From an optimization exercise on the open Yosys and OpenROAD flow, aimed at small area, a short achievable clock period and few clock cycles; shortcuts taken in it are not production practice.
At most, simulation tests tie the RTL to the original design; equivalence was not proved.
Some runs may be left out. An edit can pass the tests and still lose a function that they never use.
No functional check of the RTL was part of runs 2, 3, 11 and 12.

$ cat design.v
module keccak(clk, reset, in, in_ready, is_last, byte_num, buffer_full, out, out_ready);
    input              clk, reset;
    input      [31:0]  in;
    input              in_ready, is_last;
    input      [1:0]   byte_num;
    output             buffer_full;  
    output     [511:0] out;
    output reg         out_ready;
    reg                state;     
    wire       [575:0] padder_out,
                       padder_out_1;  
    wire               padder_out_ready;
    wire               f_ack;
    wire      [1599:0] f_out;
    wire               f_out_ready;
    wire       [511:0] out1;       
    reg        [22:0]  i;          
    genvar w, b;
    assign out1 = f_out[1599:1599-511];
    always @ (posedge clk)
      if (reset)
        i <= 0;
      else
        i <= {i[21:0], state & f_ack};
    always @ (posedge clk)
      if (reset)
        state <= 0;
      else if (is_last & in_ready & (~ buffer_full))  
        state <= 1;
    generate
      for(w=0; w<8; w=w+1)
        begin : L0
          for(b=0; b<8; b=b+1)
            begin : L1
              assign out[(((w)*64 + (b)*8) + 7):((w)*64 + (b)*8)] = out1[(((w)*64 + (7-b)*8) + 7):((w)*64 + (7-b)*8)];
            end
        end
    endgenerate
    generate
      for(w=0; w<9; w=w+1)
        begin : L2
          for(b=0; b<8; b=b+1)
            begin : L3
              assign padder_out[(((w)*64 + (b)*8) + 7):((w)*64 + (b)*8)] = padder_out_1[(((w)*64 + (7-b)*8) + 7):((w)*64 + (7-b)*8)];
            end
        end
    endgenerate
    always @ (posedge clk)
      if (reset)
        out_ready <= 0;
      else if (i[22])
        out_ready <= 1;
    padder
      padder_ (clk, reset, in, in_ready, is_last, byte_num, buffer_full, padder_out_1, padder_out_ready, f_ack);
    f_permutation
      f_permutation_ (clk, reset, padder_out, padder_out_ready, f_ack, f_out, f_out_ready);
endmodule
module padder(clk, reset, in, in_ready, is_last, byte_num, buffer_full, out, out_ready, f_ack);
    input              clk, reset;
    input      [31:0]  in;
    input              in_ready, is_last;
    input      [1:0]   byte_num;
    output             buffer_full;  
    output reg [575:0] out;          
    output             out_ready;    
    input              f_ack;        
    reg                state;       
    reg                done;         
    reg        [17:0]  i;             
    wire       [31:0]  v0;           
    reg        [31:0]  v1;           
    wire               accept,       
                       update;
    assign buffer_full = i[17]; 
    assign out_ready = buffer_full;
    assign accept = (~ state) & in_ready & (~ buffer_full);  
    assign update = (accept | (state & (~ buffer_full))) & (~ done);  
    always @ (posedge clk)
      if (reset)
        out <= 0;
      else if (update)
        out <= {out[575-32:0], v1};
    always @ (posedge clk)
      if (reset)
        i <= 0;
      else if (f_ack | update)
        i <= {i[16:0], 1'b1} & {18{~ f_ack}};
    always @ (posedge clk)
      if (reset)
        state <= 0;
      else if (accept & is_last)  
        state <= 1;
    always @ (posedge clk)
      if (reset)
        done <= 0;
      else if (state & out_ready)
        done <= 1;
    padder1 p0 (in, byte_num, v0);
    always @ (*)
      begin
        if (state)
          begin
            v1 = 0;
            v1[7] = v1[7] | i[16];  
          end
        else if (is_last == 0)
          v1 = in;
        else
          begin
            v1 = v0;
            v1[7] = v1[7] | i[16];
          end
      end
endmodule
module padder1(in, byte_num, out);
    input      [31:0] in;
    input      [1:0]  byte_num;
    output reg [31:0] out;
    always @ (*)
      case (byte_num)
        0: out = 32'h6000000;
        1: out = {in[31:24], 24'h060000};
        2: out = {in[31:16], 16'h0600};
        3: out = {in[31:8],   8'h06};
      endcase
endmodule
module f_permutation(clk, reset, in, in_ready, ack, out, out_ready);
    input               clk, reset;
    input      [575:0]  in;
    input               in_ready;
    output              ack;
    output reg [1599:0] out;
    output reg          out_ready;
    reg        [22:0]   i;  
    wire       [1599:0] round_in, round_out;
    wire       [63:0]   rc;  
    wire                update;
    wire                accept;
    reg                 calc;  
    assign accept = in_ready & (~ calc);  
    always @ (posedge clk)
      if (reset) i <= 0;
      else       i <= {i[21:0], accept};
    always @ (posedge clk)
      if (reset) calc <= 0;
      else       calc <= (calc & (~ i[22])) | accept;
    assign update = calc | accept;
    assign ack = accept;
    always @ (posedge clk)
      if (reset)
        out_ready <= 0;
      else if (accept)
        out_ready <= 0;
      else if (i[22])  
        out_ready <= 1;
    assign round_in = accept ? {in ^ out[1599:1599-575], out[1599-576:0]} : out;
    rconst
      rconst_ ({i, accept}, rc);
    round
      round_ (round_in, rc, round_out);
    always @ (posedge clk)
      if (reset)
        out <= 0;
      else if (update)
        out <= round_out;
endmodule
module rconst(i, rc);
    input      [23:0] i;
    output reg [63:0] rc;
    always @ (i)
      begin
        rc = 0;
        rc[0] = i[0] | i[4] | i[5] | i[6] | i[7] | i[10] | i[12] | i[13] | i[14] | i[15] | i[20] | i[22];
        rc[1] = i[1] | i[2] | i[4] | i[8] | i[11] | i[12] | i[13] | i[15] | i[16] | i[18] | i[19];
        rc[3] = i[2] | i[4] | i[7] | i[8] | i[9] | i[10] | i[11] | i[12] | i[13] | i[14] | i[18] | i[19] | i[23];
        rc[7] = i[1] | i[2] | i[4] | i[6] | i[8] | i[9] | i[12] | i[13] | i[14] | i[17] | i[20] | i[21];
        rc[15] = i[1] | i[2] | i[3] | i[4] | i[6] | i[7] | i[10] | i[12] | i[14] | i[15] | i[16] | i[18] | i[20] | i[21] | i[23];
        rc[31] = i[3] | i[5] | i[6] | i[10] | i[11] | i[12] | i[19] | i[20] | i[22] | i[23];
        rc[63] = i[2] | i[3] | i[6] | i[7] | i[13] | i[14] | i[15] | i[16] | i[17] | i[19] | i[20] | i[21] | i[23];
      end
endmodule
module round(in, round_const, out);
    input  [1599:0] in;
    input  [63:0]   round_const;
    output [1599:0] out;
    wire   [63:0]   a[4:0][4:0];
    wire   [63:0]   b[4:0];
    wire   [63:0]   c[4:0][4:0], d[4:0][4:0], e[4:0][4:0], f[4:0][4:0], g[4:0][4:0];
    genvar x, y;
    generate
      for(y=0; y<5; y=y+1)
        begin : L0
          for(x=0; x<5; x=x+1)
            begin : L1
              assign a[x][y] = in[1599 - 64*(5*y+x) : 1599 - 64*(5*y+x) - 63];
            end
        end
    endgenerate
    generate
      for(x=0; x<5; x=x+1)
        begin : L2
          assign b[x] = a[x][0] ^ a[x][1] ^ a[x][2] ^ a[x][3] ^ a[x][4];
        end
    endgenerate
    generate
      for(y=0; y<5; y=y+1)
        begin : L3
          for(x=0; x<5; x=x+1)
            begin : L4
              assign c[x][y] = a[x][y] ^ b[(x == 0 ? 4 : x - 1)] ^ {b[(x == 4 ? 0 : x + 1)][62:0], b[(x == 4 ? 0 : x + 1)][63]};
            end
        end
    endgenerate
    assign d[0][0] = c[0][0];
    assign d[1][0] = {c[1][0][62:0], c[1][0][63]};
    assign d[2][0] = {c[2][0][63-62:0], c[2][0][63:63-62+1]};
    assign d[3][0] = {c[3][0][63-28:0], c[3][0][63:63-28+1]};
    assign d[4][0] = {c[4][0][63-27:0], c[4][0][63:63-27+1]};
    assign d[0][1] = {c[0][1][63-36:0], c[0][1][63:63-36+1]};
    assign d[1][1] = {c[1][1][63-44:0], c[1][1][63:63-44+1]};
    assign d[2][1] = {c[2][1][63-6:0], c[2][1][63:63-6+1]};
    assign d[3][1] = {c[3][1][63-55:0], c[3][1][63:63-55+1]};
    assign d[4][1] = {c[4][1][63-20:0], c[4][1][63:63-20+1]};
    assign d[0][2] = {c[0][2][63-3:0], c[0][2][63:63-3+1]};
    assign d[1][2] = {c[1][2][63-10:0], c[1][2][63:63-10+1]};
    assign d[2][2] = {c[2][2][63-43:0], c[2][2][63:63-43+1]};
    assign d[3][2] = {c[3][2][63-25:0], c[3][2][63:63-25+1]};
    assign d[4][2] = {c[4][2][63-39:0], c[4][2][63:63-39+1]};
    assign d[0][3] = {c[0][3][63-41:0], c[0][3][63:63-41+1]};
    assign d[1][3] = {c[1][3][63-45:0], c[1][3][63:63-45+1]};
    assign d[2][3] = {c[2][3][63-15:0], c[2][3][63:63-15+1]};
    assign d[3][3] = {c[3][3][63-21:0], c[3][3][63:63-21+1]};
    assign d[4][3] = {c[4][3][63-8:0], c[4][3][63:63-8+1]};
    assign d[0][4] = {c[0][4][63-18:0], c[0][4][63:63-18+1]};
    assign d[1][4] = {c[1][4][63-2:0], c[1][4][63:63-2+1]};
    assign d[2][4] = {c[2][4][63-61:0], c[2][4][63:63-61+1]};
    assign d[3][4] = {c[3][4][63-56:0], c[3][4][63:63-56+1]};
    assign d[4][4] = {c[4][4][63-14:0], c[4][4][63:63-14+1]};
    assign e[0][0] = d[0][0];
    assign e[0][2] = d[1][0];
    assign e[0][4] = d[2][0];
    assign e[0][1] = d[3][0];
    assign e[0][3] = d[4][0];
    assign e[1][3] = d[0][1];
    assign e[1][0] = d[1][1];
    assign e[1][2] = d[2][1];
    assign e[1][4] = d[3][1];
    assign e[1][1] = d[4][1];
    assign e[2][1] = d[0][2];
    assign e[2][3] = d[1][2];
    assign e[2][0] = d[2][2];
    assign e[2][2] = d[3][2];
    assign e[2][4] = d[4][2];
    assign e[3][4] = d[0][3];
    assign e[3][1] = d[1][3];
    assign e[3][3] = d[2][3];
    assign e[3][0] = d[3][3];
    assign e[3][2] = d[4][3];
    assign e[4][2] = d[0][4];
    assign e[4][4] = d[1][4];
    assign e[4][1] = d[2][4];
    assign e[4][3] = d[3][4];
    assign e[4][0] = d[4][4];
    generate
      for(y=0; y<5; y=y+1)
        begin : L5
          for(x=0; x<5; x=x+1)
            begin : L6
              assign f[x][y] = e[x][y] ^ ((~ e[(x == 4 ? 0 : x + 1)][y]) & e[(x == 3 ? 0 : x == 4 ? 1 : x + 2)][y]);
            end
        end
    endgenerate
    generate
      for(x=0; x<64; x=x+1)
        begin : L60
          if(x==0 || x==1 || x==3 || x==7 || x==15 || x==31 || x==63)
            assign g[0][0][x] = f[0][0][x] ^ round_const[x];
          else
            assign g[0][0][x] = f[0][0][x];
        end
    endgenerate
    generate
      for(y=0; y<5; y=y+1)
        begin : L7
          for(x=0; x<5; x=x+1)
            begin : L8
              if(x!=0 || y!=0)
                assign g[x][y] = f[x][y];
            end
        end
    endgenerate
    generate
      for(y=0; y<5; y=y+1)
        begin : L99
          for(x=0; x<5; x=x+1)
            begin : L100
              assign out[1599 - 64*(5*y+x) : 1599 - 64*(5*y+x) - 63] = g[x][y];
            end
        end
    endgenerate
endmodule
$ cat run.sh
#!/bin/bash
# synth_recipe.tcl (not shown) runs the flow's synth.tcl, then flattens the netlist and writes it again
# the make line also repeats each setting of config.mk as NAME=value (left out here)
make -C /OpenROAD-flow-scripts/flow DESIGN_CONFIG=/design/flow/config.mk WORK_HOME=/design/flow/orfs CLKGATE_MAP_FILE= SYNTH_SCRIPT=/design/flow/synth_recipe.tcl finish
$ cat config.mk
export PLATFORM = sky130hd
export DESIGN_NAME = keccak
export DESIGN_NICKNAME = keccak
export VERILOG_FILES = /design/flow/design.v
export SDC_FILE = /design/flow/constraint.sdc
export NUM_CORES = 8
export LEC_CHECK = 0
export CAP_MARGIN = 20
export CORE_MARGIN = 2
export CORE_UTILIZATION = 25
export GPL_ROUTABILITY_DRIVEN = 1
export PLACE_DENSITY = 0.35
export SLEW_MARGIN = 20
$ cat constraint.sdc
create_clock -name core_clock -period 5.5 [get_ports {clk}]
set_input_delay 1.1000 -clock core_clock [delete_from_list [all_inputs] [get_ports {clk}]]
set_output_delay 1.1000 -clock core_clock [all_outputs]
set_load 0.01 [all_outputs]
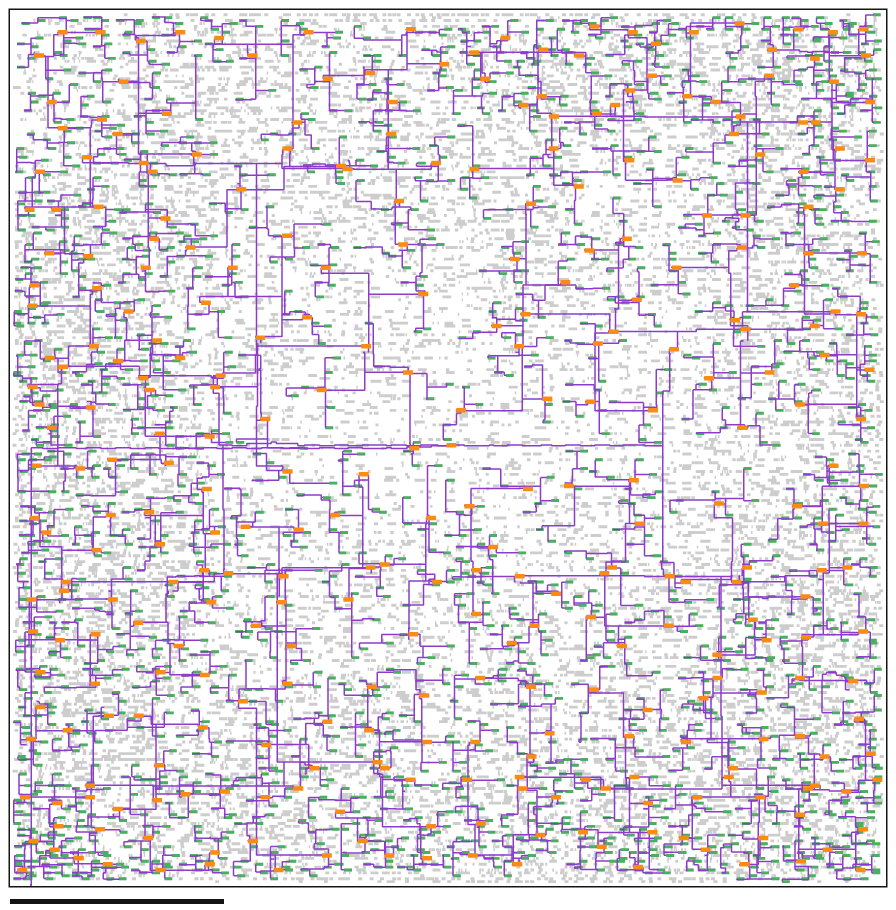
Fig. 1. Clock wires, drivers and flops (run 1).
Scale bar: 200 um.
- clock drivers: orange (count 332)
- flip-flops: green (count 2245)
- clock wires: purple (length 50.6 mm)
- flops lie: all over the die

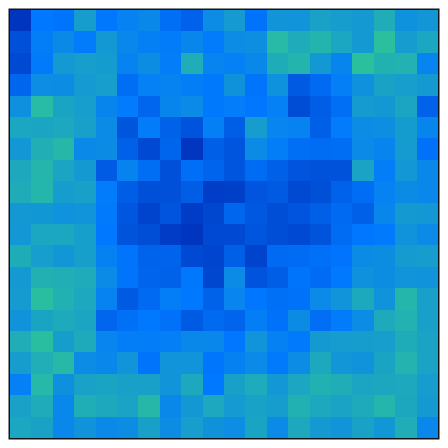
Fig. 2. Local utilization (run 1).
20 x 20 tiles, from dark blue (low) to red (high), 0 to 100% covered.
- emptiest ninth of the die: center
- mean over tiles: 29%
- fullest tile: 43%
initial core utilization: 0.2507
Layout Utilization: 0.3097
core area: 662500 um2

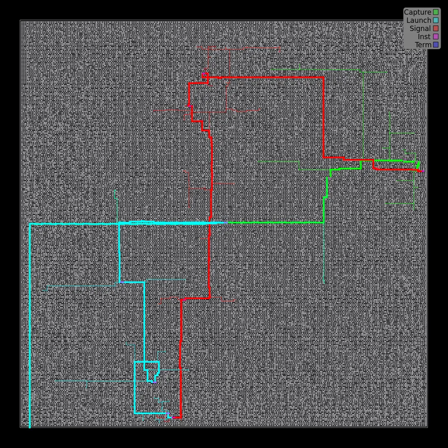
Fig. 3. Critical path on the layout (run 1).
Final Critical Period: 4830 ps
non-filler instance count after layout: 27625
setup_tns: 0 ps
Final Worst Setup Slack: 670.1 ps

==> impl_results.md, run 1 <==
- Detailed Route Iter0 Violations: 27543
- Cell Rows: 299
- Clk cell area share: 0.05431
- Clock-pin transition on the worst setup and hold timing paths: 60 ps
- Post-synth EDFFs: 0
- Setup violators final: 0
- Average wire per standard cell: 65.43 um
- Synth top area share: 0.2706
- Htree depth: 5
- Number of synthesized register bits: 2245
- Critical path's largest stage delay: 1130 ps
- Area fraction in compound gates after synthesis: 0.08902
- WHS Path Cells: 1
- Crit path capture: f_permutation_.out[1194]
- Endpoints failing hold: 0
- IO Pins: 552
- Wl on met1: 691.3 mm
- Post-synth top cells: 2253 x nand2_1, 2245 x dfxtp_1, 1824 x xnor3_1
- R2R cell count: 8
- Largest area contributor in the netlist: dfxtp_1
- Place WS: 965.4 ps
- Hold WC Path Type: reg2reg
- Total gr overflow: 0
- Met3 wire len: 213.4 mm
- Slowest stage cell, crit path: xnor3_1
- Clk sinks: 2245
- CLK BUF: 484
- # hold bufs at CTS: 0
- Area grow syn2layout: 23.55%
- M3 GR Usage: 0.2147
- Yosys Warn Count: 6
- Worst Setup SP: padder_.i[17]
- Global-route wire length before repair: 2100 mm
- Inverters: 14
- DR pass1 iterations: 6
- Largest Register: f_permutation_.out
- Cells after Synth: 16902
- Outcome: no timing/DRC/antenna violations
- Adder-cell share of the synthesized area: 0
- Die Y: 819.1 um
- Vias in the first global route: 132721
Testbench counts for the RTL of run 1, summed over its fixed seeds: cycles 8,440.
Fig. 4: run 1, where the registers sit
Scale bar: 200 um.
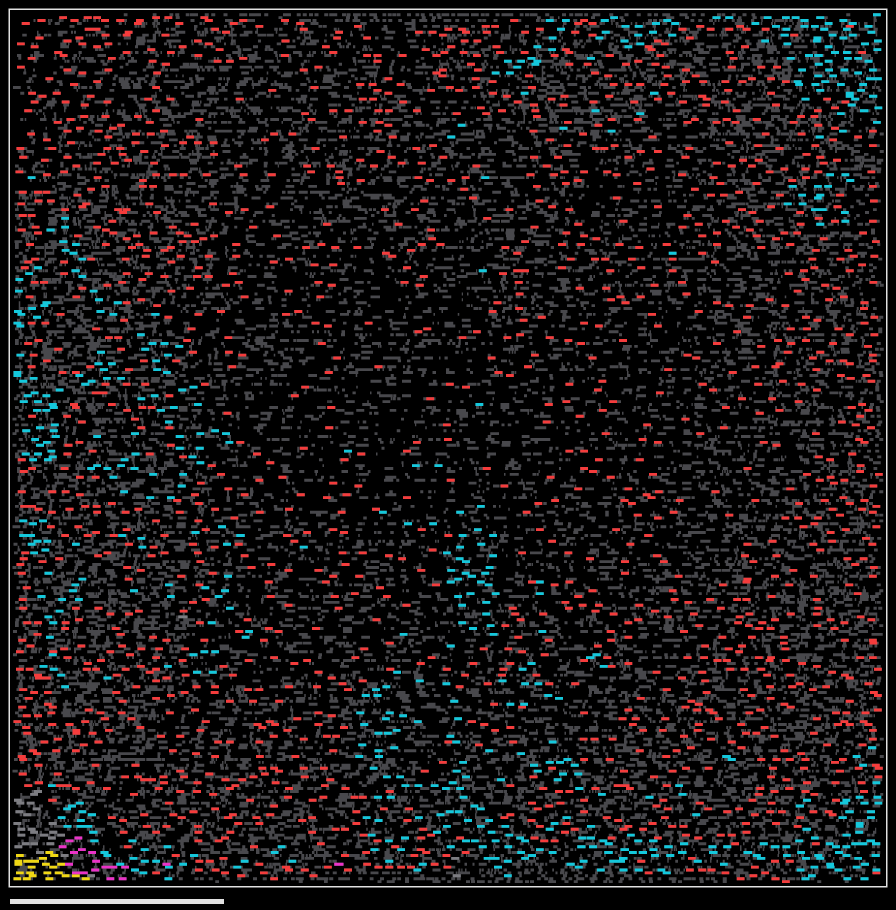

--- run 2 (changed files replaced; the others as in run 1) ---
==> design.v <==
module keccak(clk, reset, in, in_ready, is_last, byte_num, buffer_full, out, out_ready);
    input              clk, reset;
    input      [31:0]  in;
    input              in_ready, is_last;
    input      [1:0]   byte_num;
    output             buffer_full;
    output     [511:0] out;
    output reg         out_ready;
    reg       [1599:0] st;      
    reg        [4:0]   wc;      
    reg        [4:0]   rnd;     
    reg                perm;    
    reg                fin;     
    wire               accept = in_ready & ~buffer_full;
    wire               blk_end = accept & (is_last | (wc == 5'd17));
    wire       [31:0]  padded, word;
    wire       [63:0]  rc;
    wire     [1599:0]  round_out;
    assign buffer_full = perm | fin;
    padder1 padder1_ (in, byte_num, padded);
    assign word = is_last ? padded : in;
    rconst rconst_ (rnd, rc);
    round  round_  (st, rc, round_out);
    always @ (posedge clk)
      if (reset) begin
        wc <= 0; rnd <= 0; perm <= 0; fin <= 0; out_ready <= 0;
      end else begin
        if (accept)
          wc <= blk_end ? 5'd0 : wc + 5'd1;
        if (blk_end)
          perm <= 1;
        if (accept & is_last)
          fin <= 1;
        if (perm) begin
          rnd <= (rnd == 5'd23) ? 5'd0 : rnd + 5'd1;
          if (rnd == 5'd23) begin
            perm <= 0;
            if (fin) out_ready <= 1;
          end
        end
      end
    genvar j;
    generate
      for (j = 0; j < 18; j = j + 1) begin : ABS
        always @ (posedge clk)
          if (reset)
            st[32*j +: 32] <= 0;
          else if (perm)
            st[32*j +: 32] <= round_out[32*j +: 32];
          else if (accept && wc == j)
            st[32*j +: 32] <= st[32*j +: 32]
                            ^ {word[7:0], word[15:8], word[23:16], word[31:24]}
                            ^ {(j == 17) & is_last, 31'b0};
          else if (accept && is_last && j == 17)
            st[32*j + 31] <= ~st[32*j + 31];    
      end
    endgenerate
    always @ (posedge clk)
      if (reset)
        st[1599:576] <= 0;
      else if (perm)
        st[1599:576] <= round_out[1599:576];
    generate
      for (j = 0; j < 64; j = j + 1) begin : OUT
        assign out[511-8*j -: 8] = st[8*j +: 8];
      end
    endgenerate
endmodule
module padder1(in, byte_num, out);
    input      [31:0] in;
    input      [1:0]  byte_num;
    output reg [31:0] out;
    always @ (*)
      case (byte_num)
        2'd0: out = 32'h06000000;
        2'd1: out = {in[31:24], 24'h060000};
        2'd2: out = {in[31:16], 16'h0600};
        default: out = {in[31:8], 8'h06};
      endcase
endmodule
module rconst(r, rc);
    input      [4:0]  r;
    output reg [63:0] rc;
    always @ (*)
      case (r)
        5'd0:    rc = 64'h0000000000000001;
        5'd1:    rc = 64'h0000000000008082;
        5'd2:    rc = 64'h800000000000808A;
        5'd3:    rc = 64'h8000000080008000;
        5'd4:    rc = 64'h000000000000808B;
        5'd5:    rc = 64'h0000000080000001;
        5'd6:    rc = 64'h8000000080008081;
        5'd7:    rc = 64'h8000000000008009;
        5'd8:    rc = 64'h000000000000008A;
        5'd9:    rc = 64'h0000000000000088;
        5'd10:   rc = 64'h0000000080008009;
        5'd11:   rc = 64'h000000008000000A;
        5'd12:   rc = 64'h000000008000808B;
        5'd13:   rc = 64'h800000000000008B;
        5'd14:   rc = 64'h8000000000008089;
        5'd15:   rc = 64'h8000000000008003;
        5'd16:   rc = 64'h8000000000008002;
        5'd17:   rc = 64'h8000000000000080;
        5'd18:   rc = 64'h000000000000800A;
        5'd19:   rc = 64'h800000008000000A;
        5'd20:   rc = 64'h8000000080008081;
        5'd21:   rc = 64'h8000000000008080;
        5'd22:   rc = 64'h0000000080000001;
        5'd23:   rc = 64'h8000000080008008;
        default: rc = 64'h0;
      endcase
endmodule
module round(in, round_const, out);
    input  [1599:0] in;
    input  [63:0]   round_const;
    output [1599:0] out;
    wire   [63:0]   c[0:4], d[0:4], b[0:24];
    genvar x, y;
    function integer rho;
        input integer k;
        case (k)
          0: rho = 0;   1: rho = 1;   2: rho = 62;  3: rho = 28;  4: rho = 27;
          5: rho = 36;  6: rho = 44;  7: rho = 6;   8: rho = 55;  9: rho = 20;
          10: rho = 3;  11: rho = 10; 12: rho = 43; 13: rho = 25; 14: rho = 39;
          15: rho = 41; 16: rho = 45; 17: rho = 15; 18: rho = 21; 19: rho = 8;
          20: rho = 18; 21: rho = 2;  22: rho = 61; 23: rho = 56; default: rho = 14;
        endcase
    endfunction
    generate
      for (x = 0; x < 5; x = x + 1) begin : TC
        assign c[x] = in[64*x +: 64] ^ in[64*(x+5) +: 64] ^ in[64*(x+10) +: 64]
                    ^ in[64*(x+15) +: 64] ^ in[64*(x+20) +: 64];
      end
      for (x = 0; x < 5; x = x + 1) begin : TD
        assign d[x] = c[(x+4)%5] ^ {c[(x+1)%5][62:0], c[(x+1)%5][63]};
      end
    endgenerate
    generate
      for (y = 0; y < 5; y = y + 1) begin : RY
        for (x = 0; x < 5; x = x + 1) begin : RX
          wire [63:0] t = in[64*(x+5*y) +: 64] ^ d[x];
          wire [127:0] tt = {t, t} << rho(x+5*y);
          assign b[y + 5*((2*x+3*y)%5)] = tt[127:64];
        end
      end
    endgenerate
    generate
      for (y = 0; y < 5; y = y + 1) begin : CY
        for (x = 0; x < 5; x = x + 1) begin : CX
          if (x == 0 && y == 0)
            assign out[0 +: 64] = b[0] ^ (~b[1] & b[2]) ^ round_const;
          else
            assign out[64*(x+5*y) +: 64] = b[x+5*y] ^ (~b[(x+1)%5+5*y] & b[(x+2)%5+5*y]);
        end
      end
    endgenerate
endmodule
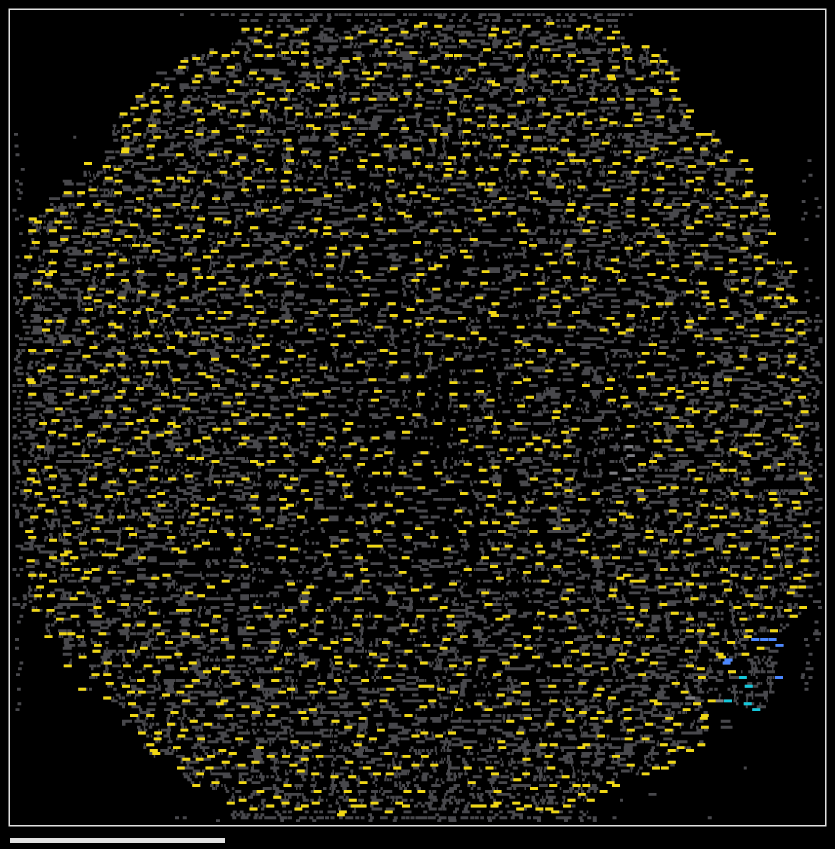
Fig. 5. Where the registers sit (run 2).
Scale bar: 200 um.
- round_.round_const: blue (sequential cells 7; where south-east)
- rnd: cyan (sequential cells 5; where south-east)
- st: yellow (sequential cells 1600; where all over the die)
- not colored: 8

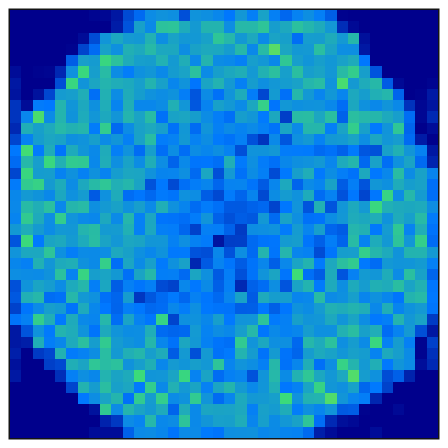
Fig. 6. Local utilization (run 2).
38 x 38 tiles, from dark blue (low) to red (high), 0 to 100% covered.
- mean over tiles: 27%
- fullest tile: 54%
- nearly empty tiles: 12%

==> run 2 against run 1 <==
Net effect: synthesized cell count fell by 21%; sequential share of layout area fell by 2.2 points; clock skew fell by 5.5 ps; critical path depth fell by 2; non-clock buffer count fell by 1408; area after synthesis fell by 14%; register-to-register slack improved by 730 ps; via count fell by 27%; first-iteration DRC count fell by 30%; worst hold slack improved by 76 ps; maximum frequency rose by 18%.
==> impl_results.md, run 2 <==
- Outcome: no timing/DRC/antenna violations (unchanged)
- Largest area contributor in the netlist: xnor3_1 (was dfxtp_1)
- R2R cell count: 6 (was 8)
- Global-route wire length before repair: 1430 mm (was 2100 mm)
- Cells after Synth: 13296 (was 16902)
- Clock-pin transition on the worst setup and hold timing paths: 60 ps (about the same)
- Detailed Route Iter0 Violations: 19275 (was 27543)
- Initial core utilization: 0.2508 (was 0.2507)
- Area grow syn2layout: 15.42% (was 23.55%)
- Layout cells sized above 1: 0.1036 (was 0.1584)
- Area fraction in compound gates after synthesis: 0.1102 (was 0.08902)
- CLK BUF: 384 (was 484)
- Req. time, crit path: 6340 ps (was 6490 ps)
- Inverters: 87 (was 14)
- Crit path capture: st[1146] (was f_permutation_.out[1194])
- Htree depth: 4 (was 5)
- Met3 wire len: 129.5 mm (was 213.4 mm)
- Slew headroom: 0.06097 (was 0.03144)
- Clk cell area share: 0.04890 (was 0.05431)
- Cell Rows: 277 (was 299)
- Die Y: 759.1 um (was 819.1 um)
- Synth top area share: 0.2368 (was 0.2706)
- Count leader, synth: nor2_1 (was nand2_1)
- Critical path's largest stage delay: 1040 ps (was 1130 ps)
- Most frequent cells in the layout: 1839 x nor2_1, 1722 x xnor2_1, 1619 x dfxtp_1 (was 2252 x nand2_1, 2200 x dfxtp_1, 1744 x buf_4)
- Non-filler instance count after layout: 21311 (was 27625)
- Adder-cell share of the synthesized area: 0.001141 (was 0)
- IO Pins: 552 (unchanged)
- WHS Path Cells: 2 (was 1)
- Setup_tns: 0 ps (unchanged)
- Largest Register: st (was f_permutation_.out)
- Launch point of the worst reg-to-reg path: st[450] (was padder_.i[17])
- Total gr overflow: 0 (unchanged)
- DR pass1 iterations: 7 (was 6)
- Wl on met1: 478.0 mm (was 691.3 mm)
- Multi-input gate area: 103600 um2 (was 113400 um2)
- Place WS: 1053 ps (was 965.4 ps)
- Yosys Warn Count: 4 (was 6)
- Average wire per standard cell: 56.07 um (was 65.43 um)
- Final Worst Setup Slack: 1395 ps (was 670.1 ps)
- Post-synth ARST share: 0 (unchanged)
- Vias in the first global route: 100532 (was 132721)
- Setup violators final: 0 (unchanged)
- Final Critical Period: 4105 ps (was 4830 ps)
- Worst Setup SP: st[450] (was padder_.i[17])
- Post-synth top cells: 1850 x nor2_1, 1722 x xnor2_1, 1620 x dfxtp_1 (was 2253 x nand2_1, 2245 x dfxtp_1, 1824 x xnor3_1)
- Endpoints failing hold: 0 (unchanged)
- Number of synthesized register bits: 1620 (was 2245)
- Layout Utilization: 0.2895 (was 0.3097)
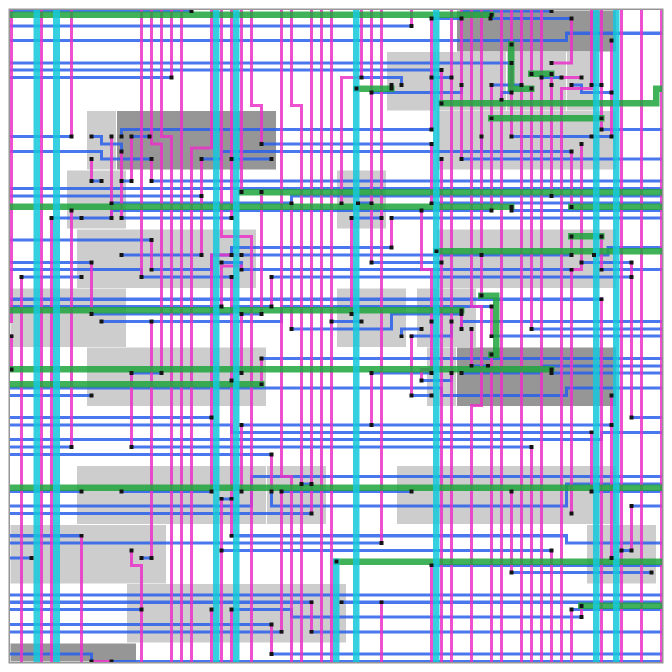
Fig. 7. Zoomed window (run 2).
Window x 554 to 584, y 554 to 584 um. Cells in gray, sequential cells in the stronger gray; small squares are vias.
- metal 4: cyan
- metal 2: magenta
- metal 1: blue
- metal 3: green
- sequential cells in the window: 3
- most frequent: xnor3_1 (5)
- cells with their middle in the window: 24
- netlist names of flops here include: st (3)

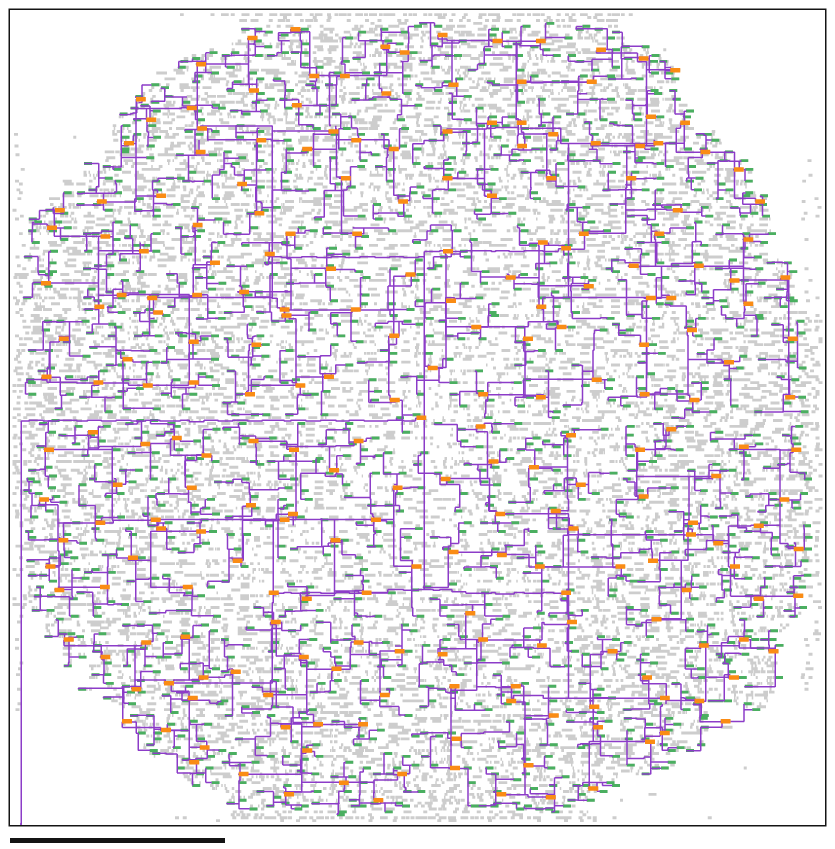
Fig. 8. Clock wires, drivers and flops (run 2).
Scale bar: 200 um.
- clock wires: purple (length 38.5 mm)
- flip-flops: green (count 1620)
- clock drivers: orange (count 242)
- flops lie: all over the die
- routed clock nets: 243
Skew-Pair Late Insertion Delay: 1080 ps
clock skew: 82.73 ps

Fig. 9: run 2, critical path on the layout
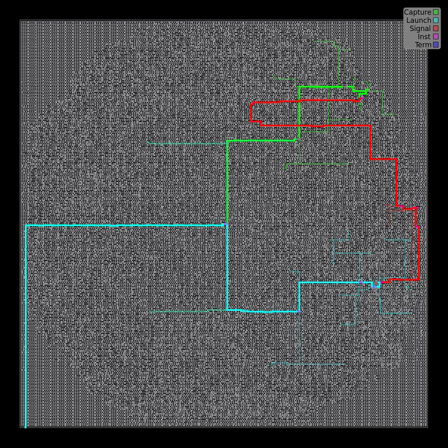

==> run 3: changes to the inputs <==
--- a/config.mk
+++ b/config.mk
@@ -6,8 +6,10 @@
 export NUM_CORES = 8
 export LEC_CHECK = 0
-export CAP_MARGIN = 20
+export CAP_MARGIN = 30
 export CORE_MARGIN = 2
-export CORE_UTILIZATION = 25
+export CORE_UTILIZATION = 40
 export GPL_ROUTABILITY_DRIVEN = 1
-export PLACE_DENSITY = 0.35
-export SLEW_MARGIN = 20
+export GPL_TIMING_DRIVEN = 1
+export PLACE_DENSITY = 0.5
+export SETUP_SLACK_MARGIN = 2.5
+export SLEW_MARGIN = 30
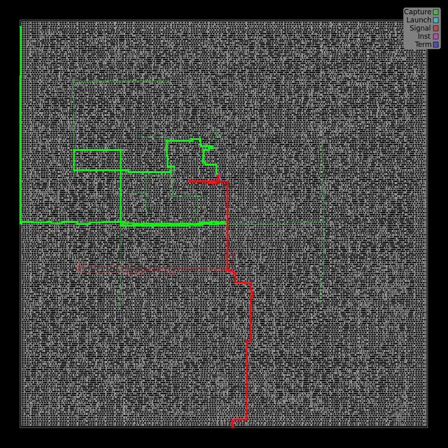
Fig. 10. Critical path on the layout (run 3).
Final Worst Setup Slack: 2233 ps
Final Critical Period: 3267 ps
Layout Utilization: 0.4801
non-filler instance count after layout: 19214

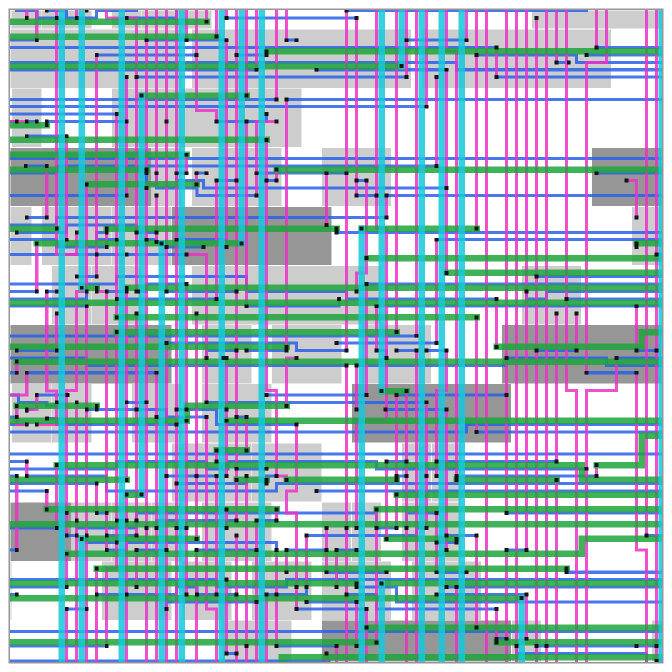
Fig. 11. Zoomed window (run 3).
Window x 436 to 466, y 436 to 466 um. Cells in gray, sequential cells in the stronger gray; small squares are vias.
- metal 4: cyan
- metal 3: green
- metal 1: blue
- metal 2: magenta
- cells with their middle in the window: 47
- netlist names of flops here include: st (6)
- sequential cells in the window: 6
- most frequent: xnor2_1 (8), nor2_1 (7)

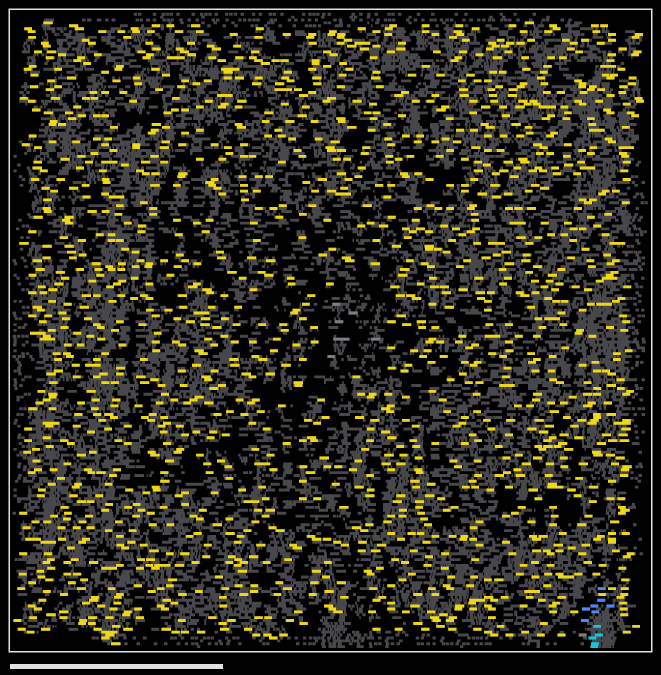
Fig. 12. Where the registers sit (run 3).
Scale bar: 200 um.
- round_.round_const: blue (sequential cells 7; where south-east)
- st: yellow (sequential cells 1600; where all over the die)
- rnd: cyan (sequential cells 5; where south-east)
Storage cell area: 33700 um2
Seq/total area: 0.1975

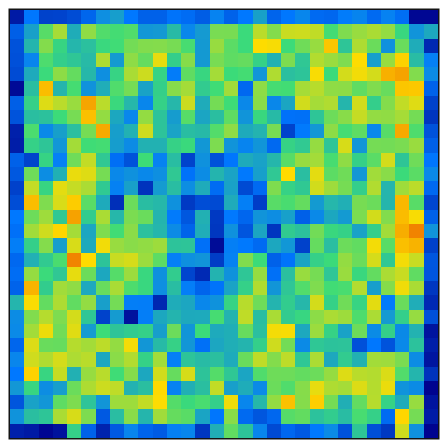
Fig. 13. Local utilization (run 3).
30 x 30 tiles, from dark blue (low) to red (high), 0 to 100% covered.
- tiles over 75% full: 3.3%
- emptiest ninth of the die: center
- fullest tile: 85%
- nearly empty tiles: 0.60%

==> run 3 against run 2 <==
Net effect: highest routed layer unchanged; synthesized cell count unchanged; critical path depth rose by 1; via count increased by 13%; sequential share of layout area about the same; clock-buffer cell count decreased by 54.
==> impl_results.md, run 3 <==
- IO Pins: 552 (unchanged)
- DR pass1 iterations: 10 (was 7)
- Yosys Warn Count: 4 (unchanged)
- Multi-input gate area: 105400 um2 (was 103600 um2)
- WHS Path Cells: 2 (unchanged)
- Outcome: no timing/DRC/antenna violations (unchanged)
- Synth top area share: 0.2368 (unchanged)
- Detailed Route Iter0 Violations: 26070 (was 19275)
- Global-route wire length before repair: 1328 mm (was 1430 mm)
- Launch point of the worst reg-to-reg path: st[668] (was st[450])
- Core area: 355400 um2 (was 568400 um2)
- Count leader, synth: nor2_1 (unchanged)
- Setup_tns: 0 ps (unchanged)
- Slowest stage cell, crit path: nor2b_2 (was xor3_1)
- Area grow syn2layout: 19.70% (was 15.42%)
- Vias in the first global route: 110540 (was 100532)
- Crit path capture: st[252] (was st[1146])
- Clock skew: 76.34 ps (was 82.73 ps)
- Req. time, crit path: 6420 ps (was 6340 ps)
- Area fraction in compound gates after synthesis: 0.1102 (unchanged)
- Average wire per standard cell: 57.07 um (was 56.07 um)
- Inverters: 87 (unchanged)
- CLK BUF: 330 (was 384)
- Total gr overflow: 0 (unchanged)
- Clock-pin transition on the worst setup and hold timing paths: 60 ps (about the same)
- Most frequent cells in the layout: 1837 x nor2_1, 1706 x xnor2_1, 1299 x a211oi_1 (was 1839 x nor2_1, 1722 x xnor2_1, 1619 x dfxtp_1)
- Clk cell area share: 0.04495 (was 0.04890)
- M3 GR Usage: 0.4043 (was 0.1335)
Fig. 14: run 3, clock wires, drivers and flops
Scale bar: 200 um.
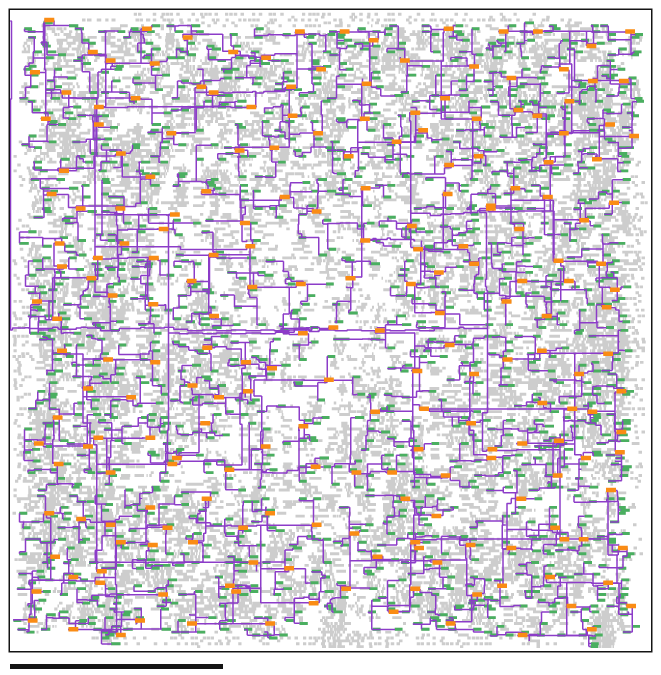

==> run 4: changes to the inputs <==
--- a/design.v
+++ b/design.v
@@ -14,12 +14,16 @@
     wire               accept = in_ready & ~buffer_full;
     wire               blk_end = accept & (is_last | (wc == 5'd17));
-    wire       [31:0]  padded, word;
+    wire       [31:0]  padded, word, w;
     wire       [63:0]  rc;
-    wire     [1599:0]  round_out;
+    wire     [1599:0]  chi_out, round_out, absorbed, st_next;
+    wire               p = perm & ~reset;      
+    wire               h = ~perm & ~reset;     
     assign buffer_full = perm | fin;
     padder1 padder1_ (in, byte_num, padded);
     assign word = is_last ? padded : in;
+    assign w = {word[7:0], word[15:8], word[23:16], word[31:24]};
     rconst rconst_ (rnd, rc);
-    round  round_  (st, rc, round_out);
+    round  round_  (st, chi_out);
+    assign round_out = {chi_out[1599:64], chi_out[63:0] ^ rc};
     always @ (posedge clk)
       if (reset) begin
@@ -40,25 +44,24 @@
         end
       end
-    genvar j;
+    genvar j, k;
     generate
       for (j = 0; j < 18; j = j + 1) begin : ABS
-        always @ (posedge clk)
-          if (reset)
-            st[32*j +: 32] <= 0;
-          else if (perm)
-            st[32*j +: 32] <= round_out[32*j +: 32];
-          else if (accept && wc == j)
-            st[32*j +: 32] <= st[32*j +: 32]
-                            ^ {word[7:0], word[15:8], word[23:16], word[31:24]}
-                            ^ {(j == 17) & is_last, 31'b0};
-          else if (accept && is_last && j == 17)
-            st[32*j + 31] <= ~st[32*j + 31];    
+        wire e = accept & (wc == j);
+        for (k = 0; k < 32; k = k + 1) begin : B
+          if (j == 17 && k == 31)
+            assign absorbed[32*j + k] = st[32*j + k] ^ (w[k] & e) ^ (accept & is_last);
+          else
+            kab ab (st[32*j + k], w[k], e, absorbed[32*j + k]);
+        end
+      end
+    endgenerate
+    assign absorbed[1599:576] = st[1599:576];
+    generate
+      for (j = 0; j < 1600; j = j + 1) begin : NX
+        knx nx (p, round_out[j], h, absorbed[j], st_next[j]);
       end
     endgenerate
     always @ (posedge clk)
-      if (reset)
-        st[1599:576] <= 0;
-      else if (perm)
-        st[1599:576] <= round_out[1599:576];
+      st <= st_next;
     generate
       for (j = 0; j < 64; j = j + 1) begin : OUT
@@ -78,4 +81,14 @@
         default: out = {in[31:8], 8'h06};
       endcase
+endmodule
+module knx(p, r, h, s, y);
+    input p, r, h, s;
+    output y;
+    assign y = (p & r) | (h & s);
+endmodule
+module kab(s, w, e, y);
+    input s, w, e;
+    output y;
+    assign y = s ^ (w & e);
 endmodule
 module rconst(r, rc);
@@ -111,10 +124,33 @@
       endcase
 endmodule
-module round(in, round_const, out);
+module kx2(a, b, y);
+    input a, b;
+    output y;
+    assign y = a ^ b;
+endmodule
+module kxn(a, b, y);
+    input a, b;
+    output y;
+    assign y = ~(a ^ b);
+endmodule
+module kan(b, c, y);
+    input b, c;
+    output y;
+    assign y = b | ~c;
+endmodule
+module kchi(a, b, c, y);
+    input a, b, c;
+    output y;
+    wire t;
+    kan an (b, c, t);
+    kxn xo (a, t, y);
+endmodule
+module round(in, out);
     input  [1599:0] in;
-    input  [63:0]   round_const;
     output [1599:0] out;
-    wire   [63:0]   c[0:4], d[0:4], b[0:24];
-    genvar x, y;
+    wire   [63:0]   c01[0:4], c23[0:4], c4[0:4], c[0:4], d[0:4];
+    wire   [63:0]   b[0:24];
+    wire [1599:0]   t;
+    genvar x, y, z;
     function integer rho;
         input integer k;
@@ -129,27 +165,29 @@
     generate
       for (x = 0; x < 5; x = x + 1) begin : TC
-        assign c[x] = in[64*x +: 64] ^ in[64*(x+5) +: 64] ^ in[64*(x+10) +: 64]
-                    ^ in[64*(x+15) +: 64] ^ in[64*(x+20) +: 64];
+        for (z = 0; z < 64; z = z + 1) begin : Z
+          kx2 x01 (in[64*x + z],      in[64*(x+5) + z],  c01[x][z]);
+          kx2 x23 (in[64*(x+10) + z], in[64*(x+15) + z], c23[x][z]);
+          kx2 x03 (c01[x][z], c23[x][z], c4[x][z]);
+          kx2 x04 (c4[x][z], in[64*(x+20) + z], c[x][z]);
+        end
       end
       for (x = 0; x < 5; x = x + 1) begin : TD
-        assign d[x] = c[(x+4)%5] ^ {c[(x+1)%5][62:0], c[(x+1)%5][63]};
+        for (z = 0; z < 64; z = z + 1) begin : Z
+          kx2 xd (c[(x+4)%5][z], c[(x+1)%5][(z+63)%64], d[x][z]);
+        end
       end
-    endgenerate
-    generate
       for (y = 0; y < 5; y = y + 1) begin : RY
         for (x = 0; x < 5; x = x + 1) begin : RX
-          wire [63:0] t = in[64*(x+5*y) +: 64] ^ d[x];
-          wire [127:0] tt = {t, t} << rho(x+5*y);
-          assign b[y + 5*((2*x+3*y)%5)] = tt[127:64];
+          for (z = 0; z < 64; z = z + 1) begin : Z
+            kx2 xt (in[64*(x+5*y) + z], d[x][z], t[64*(x+5*y) + z]);
+          end
+          assign b[y + 5*((2*x+3*y)%5)] = {t[64*(x+5*y) +: 64], t[64*(x+5*y) +: 64]} >> (64 - rho(x+5*y));
         end
       end
-    endgenerate
-    generate
       for (y = 0; y < 5; y = y + 1) begin : CY
         for (x = 0; x < 5; x = x + 1) begin : CX
-          if (x == 0 && y == 0)
-            assign out[0 +: 64] = b[0] ^ (~b[1] & b[2]) ^ round_const;
-          else
-            assign out[64*(x+5*y) +: 64] = b[x+5*y] ^ (~b[(x+1)%5+5*y] & b[(x+2)%5+5*y]);
+          for (z = 0; z < 64; z = z + 1) begin : Z
+            kchi ch (b[x+5*y][z], b[(x+1)%5+5*y][z], b[(x+2)%5+5*y][z], out[64*(x+5*y) + z]);
+          end
         end
       end
==> config.mk (replaced) <==
export PLATFORM = sky130hd
export DESIGN_NAME = keccak
export DESIGN_NICKNAME = keccak
export VERILOG_FILES = /design/flow/design.v
export SDC_FILE = /design/flow/constraint.sdc
export NUM_CORES = 8
export LEC_CHECK = 0
export CAP_MARGIN = 20
export CORE_MARGIN = 2
export CORE_UTILIZATION = 25
export GPL_ROUTABILITY_DRIVEN = 1
export PLACE_DENSITY = 0.35
export SLEW_MARGIN = 20
export SYNTH_HIERARCHICAL = 1
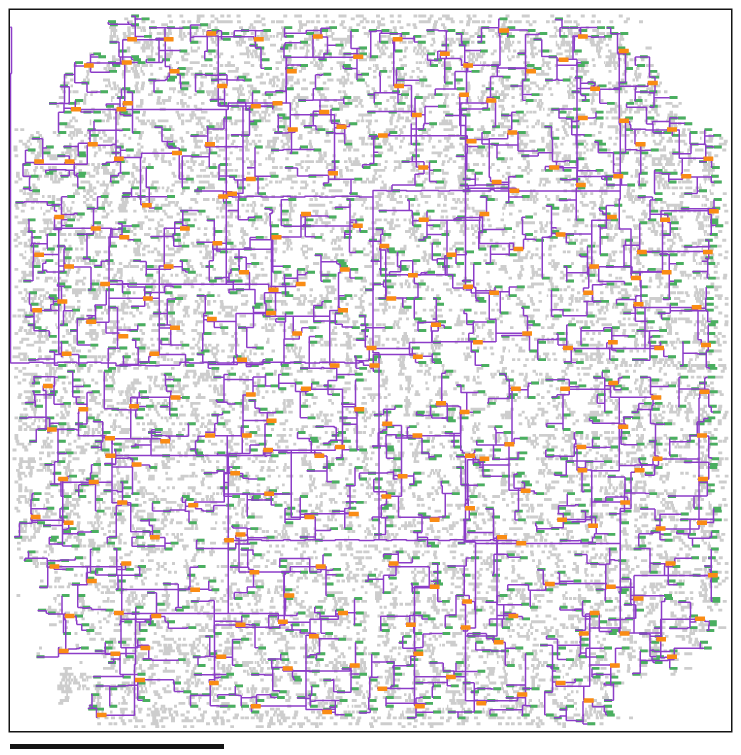
Fig. 15. Clock wires, drivers and flops (run 4).
Scale bar: 200 um.
- clock drivers: orange (count 234)
- flip-flops: green (count 1613)
- clock wires: purple (length 35.2 mm)
- flops lie: all over the die
- routed clock nets: 235
clock skew: 61.74 ps

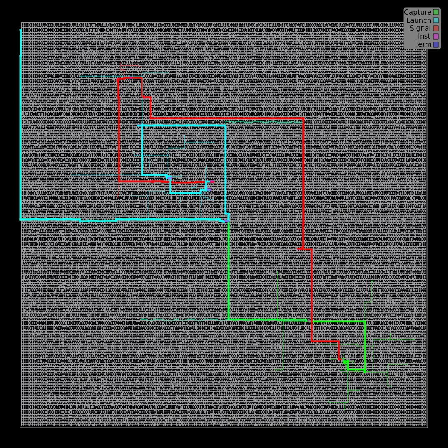
Fig. 16. Critical path on the layout (run 4).
Final Worst Setup Slack: 781.4 ps
non-filler instance count after layout: 19101
Layout Utilization: 0.3157

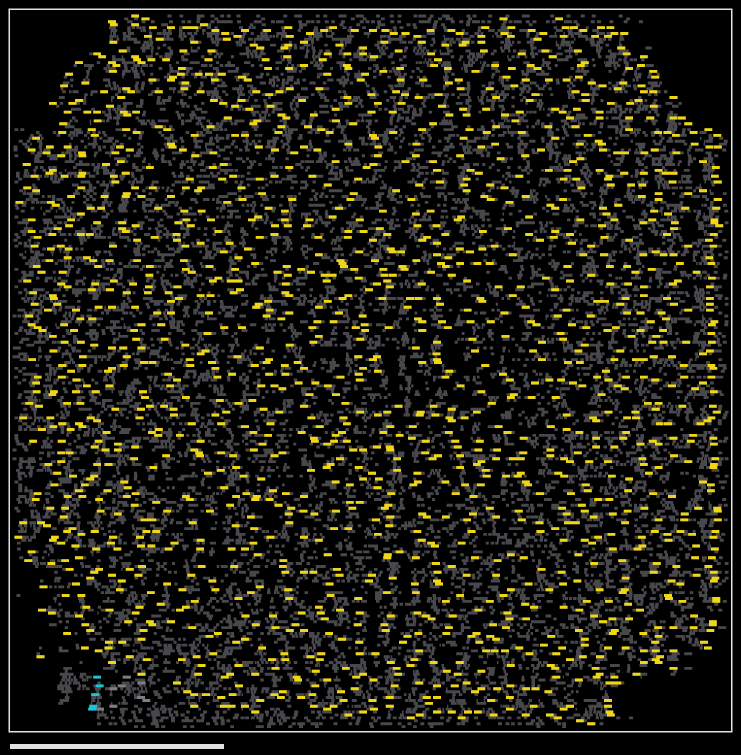
Fig. 17. Where the registers sit (run 4).
Scale bar: 200 um.
- rnd: cyan (sequential cells 5; where south-west)
- st: yellow (sequential cells 1600; where all over the die)
- not colored: 8

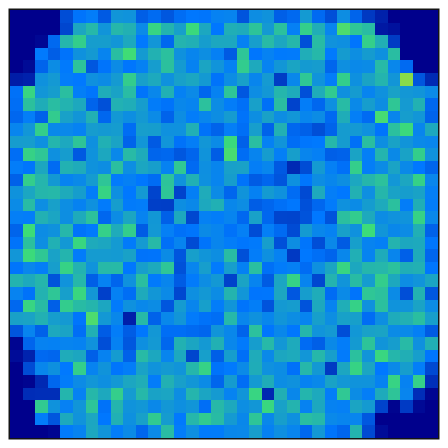
Fig. 18. Local utilization (run 4).
34 x 34 tiles, from dark blue (low) to red (high), 0 to 100% covered.
- mean over tiles: 29%
- fullest tile: 60%
- nearly empty tiles: 4.8%
core area: 445700 um2
initial core utilization: 0.2513

==> run 4 against run 3 <==
Net effect: via count decreased by 24%; critical endpoint is now st[1128]; critical path depth increased by 2.
==> impl_results.md, run 4 <==
- Outcome: no timing/DRC/antenna violations (unchanged)
- Largest area contributor in the netlist: dfxtp_1 (was xnor3_1)
- Synth top area share: 0.2883 (was 0.2368)
- Cell Rows: 245 (was 219)
- CLK BUF: 360 (was 330)
- Setup violators final: 0 (unchanged)
- Adder-cell share of the synthesized area: 0.001452 (was 0.001141)
- Storage cell area: 32290 um2 (was 33700 um2)
- Cells after Synth: 11624 (was 13296)
- Slowest stage cell, crit path: xor2_1 (was nor2b_2)
- Global-route wire length before repair: 1153 mm (was 1328 mm)
- Area grow syn2layout: 25.63% (was 19.70%)
- Count leader, synth: xor2_1 (was nor2_1)
- Seq/total area: 0.2295 (was 0.1975)
- Met3 wire len: 84.57 mm (was 202.2 mm)
- Largest Register: st (unchanged)
- Clk cell area share: 0.05550 (was 0.04495)
- Total gr overflow: 0 (unchanged)
- Slew headroom: 0.06466 (was 0.1606)
- Clock-pin transition on the worst setup and hold timing paths: 60 ps (about the same)
- IO Pins: 552 (unchanged)
- Hold WC Path Type: reg2reg (unchanged)
- Endpoints failing hold: 0 (unchanged)
- Place WS: 1031 ps (was 1175 ps)
- M3 GR Usage: 0.1148 (was 0.4043)
- Yosys Warn Count: 10 (was 4)
- Post-synth EDFFs: 0 (unchanged)
- Htree depth: 4 (unchanged)
- Average wire per standard cell: 49.62 um (was 57.07 um)
- Critical path's largest stage delay: 930 ps (was 850 ps)
- DR pass1 iterations: 5 (was 10)
- Most frequent cells in the layout: 2871 x xor2_1, 2177 x xnor2_1, 1613 x dfxtp_1 (was 1837 x nor2_1, 1706 x xnor2_1, 1299 x a211oi_1)
- # hold bufs at CTS: 0 (unchanged)
- Detailed Route Iter0 Violations: 13161 (was 26070)
- Setup_tns: 0 ps (unchanged)
- Inverters: 11 (was 87)
Testbench counts for the RTL of run 4, summed over its fixed seeds: cycles 7,568.
Fig. 19: run 4, zoomed window
Window x 490 to 520, y 490 to 520 um. Cells in gray, sequential cells in the stronger gray; small squares are vias.
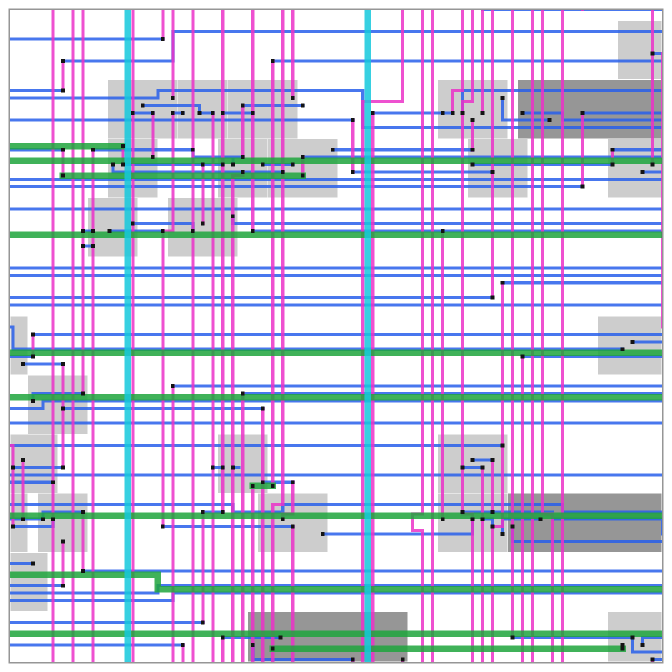

==> run 5: changes to the inputs <==
--- a/config.mk
+++ b/config.mk
@@ -8,7 +8,9 @@
 export CAP_MARGIN = 20
 export CORE_MARGIN = 2
-export CORE_UTILIZATION = 25
+export CORE_UTILIZATION = 50
 export GPL_ROUTABILITY_DRIVEN = 1
-export PLACE_DENSITY = 0.35
+export GPL_TIMING_DRIVEN = 1
+export PLACE_DENSITY = 0.6
+export SETUP_SLACK_MARGIN = 1.5
 export SLEW_MARGIN = 20
 export SYNTH_HIERARCHICAL = 1
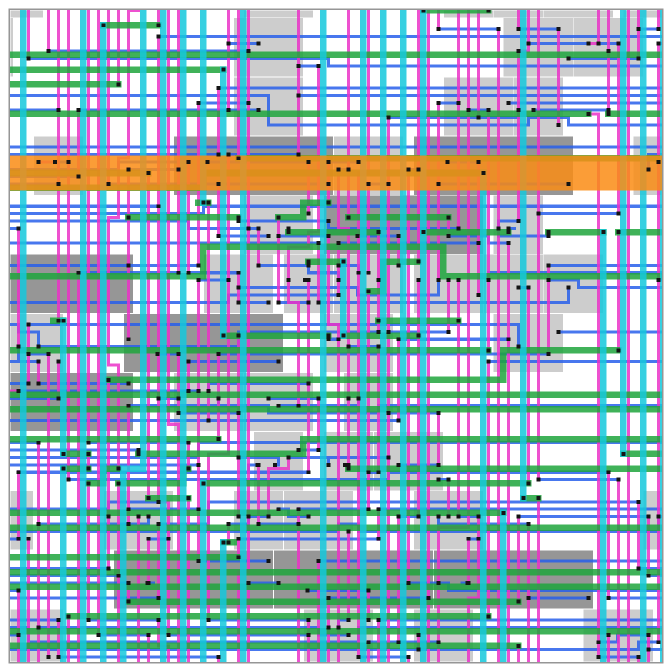
Fig. 20. Zoomed window (run 5).
Window x 343 to 373, y 343 to 373 um. Cells in gray, sequential cells in the stronger gray; small squares are vias.
- metal 4: cyan
- metal 5: orange
- metal 1: blue
- metal 2: magenta
- metal 3: green
- sequential cells in the window: 9
- cells with their middle in the window: 42
- netlist names of flops here include: st (9)
- most frequent: xnor2_1 (9), dfxtp_1 (9)

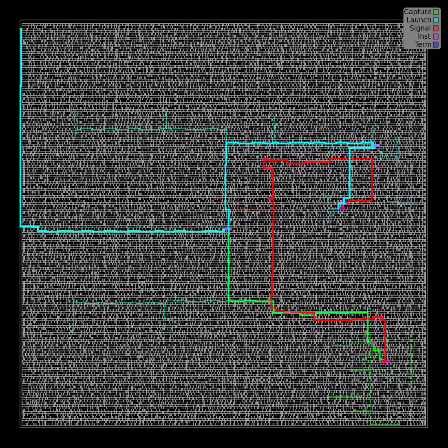
Fig. 21. Critical path on the layout (run 5).
Final Critical Period: 4479 ps
Final Worst Setup Slack: 1021 ps
Layout Utilization: 0.5885
non-filler instance count after layout: 15586

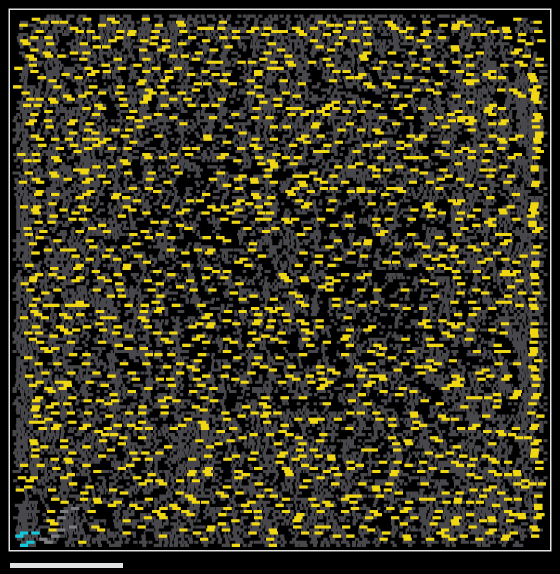
Fig. 22. Where the registers sit (run 5).
Scale bar: 100 um.
- rnd: cyan (sequential cells 5; where south-west)
- st: yellow (sequential cells 1600; where all over the die)
- not colored: 8
Storage cell area: 32290 um2

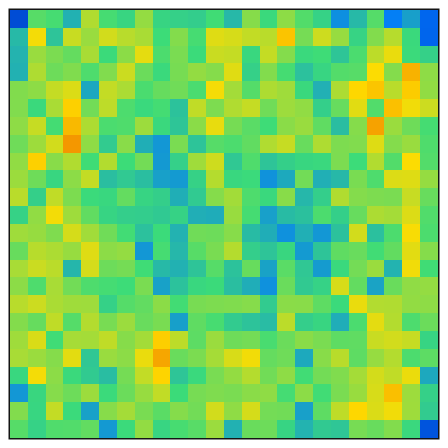
Fig. 23. Local utilization (run 5).
24 x 24 tiles, from dark blue (low) to red (high), 0 to 100% covered.
- tiles over 75% full: 2.8%
- emptiest ninth of the die: center
- mean over tiles: 56%
- fullest tile: 83%

==> run 5 against run 4 <==
Net effect: the layout now fails its checks (capacitance limit, slew limit); cell count is 18% lower; critical path depth is 1 lower; non-clock buffer count is 477 lower; clock skew is 21 ps lower; clock-buffer cell count is 76 lower; critical endpoint is now st[679]; highest routed layer unchanged.
==> impl_results.md, run 5 <==
- Clock-pin transition on the worst setup and hold timing paths: 60 ps (about the same)
- Most frequent cells in the layout: 3013 x xor2_1, 2171 x xnor2_1, 1613 x dfxtp_1 (was 2871 x xor2_1, 2177 x xnor2_1, 1613 x dfxtp_1)
- Vias in the first global route: 93234 (was 91522)
- Seq/total area: 0.2466 (was 0.2295)
- Clk cell area share: 0.04924 (was 0.05550)
- Endpoints failing hold: 0 (unchanged)
- Core area: 222500 um2 (was 445700 um2)
- Met3 wire len: 132.4 mm (was 84.57 mm)
- Setup violators final: 0 (unchanged)
- Worst Setup SP: st[269] (was st[1263])
- WHS Path Cells: 2 (unchanged)
- CLK BUF: 284 (was 360)
- Area grow syn2layout: 16.91% (was 25.63%)
- Hold WC Path Type: reg2reg (unchanged)
- Count leader, synth: xor2_1 (unchanged)
- Detailed Route Iter0 Violations: 18872 (was 13161)
- R2R cell count: 8 (was 9)
- DR pass1 iterations: 10 (was 5)
- Post-synth EDFFs: 0 (unchanged)
- # hold bufs at CTS: 0 (unchanged)
- Clock skew: 41.21 ps (was 61.74 ps)
- Cell Rows: 173 (was 245)
- Initial core utilization: 0.5034 (was 0.2513)
- Multi-input gate area: 77970 um2 (was 79130 um2)
- Outcome: failed layout checks (was no timing/DRC/antenna violations)
- Number of synthesized register bits: 1613 (unchanged)
- Launch point of the worst reg-to-reg path: st[269] (was st[1263])
- Skew-Pair Late Insertion Delay: 910 ps (was 1020 ps)
- Req. time, crit path: 6340 ps (was 6430 ps)
- M3 GR Usage: 0.3924 (was 0.1148)
- Die Y: 477.3 um (was 673.4 um)
- Largest area contributor in the netlist: dfxtp_1 (unchanged)
- Post-synth top cells: 3266 x xor2_1, 2177 x xnor2_1, 1613 x dfxtp_1 (unchanged)
- Setup_tns: 0 ps (unchanged)
- Total gr overflow: 0 (unchanged)
- Slew headroom: -0.05686 (was 0.06466)
- Adder-cell share of the synthesized area: 0.001452 (unchanged)
- Place WS: 651.9 ps (was 1031 ps)
- Average wire per standard cell: 47.60 um (was 49.62 um)
- Wl on met1: 242.8 mm (was 396.7 mm)
- SO Faults: capacitance limit, slew limit
- Pins over their slew limit: 8 (was 0)
- MaxCap Viol Count: 4 (was 0)
- Largest Register: st (unchanged)
- Clk sinks: 1613 (unchanged)
- Synth top area share: 0.2883 (unchanged)
Fig. 24: run 5, clock wires, drivers and flops
Scale bar: 100 um.
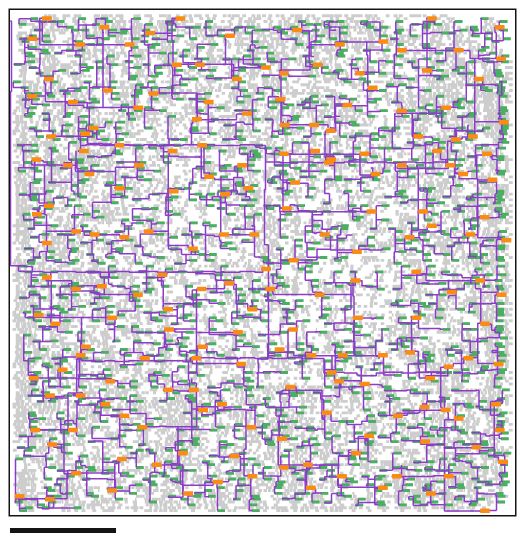

==> run 6: changes to the inputs <==
--- a/config.mk
+++ b/config.mk
@@ -12,5 +12,4 @@
 export GPL_TIMING_DRIVEN = 1
 export PLACE_DENSITY = 0.6
-export SETUP_SLACK_MARGIN = 1.5
 export SLEW_MARGIN = 20
 export SYNTH_HIERARCHICAL = 1
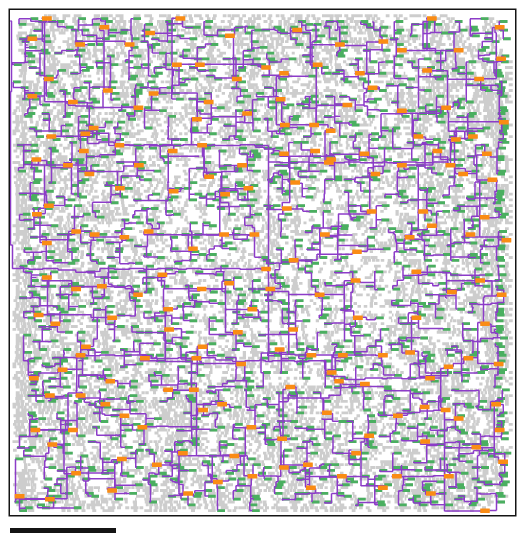
Fig. 25. Clock wires, drivers and flops (run 6).
Scale bar: 100 um.
- clock wires: purple (length 25.1 mm)
- flip-flops: green (count 1613)
- clock drivers: orange (count 191)
- flops lie: all over the die
- routed clock nets: 192

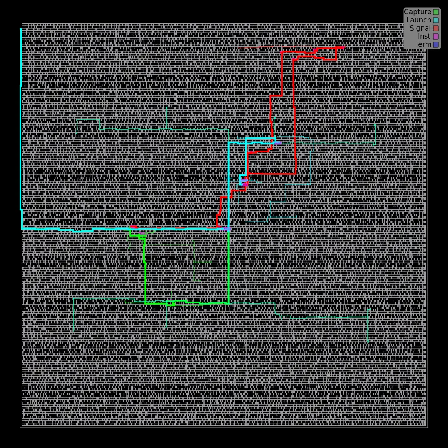
Fig. 26. Critical path on the layout (run 6).
Layout Utilization: 0.5863
Final Critical Period: 4805 ps
non-filler instance count after layout: 15574

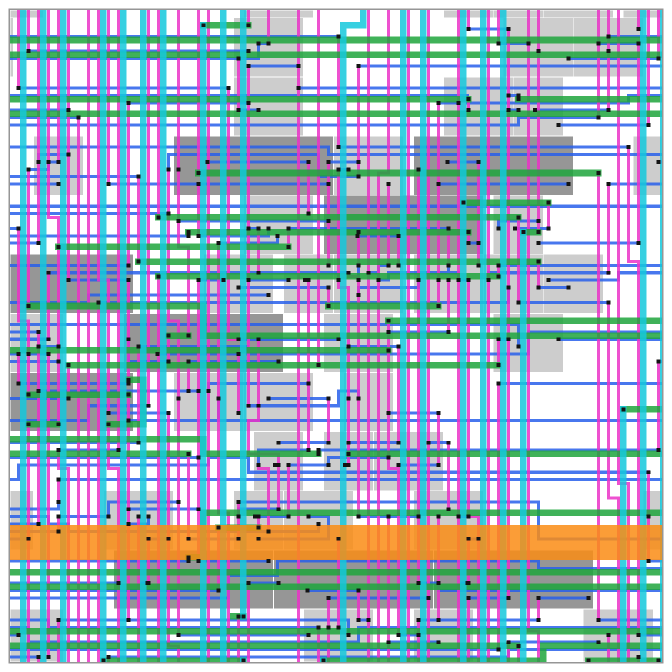
Fig. 27. Zoomed window (run 6).
Window x 343 to 373, y 343 to 373 um. Cells in gray, sequential cells in the stronger gray; small squares are vias.
- metal 5: orange
- metal 2: magenta
- metal 1: blue
- metal 4: cyan
- metal 3: green
- sequential cells in the window: 9
- cells with their middle in the window: 42
- netlist names of flops here include: st (9)
- most frequent: xnor2_1 (9), dfxtp_1 (9)

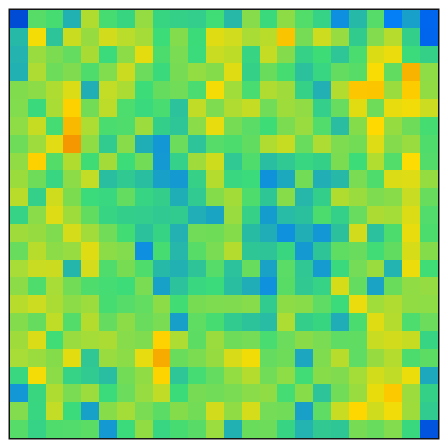
Fig. 28. Local utilization (run 6).
24 x 24 tiles, from dark blue (low) to red (high), 0 to 100% covered.
- tiles over 75% full: 2.6%
- fullest tile: 83%
- emptiest ninth of the die: center
- mean over tiles: 56%
initial core utilization: 0.5034
core area: 222500 um2

==> run 6 against run 5 <==
Net effect: the layout still fails its checks (capacitance limit, slew limit); worst hold slack improved by 4.7 ps; first-iteration DRC count grew 1.5%; sequential share of layout area increased by 0.093 points; via count down 0.66%; core utilization fell by 0.22 points; critical path type unchanged; largest cell class unchanged.
==> impl_results.md, run 6 <==
- # hold bufs at CTS: 0 (unchanged)
- Most frequent cells in the layout: 3051 x xor2_1, 2176 x xnor2_1, 1613 x dfxtp_1 (was 3013 x xor2_1, 2171 x xnor2_1, 1613 x dfxtp_1)
- SO Faults: capacitance limit, slew limit (unchanged)
- Storage cell area: 32290 um2 (unchanged)
- Slowest stage cell, crit path: xor2_1 (unchanged)
- Final Worst Setup Slack: 694.7 ps (was 1021 ps)
- Largest area contributor in the netlist: dfxtp_1 (unchanged)
- Crit path capture: st[964] (was st[679])
- Largest Register: st (unchanged)
- Wl on met1: 243.0 mm (was 242.8 mm)
- Total gr overflow: 0 (unchanged)
- Setup violators final: 0 (unchanged)
- Htree depth: 4 (unchanged)
- Outcome: failed layout checks (unchanged)
- MaxCap Viol Count: 6 (was 4)
- Skew-Pair Late Insertion Delay: 900 ps (was 910 ps)
- Req. time, crit path: 6280 ps (was 6340 ps)
- Seq/total area: 0.2475 (was 0.2466)
- Detailed Route Iter0 Violations: 19147 (was 18872)
- Area fraction in compound gates after synthesis: 0.1268 (unchanged)
- Post-synth EDFFs: 0 (unchanged)
- WHS Path Cells: 2 (unchanged)
- Adder-cell share of the synthesized area: 0.001452 (unchanged)
- Pins over their slew limit: 16 (was 8)
- Area grow syn2layout: 16.47% (was 16.91%)
- Cells after Synth: 11624 (unchanged)
- Vias in the first global route: 93207 (was 93234)
- Multi-input gate area: 77500 um2 (was 77970 um2)
- Average wire per standard cell: 47.60 um (about the same)
- Launch point of the worst reg-to-reg path: st[1055] (was st[269])
- Post-synth ARST share: 0 (unchanged)
- Clock-pin transition on the worst setup and hold timing paths: 60 ps (about the same)
Fig. 29: run 6, where the registers sit
Scale bar: 100 um.
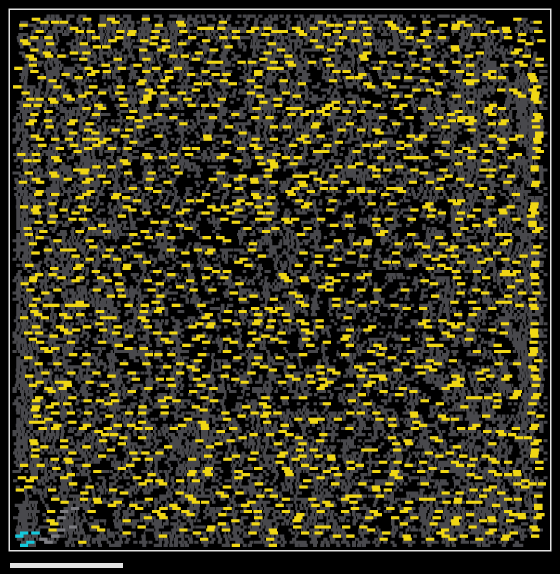

==> run 7: changes to the inputs <==
--- a/config.mk
+++ b/config.mk
@@ -6,10 +6,10 @@
 export NUM_CORES = 8
 export LEC_CHECK = 0
-export CAP_MARGIN = 20
+export CAP_MARGIN = 40
 export CORE_MARGIN = 2
-export CORE_UTILIZATION = 50
+export CORE_UTILIZATION = 40
 export GPL_ROUTABILITY_DRIVEN = 1
 export GPL_TIMING_DRIVEN = 1
-export PLACE_DENSITY = 0.6
-export SLEW_MARGIN = 20
+export PLACE_DENSITY = 0.5
+export SLEW_MARGIN = 60
 export SYNTH_HIERARCHICAL = 1
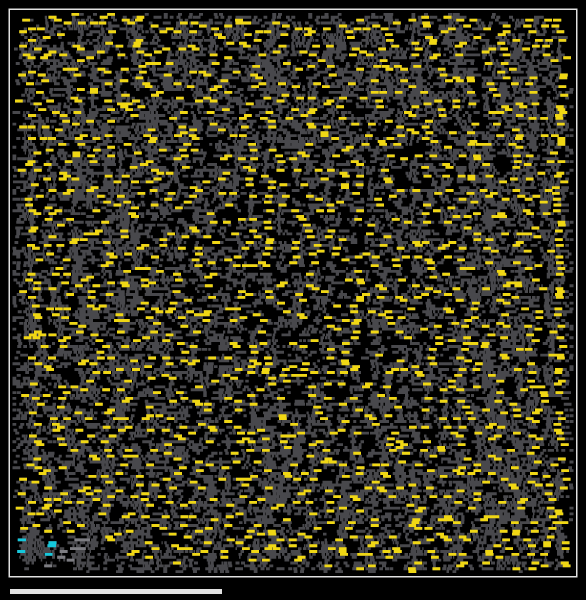
Fig. 30. Where the registers sit (run 7).
Scale bar: 200 um.
- rnd: cyan (sequential cells 5; where south-west)
- st: yellow (sequential cells 1600; where all over the die)

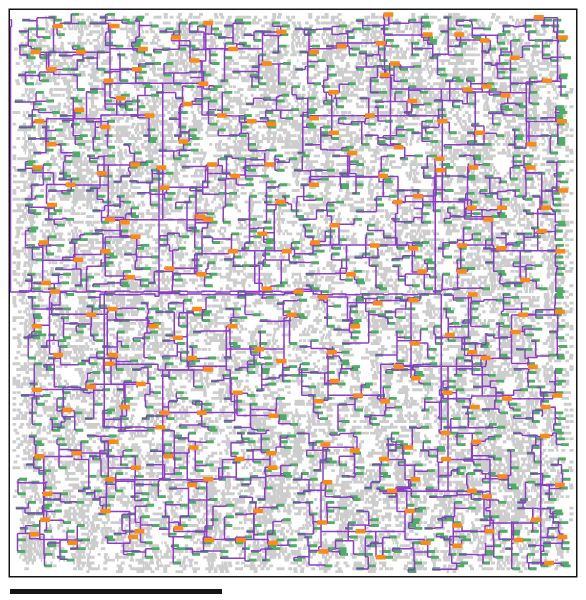
Fig. 31. Clock wires, drivers and flops (run 7).
Scale bar: 200 um.
- clock wires: purple (length 28.6 mm)
- flip-flops: green (count 1613)
- clock drivers: orange (count 209)
- flops lie: all over the die

==> run 7 against run 6 <==
Net effect: fails the layout checks on antenna rules; routed wire length grew 6.1%; synthesized cell count is the same; register-to-register slack improved by 870 ps; maximum frequency up 22%; die area rose by 25%; global-route usage down 8.5 points; worst hold slack worse by 14 ps; clock skew grew 25 ps; design area rose by 17%; worst setup slack better by 870 ps; critical path type unchanged; largest cell class unchanged; highest routed layer unchanged.
==> impl_results.md, run 7 <==
- Clk sinks: 1613 (unchanged)
- WHS Path Cells: 2 (unchanged)
- Met3 wire len: 116.0 mm (was 132.8 mm)
- Setup_tns: 0 ps (unchanged)
- Adder-cell share of the synthesized area: 0.001452 (unchanged)
- Post-synth top cells: 3266 x xor2_1, 2177 x xnor2_1, 1613 x dfxtp_1 (unchanged)
- Core area: 278900 um2 (was 222500 um2)
- Hold WC Path Type: reg2reg (unchanged)
- Count leader, synth: xor2_1 (unchanged)
- Largest Register: st (unchanged)
- Worst Setup SP: st[338] (was st[1055])
- Slowest stage cell, crit path: dfxtp_1 (was xor2_1)
- Multi-input gate area: 95410 um2 (was 77500 um2)
- Detailed Route Iter0 Violations: 15870 (was 19147)
- Outcome: failed layout checks (unchanged)
- Req. time, crit path: 6340 ps (was 6280 ps)
- Storage cell area: 32310 um2 (was 32290 um2)
- Remaining antenna violation count after routing: 1 (was 0)
- SO Faults: antenna rules (was capacitance limit, slew limit)
- Vias in the first global route: 92609 (was 93207)
- Initial core utilization: 0.4016 (was 0.5034)
- Global-route wire length before repair: 986.7 mm (was 933.3 mm)
- Pins over their slew limit: 0 (was 16)
- Cells after Synth: 11624 (unchanged)
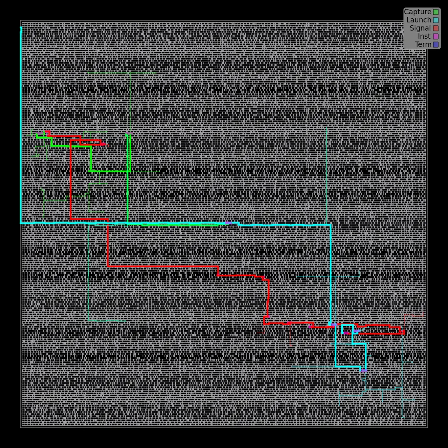
Fig. 32. Critical path on the layout (run 7).
non-filler instance count after layout: 16544
Final Worst Setup Slack: 1561 ps
Final Critical Period: 3939 ps
Layout Utilization: 0.5476

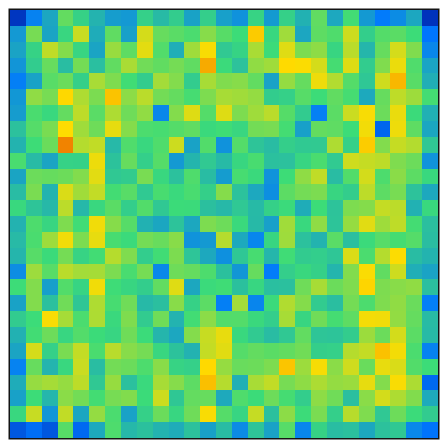
Fig. 33. Local utilization (run 7).
27 x 27 tiles, from dark blue (low) to red (high), 0 to 100% covered.
- tiles over 75% full: 1.8%
- mean over tiles: 52%
- fullest tile: 85%

Fig. 34: run 7, zoomed window
Window x 385 to 415, y 385 to 415 um. Cells in gray, sequential cells in the stronger gray; small squares are vias.
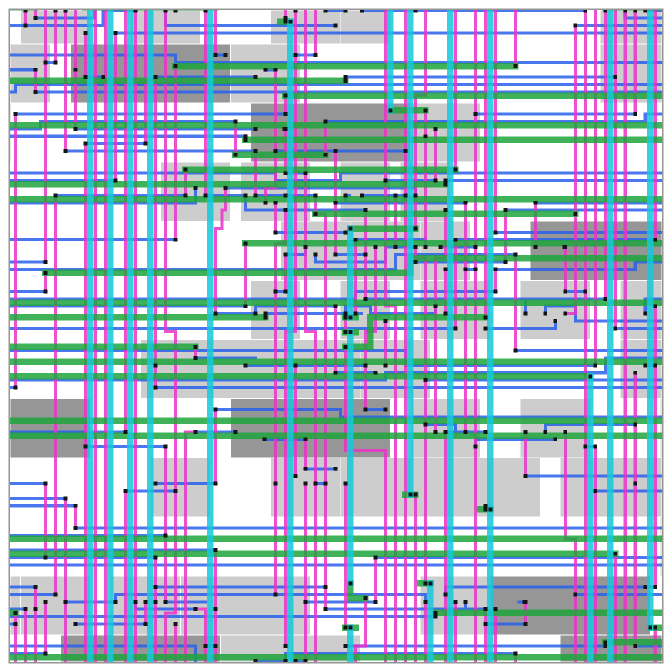

==> run 8: changes to the inputs <==
--- a/config.mk
+++ b/config.mk
@@ -6,10 +6,12 @@
 export NUM_CORES = 8
 export LEC_CHECK = 0
-export CAP_MARGIN = 40
+export CAP_MARGIN = 30
 export CORE_MARGIN = 2
 export CORE_UTILIZATION = 40
+export CTS_BUF_LIST = sky130_fd_sc_hd__clkbuf_4 sky130_fd_sc_hd__clkbuf_8
 export GPL_ROUTABILITY_DRIVEN = 1
 export GPL_TIMING_DRIVEN = 1
 export PLACE_DENSITY = 0.5
-export SLEW_MARGIN = 60
+export SETUP_SLACK_MARGIN = 2.0
+export SLEW_MARGIN = 30
 export SYNTH_HIERARCHICAL = 1
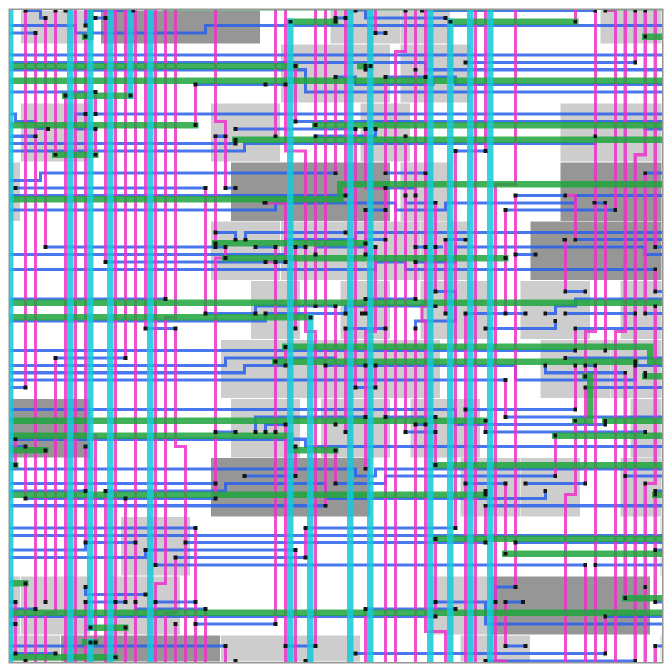
Fig. 35. Zoomed window (run 8).
Window x 385 to 415, y 385 to 415 um. Cells in gray, sequential cells in the stronger gray; small squares are vias.
- metal 4: cyan
- metal 3: green
- metal 1: blue
- metal 2: magenta
- cells with their middle in the window: 40
- netlist names of flops here include: st (7)
- most frequent: xnor2_1 (8), a22o_1 (7), dfxtp_1 (7)
- sequential cells in the window: 7

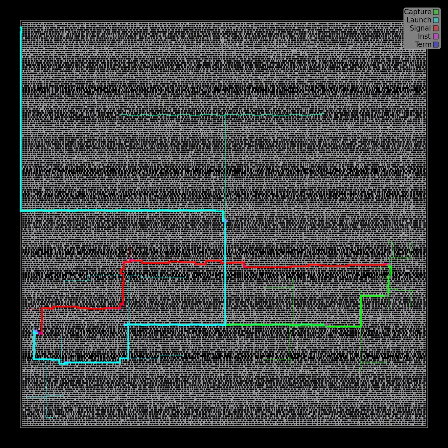
Fig. 36. Critical path on the layout (run 8).
Final Worst Setup Slack: 1632 ps
Final Critical Period: 3868 ps
Layout Utilization: 0.5106
non-filler instance count after layout: 16612

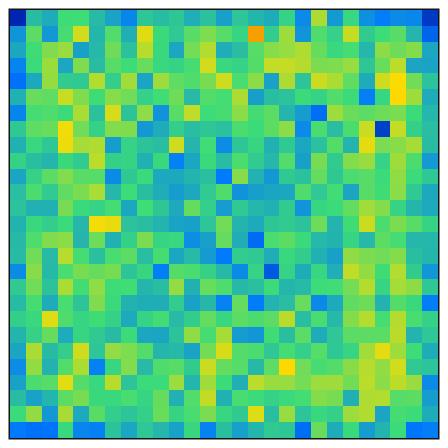
Fig. 37. Local utilization (run 8).
27 x 27 tiles, from dark blue (low) to red (high), 0 to 100% covered.
- fullest tile: 82%
- mean over tiles: 48%
- tiles over 75% full: 0.40%

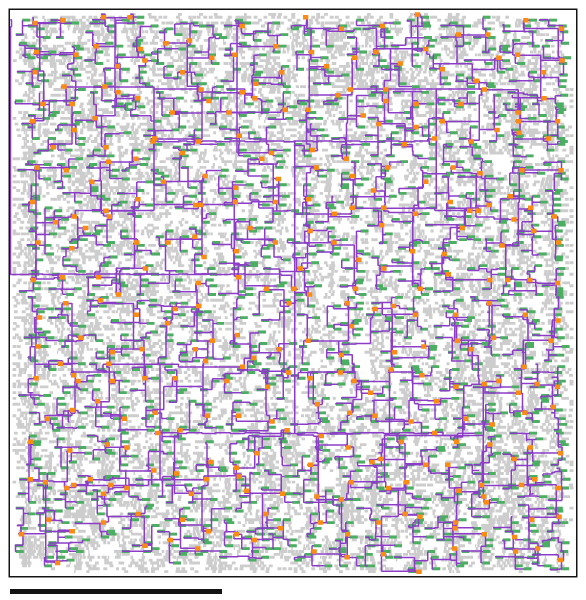
Fig. 38. Clock wires, drivers and flops (run 8).
Scale bar: 200 um.
- clock drivers: orange (count 331)
- flip-flops: green (count 1613)
- clock wires: purple (length 30.9 mm)
- flops lie: all over the die
- routed clock nets: 332
Skew-Pair Late Insertion Delay: 1150 ps
clock skew: 57.59 ps

==> run 8 against run 7 <==
Net effect: the run now finishes clean; worst hold slack better by 3.3 ps; critical path depth down 2; design area down 6.8%.
==> impl_results.md, run 8 <==
- Crit path capture: st[1146] (was st[795])
- M3 GR Usage: 0.2480 (was 0.2614)
- Remaining antenna violation count after routing: 0 (was 1)
- # hold bufs at CTS: 0 (unchanged)
- Clock-pin transition on the worst setup and hold timing paths: 60 ps (about the same)
- Pins over their slew limit: 0 (unchanged)
- Clk sinks: 1613 (unchanged)
- CLK BUF: 554 (was 302)
- Inverters: 11 (unchanged)
- Slew headroom: 0.1338 (was 0.5075)
- Number of synthesized register bits: 1613 (unchanged)
- Most frequent cells in the layout: 2232 x xor2_1, 2151 x xnor2_1, 1606 x nand2b_1 (was 2144 x xnor2_1, 1786 x xor2_1, 1606 x nand2b_1)
- Post-synth ARST share: 0 (unchanged)
- Largest area contributor in the netlist: dfxtp_1 (unchanged)
- Slowest stage cell, crit path: xnor2_1 (was dfxtp_1)
- Adder-cell share of the synthesized area: 0.001452 (unchanged)
- Hold WC Path Type: reg2reg (unchanged)
- Die Y: 533.2 um (unchanged)
- Layout cells sized above 1: 0.1824 (was 0.2097)
- WHS Path Cells: 2 (unchanged)
- Setup_tns: 0 ps (unchanged)
- Htree depth: 5 (was 4)
- Post-synth top cells: 3266 x xor2_1, 2177 x xnor2_1, 1613 x dfxtp_1 (unchanged)
- Critical path's largest stage delay: 740 ps (was 570 ps)
- Wl on met1: 283.2 mm (was 281.7 mm)
- Average wire per standard cell: 47.40 um (was 47.52 um)
- Outcome: no timing/DRC/antenna violations (was failed layout checks)
- Clk cell area share: 0.05124 (was 0.04552)
- Area grow syn2layout: 27.12% (was 36.34%)
- Count leader, synth: xor2_1 (unchanged)
- Detailed Route Iter0 Violations: 15940 (was 15870)
- Cell Rows: 194 (unchanged)
- Synth top area share: 0.2883 (unchanged)
- Largest Register: st (unchanged)
- Endpoints failing hold: 0 (unchanged)
- MaxCap Viol Count: 0 (unchanged)
- Seq/total area: 0.2271 (was 0.2116)
- Place WS: 1295 ps (was 1287 ps)
- Req. time, crit path: 6550 ps (was 6340 ps)
- R2R cell count: 8 (was 10)
Fig. 39: run 8, where the registers sit
Scale bar: 200 um.
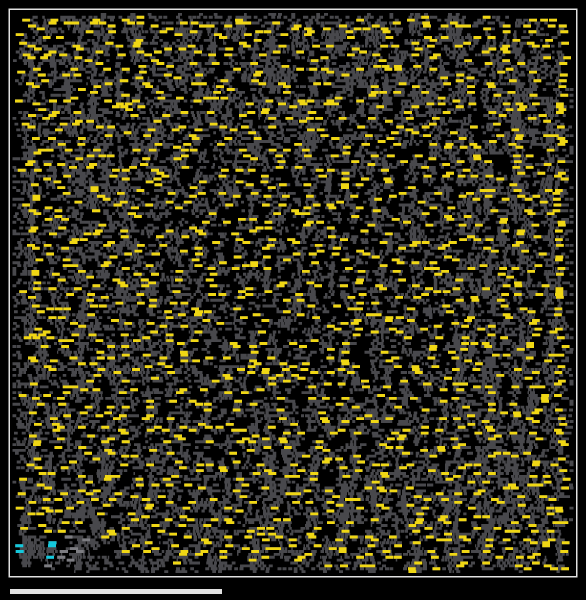

==> run 9: changes to the inputs <==
--- a/config.mk
+++ b/config.mk
@@ -9,9 +9,8 @@
 export CORE_MARGIN = 2
 export CORE_UTILIZATION = 40
-export CTS_BUF_LIST = sky130_fd_sc_hd__clkbuf_4 sky130_fd_sc_hd__clkbuf_8
 export GPL_ROUTABILITY_DRIVEN = 1
 export GPL_TIMING_DRIVEN = 1
 export PLACE_DENSITY = 0.5
-export SETUP_SLACK_MARGIN = 2.0
+export SETUP_SLACK_MARGIN = 2.5
 export SLEW_MARGIN = 30
 export SYNTH_HIERARCHICAL = 1
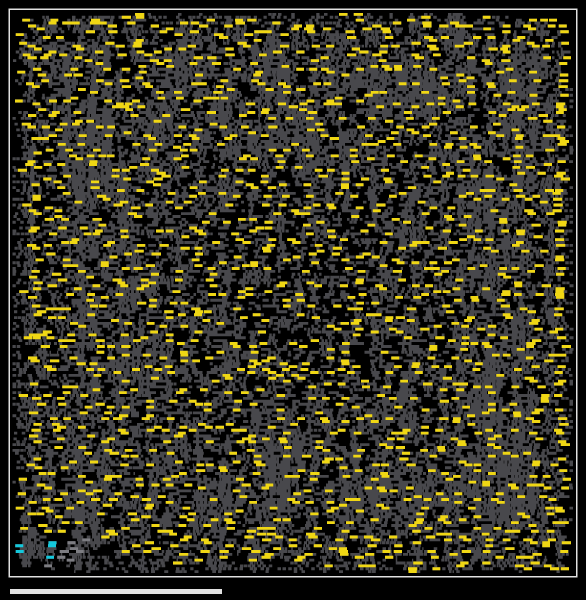
Fig. 40. Where the registers sit (run 9).
Scale bar: 200 um.
- rnd: cyan (sequential cells 5; where south-west)
- st: yellow (sequential cells 1600; where all over the die)
- not colored: 8
Storage cell area: 33600 um2

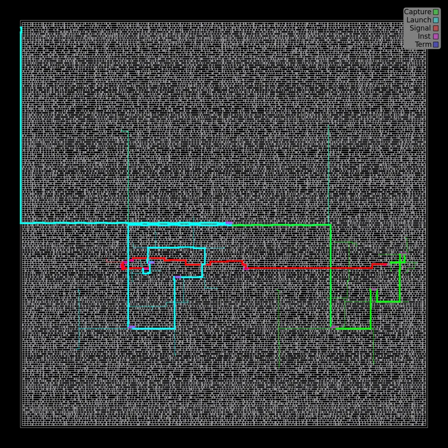
Fig. 41. Critical path on the layout (run 9).
Final Worst Setup Slack: 2317 ps
non-filler instance count after layout: 17463
Layout Utilization: 0.6057
Final Critical Period: 3183 ps

==> run 9 against run 8 <==
Net effect: global-route usage up 1.6 points; design area up 19%; synthesized cell count unchanged; sequential share of layout area down 2.8 points; critical endpoint unchanged; die area unchanged; critical path depth unchanged; area after synthesis unchanged.
==> impl_results.md, run 9 <==
- Layout cells sized above 1: 0.3204 (was 0.1824)
- Worst Setup SP: st[1090] (was st[257])
- Multi-input gate area: 100200 um2 (was 87170 um2)
- DR pass1 iterations: 8 (unchanged)
- Place WS: 1295 ps (unchanged)
- Post-synth ARST share: 0 (unchanged)
- Adder-cell share of the synthesized area: 0.001452 (unchanged)
- Crit path capture: st[1146] (unchanged)
- Slew headroom: 0.1967 (was 0.1338)
- Hold WC Path Type: reg2reg (unchanged)
- Most frequent cells in the layout: 2106 x xnor2_1, 1605 x nand2b_1, 1600 x a22o_1 (was 2232 x xor2_1, 2151 x xnor2_1, 1606 x nand2b_1)
- Remaining antenna violation count after routing: 0 (unchanged)
- Cell Rows: 194 (unchanged)
- Count leader, synth: xor2_1 (unchanged)
- Endpoints failing hold: 0 (unchanged)
- Detailed Route Iter0 Violations: 16031 (was 15940)
- Clock skew: 53.03 ps (was 57.59 ps)
- Yosys Warn Count: 10 (unchanged)
- Slowest stage cell, crit path: xor2_2 (was xnor2_1)
- Global-route wire length before repair: 1011 mm (was 981.2 mm)
- Htree depth: 4 (was 5)
- MaxCap Viol Count: 0 (unchanged)
- Average wire per standard cell: 46.25 um (was 47.40 um)
- Post-synth top cells: 3266 x xor2_1, 2177 x xnor2_1, 1613 x dfxtp_1 (unchanged)
- Number of synthesized register bits: 1613 (unchanged)
- Clk sinks: 1613 (unchanged)
- Met3 wire len: 126.7 mm (was 117.0 mm)
- Req. time, crit path: 6380 ps (was 6550 ps)
- Vias in the first global route: 96244 (was 91660)
- Cells after Synth: 11624 (unchanged)
- Setup violators final: 0 (unchanged)
- Wl on met1: 277.5 mm (was 283.2 mm)
- Area grow syn2layout: 50.82% (was 27.12%)
- Largest Register: st (unchanged)
- WHS Path Cells: 2 (unchanged)
- Launch point of the worst reg-to-reg path: st[1090] (was st[257])
- Clk cell area share: 0.03991 (was 0.05124)
- Area fraction in compound gates after synthesis: 0.1268 (unchanged)
- # hold bufs at CTS: 0 (unchanged)
- Outcome: no timing/DRC/antenna violations (unchanged)
- Die Y: 533.2 um (unchanged)
- M3 GR Usage: 0.2874 (was 0.2480)
- Largest area contributor in the netlist: dfxtp_1 (unchanged)
- Clock-pin transition on the worst setup and hold timing paths: 60 ps (about the same)
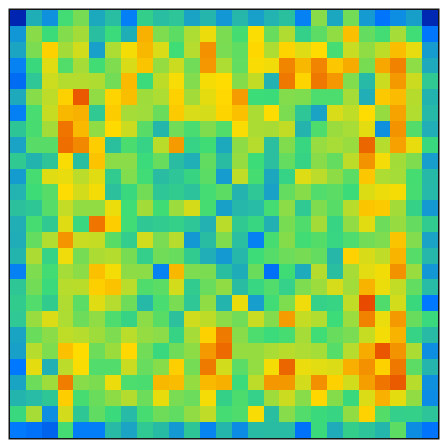
Fig. 42. Local utilization (run 9).
27 x 27 tiles, from dark blue (low) to red (high), 0 to 100% covered.
- mean over tiles: 58%
- fullest tile: 92%
- tiles over 75% full: 14%
core area: 278900 um2
initial core utilization: 0.4016

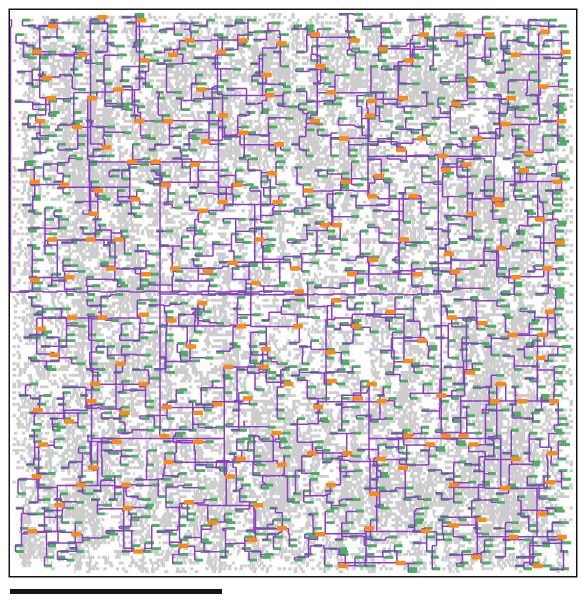
Fig. 43. Clock wires, drivers and flops (run 9).
Scale bar: 200 um.
- flip-flops: green (count 1613)
- clock drivers: orange (count 208)
- clock wires: purple (length 28.9 mm)
- flops lie: all over the die
- routed clock nets: 209

Fig. 44: run 9, zoomed window
Window x 385 to 415, y 385 to 415 um. Cells in gray, sequential cells in the stronger gray; small squares are vias.
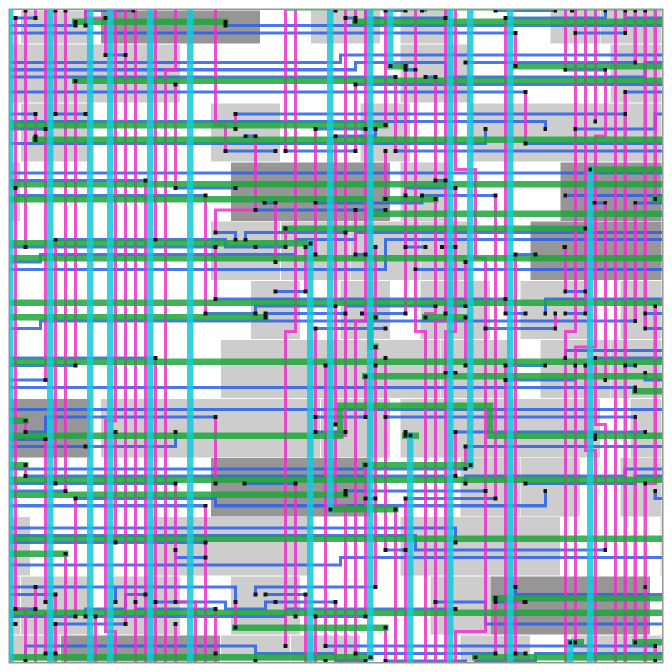

==> run 10: changes to the inputs <==
--- a/config.mk
+++ b/config.mk
@@ -8,8 +8,8 @@
 export CAP_MARGIN = 30
 export CORE_MARGIN = 2
-export CORE_UTILIZATION = 40
+export CORE_UTILIZATION = 45
 export GPL_ROUTABILITY_DRIVEN = 1
 export GPL_TIMING_DRIVEN = 1
-export PLACE_DENSITY = 0.5
+export PLACE_DENSITY = 0.55
 export SETUP_SLACK_MARGIN = 2.5
 export SLEW_MARGIN = 30
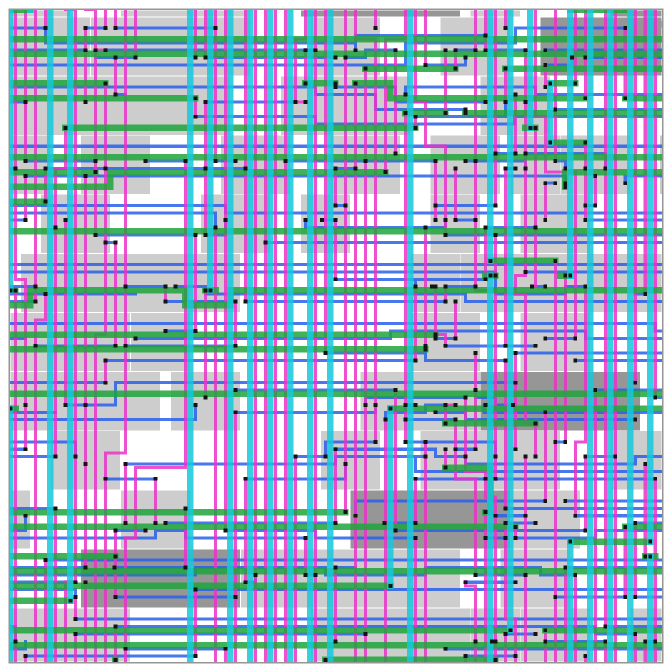
Fig. 45. Zoomed window (run 10).
Window x 362 to 392, y 362 to 392 um. Cells in gray, sequential cells in the stronger gray; small squares are vias.
- metal 3: green
- metal 2: magenta
- metal 1: blue
- metal 4: cyan
- netlist names of flops here include: st (4)
- most frequent: xnor2_1 (9), a22o_1 (8), nand2b_1 (6)
- cells with their middle in the window: 45
- sequential cells in the window: 4

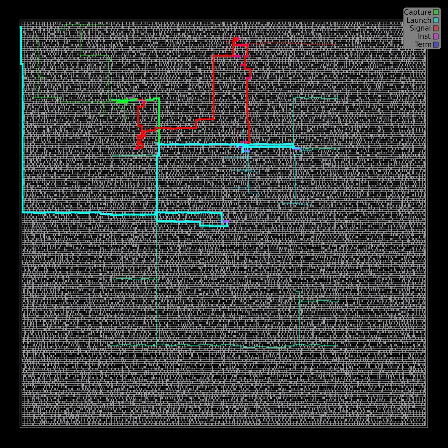
Fig. 46. Critical path on the layout (run 10).
non-filler instance count after layout: 17053
Final Worst Setup Slack: 2228 ps
Final Critical Period: 3272 ps
Layout Utilization: 0.6823

==> run 10 against run 9 <==
Net effect: still clean; critical path depth rose by 3; clock-buffer cell count fell by 29; via count rose by 4.8%; sequential share of layout area barely moved; design area rose by 0.15%; register-to-register slack got worse by 90 ps; worst hold slack improved by 26 ps; clock skew fell by 28 ps; flip-flop and latch count did not move.
==> impl_results.md, run 10 <==
- Most frequent cells in the layout: 2083 x xnor2_1, 1605 x nand2b_1, 1600 x a22o_1 (was 2106 x xnor2_1, 1605 x nand2b_1, 1600 x a22o_1)
- Seq Cell Count: 1613 (unchanged)
- R2R cell count: 11 (was 8)
- Skew-Pair Late Insertion Delay: 920 ps (was 960 ps)
- Global-route wire length before repair: 998.4 mm (was 1011 mm)
- Count leader, synth: xor2_1 (unchanged)
- Critical path's largest stage delay: 420 ps (was 540 ps)
- Hold WC Path Type: reg2reg (unchanged)
- # hold bufs at CTS: 0 (unchanged)
- CLK BUF: 288 (was 317)
- Seq/total area: 0.1985 (was 0.1989)
- M3 GR Usage: 0.3715 (was 0.2874)
- Average wire per standard cell: 46.79 um (was 46.25 um)
- DR pass1 iterations: 9 (was 8)
- Simple-Gate Fraction of Synth Area: 0.1140 (unchanged)
- IO Pins: 552 (unchanged)
- Slowest stage cell, crit path: dfxtp_2 (was xor2_2)
- Post-synth ARST share: 0 (unchanged)
- Pins over their slew limit: 0 (unchanged)
- Cells after Synth: 11624 (unchanged)
- Area grow syn2layout: 51.04% (was 50.82%)
- Detailed Route Iter0 Violations: 18834 (was 16031)
- Slew headroom: 0.1896 (was 0.1967)
- Area fraction in compound gates after synthesis: 0.1268 (unchanged)
- Req. time, crit path: 6360 ps (was 6380 ps)
- Place WS: 1072 ps (was 1295 ps)
- Yosys Warn Count: 10 (unchanged)
- Worst Tran Pin Value: 1216 ps (was 1205 ps)
- Multi-input gate area: 100700 um2 (was 100200 um2)
- Outcome: no timing/DRC/antenna violations (unchanged)
- Post-synth top cells: 3266 x xor2_1, 2177 x xnor2_1, 1613 x dfxtp_1 (unchanged)
- Setup violators final: 0 (unchanged)
- Die Y: 502.9 um (was 533.2 um)
- WHS Path Cells: 2 (unchanged)
- Remaining antenna violation count after routing: 0 (unchanged)
- Launch point of the worst reg-to-reg path: st[927] (was st[1090])
- Max Used Layer: met5 (unchanged)
- Cell Rows: 183 (was 194)
- Clock skew: 24.64 ps (was 53.03 ps)
- MaxCap Viol Count: 0 (unchanged)
- Wl on met1: 252.9 mm (was 277.5 mm)
- Post-synth EDFFs: 0 (unchanged)
- Crit path capture: st[817] (was st[1146])
- Synth top area share: 0.2883 (unchanged)
- Vias in the first global route: 100295 (was 96244)
- Endpoints failing hold: 0 (unchanged)
- Clock-pin transition on the worst setup and hold timing paths: 60 ps (about the same)
- Layout cells sized above 1: 0.3209 (was 0.3204)
- Htree depth: 4 (unchanged)
- Worst Setup SP: st[927] (was st[1090])
- Clk cell area share: 0.03880 (was 0.03991)
- Largest Register: st (unchanged)
- Largest area contributor in the netlist: dfxtp_1 (unchanged)
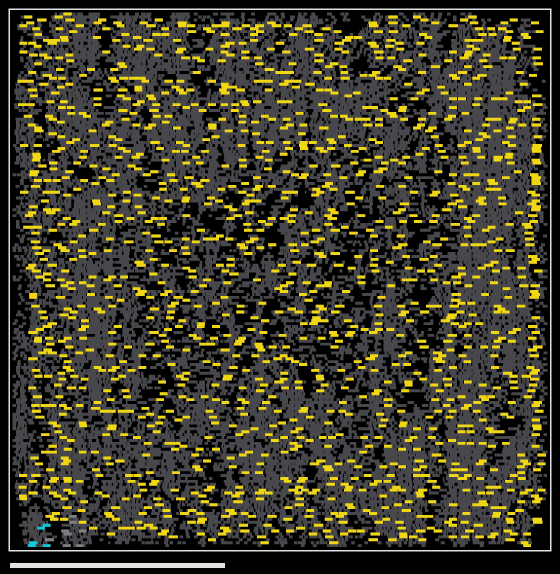
Fig. 47. Where the registers sit (run 10).
Scale bar: 200 um.
- st: yellow (sequential cells 1600; where all over the die)
- rnd: cyan (sequential cells 5; where south-west)
- not colored: 8
Storage cell area: 33580 um2

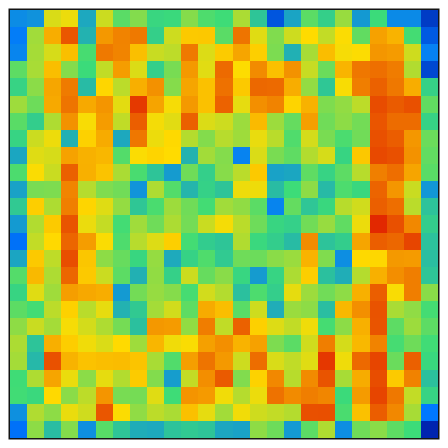
Fig. 48. Local utilization (run 10).
25 x 25 tiles, from dark blue (low) to red (high), 0 to 100% covered.
- emptiest ninth of the die: center
- mean over tiles: 65%
- fullest tile: 95%
- tiles over 75% full: 33%
initial core utilization: 0.4517
core area: 248000 um2

Fig. 49: run 10, clock wires, drivers and flops
Scale bar: 200 um.
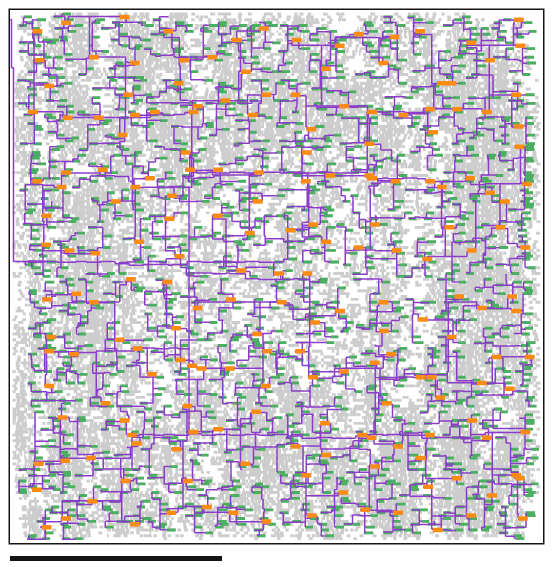

==> run 11: changes to the inputs <==
--- a/design.v
+++ b/design.v
@@ -12,35 +12,33 @@
     reg                perm;    
     reg                fin;     
-    wire               accept = in_ready & ~buffer_full;
+    reg                bf;      
+    wire               accept = in_ready & ~bf;
     wire               blk_end = accept & (is_last | (wc == 5'd17));
+    wire               last_rnd = perm & (rnd == 5'd23);
+    wire               perm_n = blk_end | (perm & ~last_rnd);
+    wire               fin_n = fin | (accept & is_last);
     wire       [31:0]  padded, word, w;
     wire       [63:0]  rc;
-    wire     [1599:0]  chi_out, round_out, absorbed, st_next;
-    wire               p = perm & ~reset;      
-    wire               h = ~perm & ~reset;     
-    assign buffer_full = perm | fin;
+    wire     [1599:0]  round_out, absorbed, st_next;
+    wire       [63:0]  p, h;    
+    assign buffer_full = bf;
     padder1 padder1_ (in, byte_num, padded);
     assign word = is_last ? padded : in;
     assign w = {word[7:0], word[15:8], word[23:16], word[31:24]};
     rconst rconst_ (rnd, rc);
-    round  round_  (st, chi_out);
-    assign round_out = {chi_out[1599:64], chi_out[63:0] ^ rc};
+    round  round_  (st, rc, round_out);
     always @ (posedge clk)
       if (reset) begin
-        wc <= 0; rnd <= 0; perm <= 0; fin <= 0; out_ready <= 0;
+        wc <= 0; rnd <= 0; perm <= 0; fin <= 0; bf <= 0; out_ready <= 0;
       end else begin
         if (accept)
           wc <= blk_end ? 5'd0 : wc + 5'd1;
-        if (blk_end)
-          perm <= 1;
-        if (accept & is_last)
-          fin <= 1;
-        if (perm) begin
-          rnd <= (rnd == 5'd23) ? 5'd0 : rnd + 5'd1;
-          if (rnd == 5'd23) begin
-            perm <= 0;
-            if (fin) out_ready <= 1;
-          end
-        end
+        perm <= perm_n;
+        fin <= fin_n;
+        bf <= perm_n | fin_n;
+        if (perm)
+          rnd <= last_rnd ? 5'd0 : rnd + 5'd1;
+        if (last_rnd & fin)
+          out_ready <= 1;
       end
     genvar j, k;
@@ -58,6 +56,9 @@
     assign absorbed[1599:576] = st[1599:576];
     generate
+      for (j = 0; j < 64; j = j + 1) begin : CT
+        kctl ct (perm, reset, p[j], h[j]);
+      end
       for (j = 0; j < 1600; j = j + 1) begin : NX
-        knx nx (p, round_out[j], h, absorbed[j], st_next[j]);
+        knx nx (p[j % 64], round_out[j], h[j % 64], absorbed[j], st_next[j]);
       end
     endgenerate
@@ -91,4 +92,10 @@
     output y;
     assign y = s ^ (w & e);
+endmodule
+module kctl(perm, reset, p, h);
+    input perm, reset;
+    output p, h;
+    assign p = perm & ~reset;
+    assign h = ~perm & ~reset;
 endmodule
 module rconst(r, rc);
@@ -146,10 +153,12 @@
     kxn xo (a, t, y);
 endmodule
-module round(in, out);
+module round(in, rc, out);
     input  [1599:0] in;
+    input  [63:0]   rc;      
     output [1599:0] out;
     wire   [63:0]   c01[0:4], c23[0:4], c4[0:4], c[0:4], d[0:4];
     wire   [63:0]   b[0:24];
     wire [1599:0]   t;
+    wire   [63:0]   b0;      
     genvar x, y, z;
     function integer rho;
@@ -185,8 +194,17 @@
         end
       end
+      for (z = 0; z < 64; z = z + 1) begin : IO
+        if (z == 0 || z == 1 || z == 3 || z == 7 || z == 15 || z == 31 || z == 63) begin : K
+          wire ar;
+          kx2 xa (in[z], rc[z], ar);
+          kx2 xb (ar, d[0][z], b0[z]);
+        end else begin : N
+          assign b0[z] = b[0][z];
+        end
+      end
       for (y = 0; y < 5; y = y + 1) begin : CY
         for (x = 0; x < 5; x = x + 1) begin : CX
           for (z = 0; z < 64; z = z + 1) begin : Z
-            kchi ch (b[x+5*y][z], b[(x+1)%5+5*y][z], b[(x+2)%5+5*y][z], out[64*(x+5*y) + z]);
+            kchi ch ((x == 0 && y == 0) ? b0[z] : b[x+5*y][z], b[(x+1)%5+5*y][z], b[(x+2)%5+5*y][z], out[64*(x+5*y) + z]);
           end
         end
--- a/config.mk
+++ b/config.mk
@@ -8,8 +8,8 @@
 export CAP_MARGIN = 30
 export CORE_MARGIN = 2
-export CORE_UTILIZATION = 45
+export CORE_UTILIZATION = 40
 export GPL_ROUTABILITY_DRIVEN = 1
 export GPL_TIMING_DRIVEN = 1
-export PLACE_DENSITY = 0.55
+export PLACE_DENSITY = 0.5
 export SETUP_SLACK_MARGIN = 2.5
 export SLEW_MARGIN = 30
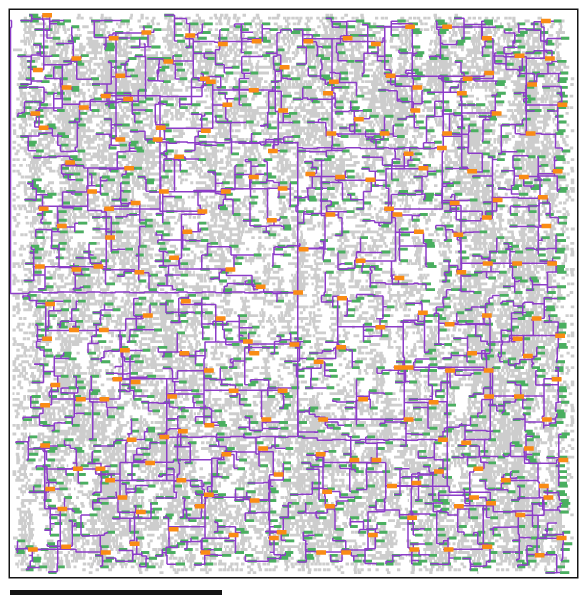
Fig. 50. Clock wires, drivers and flops (run 11).
Scale bar: 200 um.
- clock drivers: orange (count 207)
- flip-flops: green (count 1614)
- clock wires: purple (length 28.1 mm)
- flops lie: all over the die
clock skew: 42.43 ps
Skew-Pair Late Insertion Delay: 960 ps

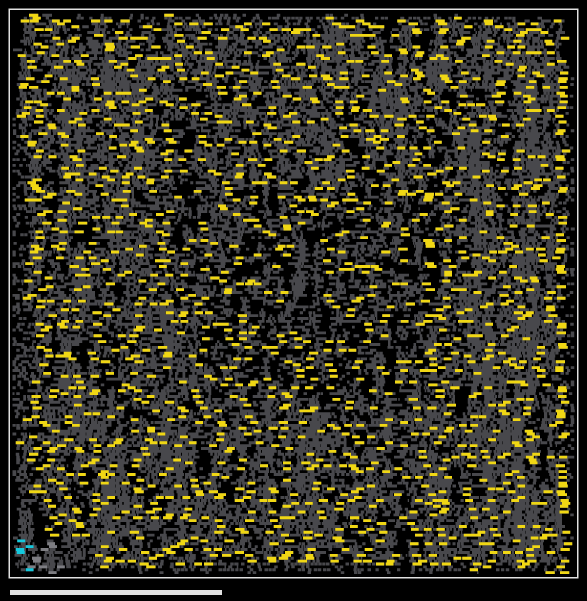
Fig. 51. Where the registers sit (run 11).
Scale bar: 200 um.
- rnd: cyan (sequential cells 5; where south-west)
- st: yellow (sequential cells 1600; where all over the die)

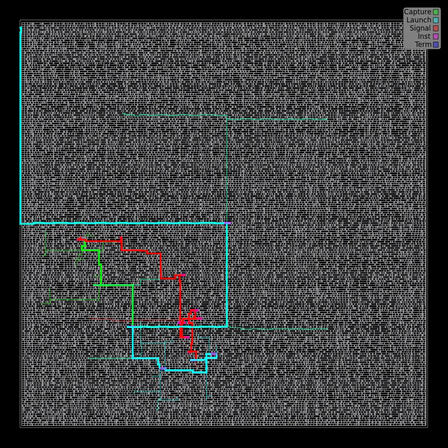
Fig. 52. Critical path on the layout (run 11).
Final Worst Setup Slack: 2339 ps
non-filler instance count after layout: 17372
Final Critical Period: 3161 ps

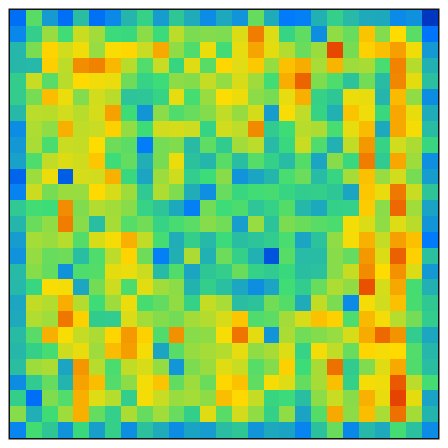
Fig. 53. Local utilization (run 11).
27 x 27 tiles, from dark blue (low) to red (high), 0 to 100% covered.
- tiles over 75% full: 14%
- emptiest ninth of the die: center
- mean over tiles: 57%
- fullest tile: 93%

==> run 11 against run 10 <==
Net effect: global-route usage is 5.1 points lower; cell count is 1.9% higher; still clean on timing, DRC and antenna; critical endpoint is now st[387]; sequential share of layout area is 0.052 points higher.
==> impl_results.md, run 11 <==
- Place WS: 1257 ps (was 1072 ps)
- Clk cell area share: 0.04017 (was 0.03880)
- Remaining antenna violation count after routing: 0 (unchanged)
- GRT Overall Usage: 0.5558 (was 0.6066)
- Setup_tns: 0 ps (unchanged)
- Storage cell area: 33590 um2 (was 33580 um2)
- Inverters: 13 (was 11)
- Endpoints failing hold: 0 (unchanged)
- Yosys Warn Count: 10 (unchanged)
- Layout cells sized above 1: 0.3202 (was 0.3209)
- Die Y: 533.9 um (was 502.9 um)
- MaxCap Viol Count: 0 (unchanged)
- Cells after Synth: 11649 (was 11624)
- IO Pins: 552 (unchanged)
- Setup violators final: 0 (unchanged)
- R2R cell count: 10 (was 11)
- Req. time, crit path: 6370 ps (was 6360 ps)
- Largest Register: st (unchanged)
- Layout fillers: 22590 (was 17976)
- Initial core utilization: 0.4021 (was 0.4517)
- Core area: 279400 um2 (was 248000 um2)
- Average wire per standard cell: 47.22 um (was 46.79 um)
- Hold WC Path Type: reg2reg (unchanged)
- Slew headroom: 0.2715 (was 0.1896)
- Vias in the first global route: 96698 (was 100295)
- Detailed Route Iter0 Violations: 16342 (was 18834)
- Worst Setup SP: st[342] (was st[927])
- Critical path's largest stage delay: 510 ps (was 420 ps)
- Cell Rows: 194 (was 183)
- Area grow syn2layout: 50.27% (was 51.04%)
- # hold bufs at CTS: 0 (unchanged)
- M3 GR Usage: 0.2836 (was 0.3715)
- WHS Path Cells: 2 (unchanged)
- Clock-pin transition on the worst setup and hold timing paths: 60 ps (about the same)
- Outcome: no timing/DRC/antenna violations (unchanged)
- Wl on met1: 279.6 mm (was 252.9 mm)
- Seq/total area: 0.1990 (was 0.1985)
- Layout Utilization: 0.6042 (was 0.6823)
- Total gr overflow: 0 (unchanged)
- Worst Tran Pin Value: 1093 ps (was 1216 ps)
- DR pass1 iterations: 7 (was 9)
Fig. 54: run 11, zoomed window
Window x 385 to 415, y 385 to 415 um. Cells in gray, sequential cells in the stronger gray; small squares are vias.
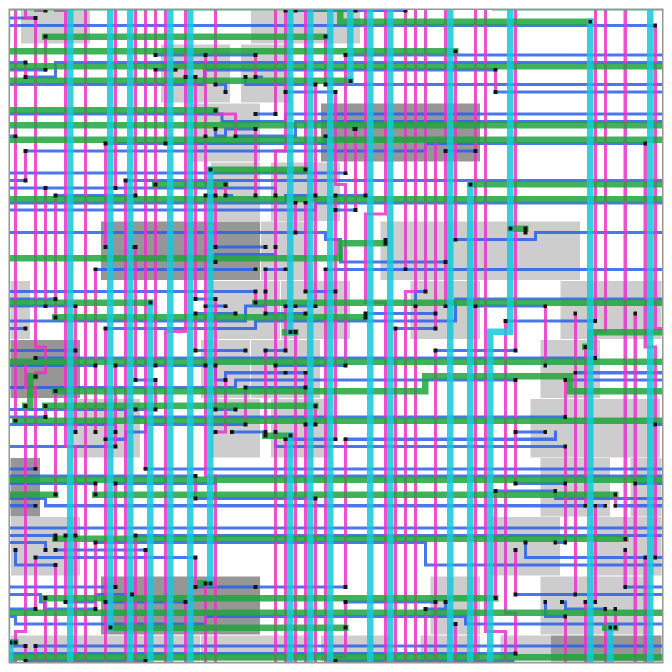

==> run 12: changes to the inputs <==
--- a/design.v
+++ b/design.v
@@ -18,11 +18,10 @@
     wire               perm_n = blk_end | (perm & ~last_rnd);
     wire               fin_n = fin | (accept & is_last);
-    wire       [31:0]  padded, word, w;
+    wire       [31:0]  word, w;
     wire       [63:0]  rc;
     wire     [1599:0]  round_out, absorbed, st_next;
     wire       [63:0]  p, h;    
     assign buffer_full = bf;
-    padder1 padder1_ (in, byte_num, padded);
-    assign word = is_last ? padded : in;
+    padder1 padder1_ (in, is_last, byte_num, word);
     assign w = {word[7:0], word[15:8], word[23:16], word[31:24]};
     rconst rconst_ (rnd, rc);
@@ -71,15 +70,17 @@
     endgenerate
 endmodule
-module padder1(in, byte_num, out);
+module padder1(in, is_last, byte_num, out);
     input      [31:0] in;
+    input             is_last;
     input      [1:0]  byte_num;
-    output reg [31:0] out;
-    always @ (*)
-      case (byte_num)
-        2'd0: out = 32'h06000000;
-        2'd1: out = {in[31:24], 24'h060000};
-        2'd2: out = {in[31:16], 16'h0600};
-        default: out = {in[31:8], 8'h06};
-      endcase
+    output     [31:0] out;
+    genvar b;
+    generate
+      for (b = 0; b < 4; b = b + 1) begin : B
+        wire keep = ~is_last | (byte_num > b);
+        wire pad  = is_last & (byte_num == b);
+        assign out[31-8*b -: 8] = (in[31-8*b -: 8] & {8{keep}}) | (8'h06 & {8{pad}});
+      end
+    endgenerate
 endmodule
 module knx(p, r, h, s, y);
==> flow/run.sh (new file) <==
#!/bin/bash
# The standard ORFS flow (standard.sh), with plain buffers instead of
# delay cells on the ports. The make output goes to flow.log; each ORFS step
# keeps its own log under orfs/logs.
set -euo pipefail
export BUFFER_PORTS_ARGS="-buffer_cell sky130_fd_sc_hd__buf_2"
bash standard.sh > flow.log 2>&1
==> standard.sh (new file) <==
#!/bin/bash
# synth_recipe.tcl (not shown) runs the flow's synth.tcl, then flattens the netlist and writes it again
# the make line also repeats each setting of config.mk as NAME=value (left out here)
make -C /OpenROAD-flow-scripts/flow DESIGN_CONFIG=/design/flow/config.mk WORK_HOME=/design/flow/orfs CLKGATE_MAP_FILE= SYNTH_SCRIPT=/design/flow/synth_recipe.tcl "${@:-finish}"
removed: run.sh
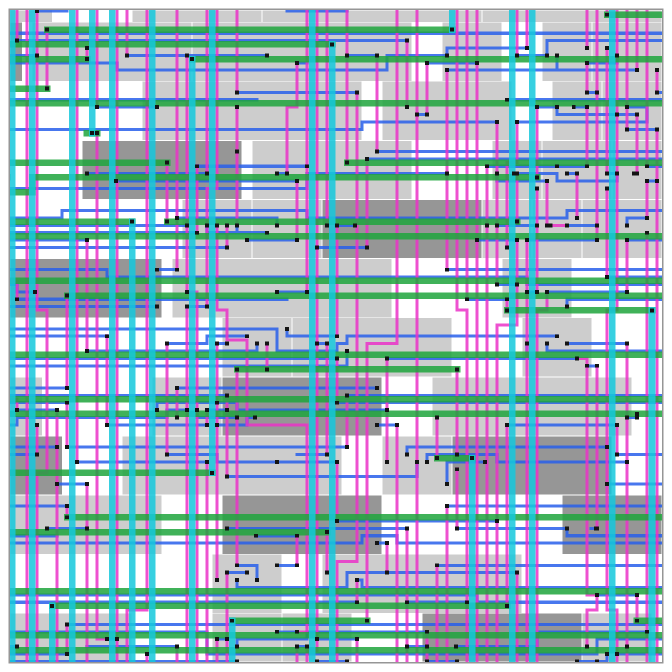
Fig. 55. Zoomed window (run 12).
Window x 384 to 414, y 384 to 414 um. Cells in gray, sequential cells in the stronger gray; small squares are vias.
- metal 2: magenta
- metal 4: cyan
- metal 3: green
- metal 1: blue
- sequential cells in the window: 8
- netlist names of flops here include: st (8)
- most frequent: dfxtp_1 (8), a22o_1 (7)
- cells with their middle in the window: 42

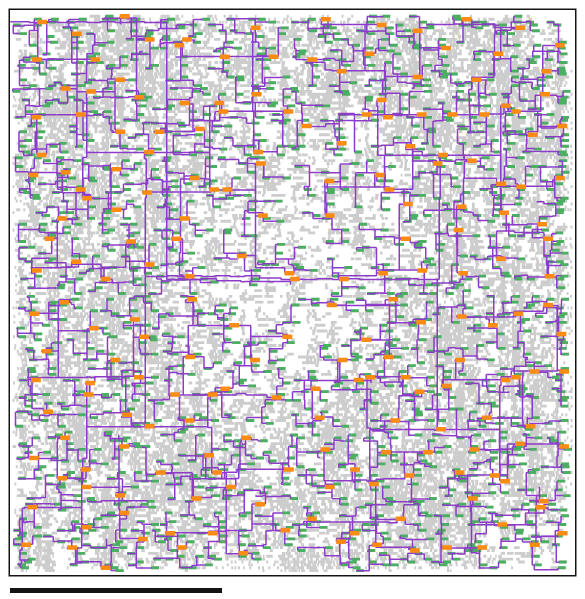
Fig. 56. Clock wires, drivers and flops (run 12).
Scale bar: 200 um.
- clock wires: purple (length 28.9 mm)
- flip-flops: green (count 1614)
- clock drivers: orange (count 209)
- flops lie: all over the die

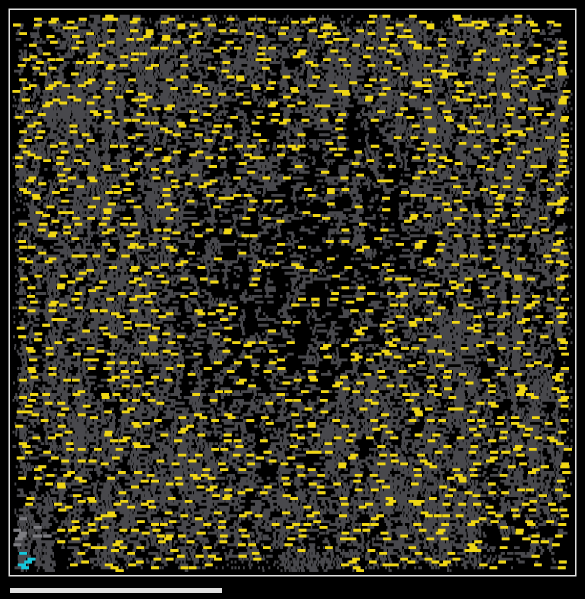
Fig. 57. Where the registers sit (run 12).
Scale bar: 200 um.
- st: yellow (sequential cells 1600; where all over the die)
- rnd: cyan (sequential cells 5; where south-west)
Storage cell area: 32640 um2
Layout Utilization: 0.5980

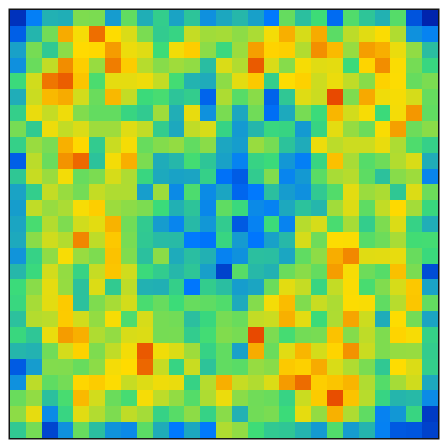
Fig. 58. Local utilization (run 12).
27 x 27 tiles, from dark blue (low) to red (high), 0 to 100% covered.
- tiles over 75% full: 12%
- emptiest ninth of the die: center
- fullest tile: 92%

==> run 12 against run 11 <==
Net effect: still clean; clock skew increased by 6.6 ps; register-to-register slack hardly changed; global-route usage is 1.1 points higher; worst setup slack improved by 2.2 ps; critical path depth decreased by 3; routed wire length up 1.7%; critical endpoint is now st[131]; highest routed layer unchanged.
==> impl_results.md, run 12 <==
- Inverters: 15 (was 13)
- Clk sinks: 1614 (unchanged)
- Outcome: no timing/DRC/antenna violations (unchanged)
- Clock skew: 49.01 ps (was 42.43 ps)
- CLK BUF: 327 (was 306)
- Endpoints failing hold: 0 (unchanged)
- Detailed Route Iter0 Violations: 16241 (was 16342)
- Critical path's largest stage delay: 1060 ps (was 510 ps)
- Met3 wire len: 133.8 mm (was 130.5 mm)
- Crit path capture: st[131] (was st[387])
- Most frequent cells in the layout: 2084 x xnor2_1, 1609 x nand2b_1, 1600 x a22o_1 (was 2092 x xnor2_1, 1608 x nand2b_1, 1601 x a22o_1)
- MaxCap Viol Count: 0 (unchanged)
- Skew-Pair Late Insertion Delay: 960 ps (about the same)
- Vias in the first global route: 96618 (was 96698)
- Place WS: 1332 ps (was 1257 ps)
- Cell Rows: 193 (was 194)
- DR pass1 iterations: 8 (was 7)
- Layout cells sized above 1: 0.3414 (was 0.3202)
- Pins over their slew limit: 0 (unchanged)
- Multi-input gate area: 101100 um2 (was 101300 um2)
- Seq/total area: 0.1971 (was 0.1990)
- Die Y: 532.3 um (was 533.9 um)
- Clock-pin transition on the worst setup and hold timing paths: 60 ps (about the same)
- Remaining antenna violation count after routing: 0 (unchanged)
- Initial core utilization: 0.4030 (was 0.4021)
- Launch point of the worst reg-to-reg path: st[1525] (was st[342])
- Average wire per standard cell: 48.12 um (was 47.22 um)
- Final Worst Setup Slack: 2341 ps (was 2339 ps)
- Non-filler instance count after layout: 17333 (was 17372)
- Yosys Warn Count: 9 (was 10)
- Max Used Layer: met5 (unchanged)
- Slowest stage cell, crit path: dfxtp_1 (unchanged)
- Total gr overflow: 0 (unchanged)
- Final Critical Period: 3159 ps (was 3161 ps)
- Largest Register: st (unchanged)
- Setup_tns: 0 ps (unchanged)
- Area grow syn2layout: 48.37% (was 50.27%)

## separate check: timing with driven ports
The flow's constraints put no driver on any port. The routed layouts listed below were extracted and timed again, unchanged, in two steps. Step 1 assumes that a clkbuf_16 drives the clock port and a buf_2 every other input. Step 2 also shifts input and output timing later by t, the mid clock arrival at the registers, as if the neighbouring blocks saw the same clock. Slacks: no drivers / after step 1 / after step 2; pairs: no drivers / after step 1.
run	t, ns	slack for setup (ns)	worst setup path after step 2	clock arrival spread, ns	slew at the worst register clock pin (ns)
run 1	1.234	0.670 / 0.670 / 0.670	register to register	0.089 / 0.089	0.07 / 0.07
run 2	1.175	1.395 / 1.395 / 0.829	input to register	0.083 / 0.083	0.07 / 0.07
run 3	1.145	2.233 / 2.282 / 1.192	input to register	0.077 / 0.076	0.07 / 0.07
run 4	1.117	0.781 / 0.781 / 0.781	register to register	0.066 / 0.066	0.07 / 0.07
run 5	1.002	1.021 / 1.021 / 0.426	input to register	0.043 / 0.043	0.07 / 0.07
run 6	1.003	0.695 / 0.695 / 0.260	input to register	0.032 / 0.032	0.07 / 0.07
run 7	1.062	1.561 / 1.561 / 1.212	input to register	0.059 / 0.058	0.07 / 0.07
run 8	1.238	1.632 / 1.632 / 1.197	input to register	0.059 / 0.060	0.07 / 0.07
run 9	1.051	2.317 / 2.317 / 1.549	input to register	0.053 / 0.053	0.07 / 0.07
run 10	1.036	2.228 / 2.228 / 1.539	input to register	0.024 / 0.025	0.07 / 0.07
run 11	1.057	2.339 / 2.339 / 1.402	input to register	0.044 / 0.044	0.07 / 0.07
run 12	1.052	2.341 / 2.341 / 1.644	input to register	0.050 / 0.050	0.07 / 0.07
The setup slack of run 3, which loses most, moves by +0.049 ns with the drivers and by -1.041 ns with both steps.
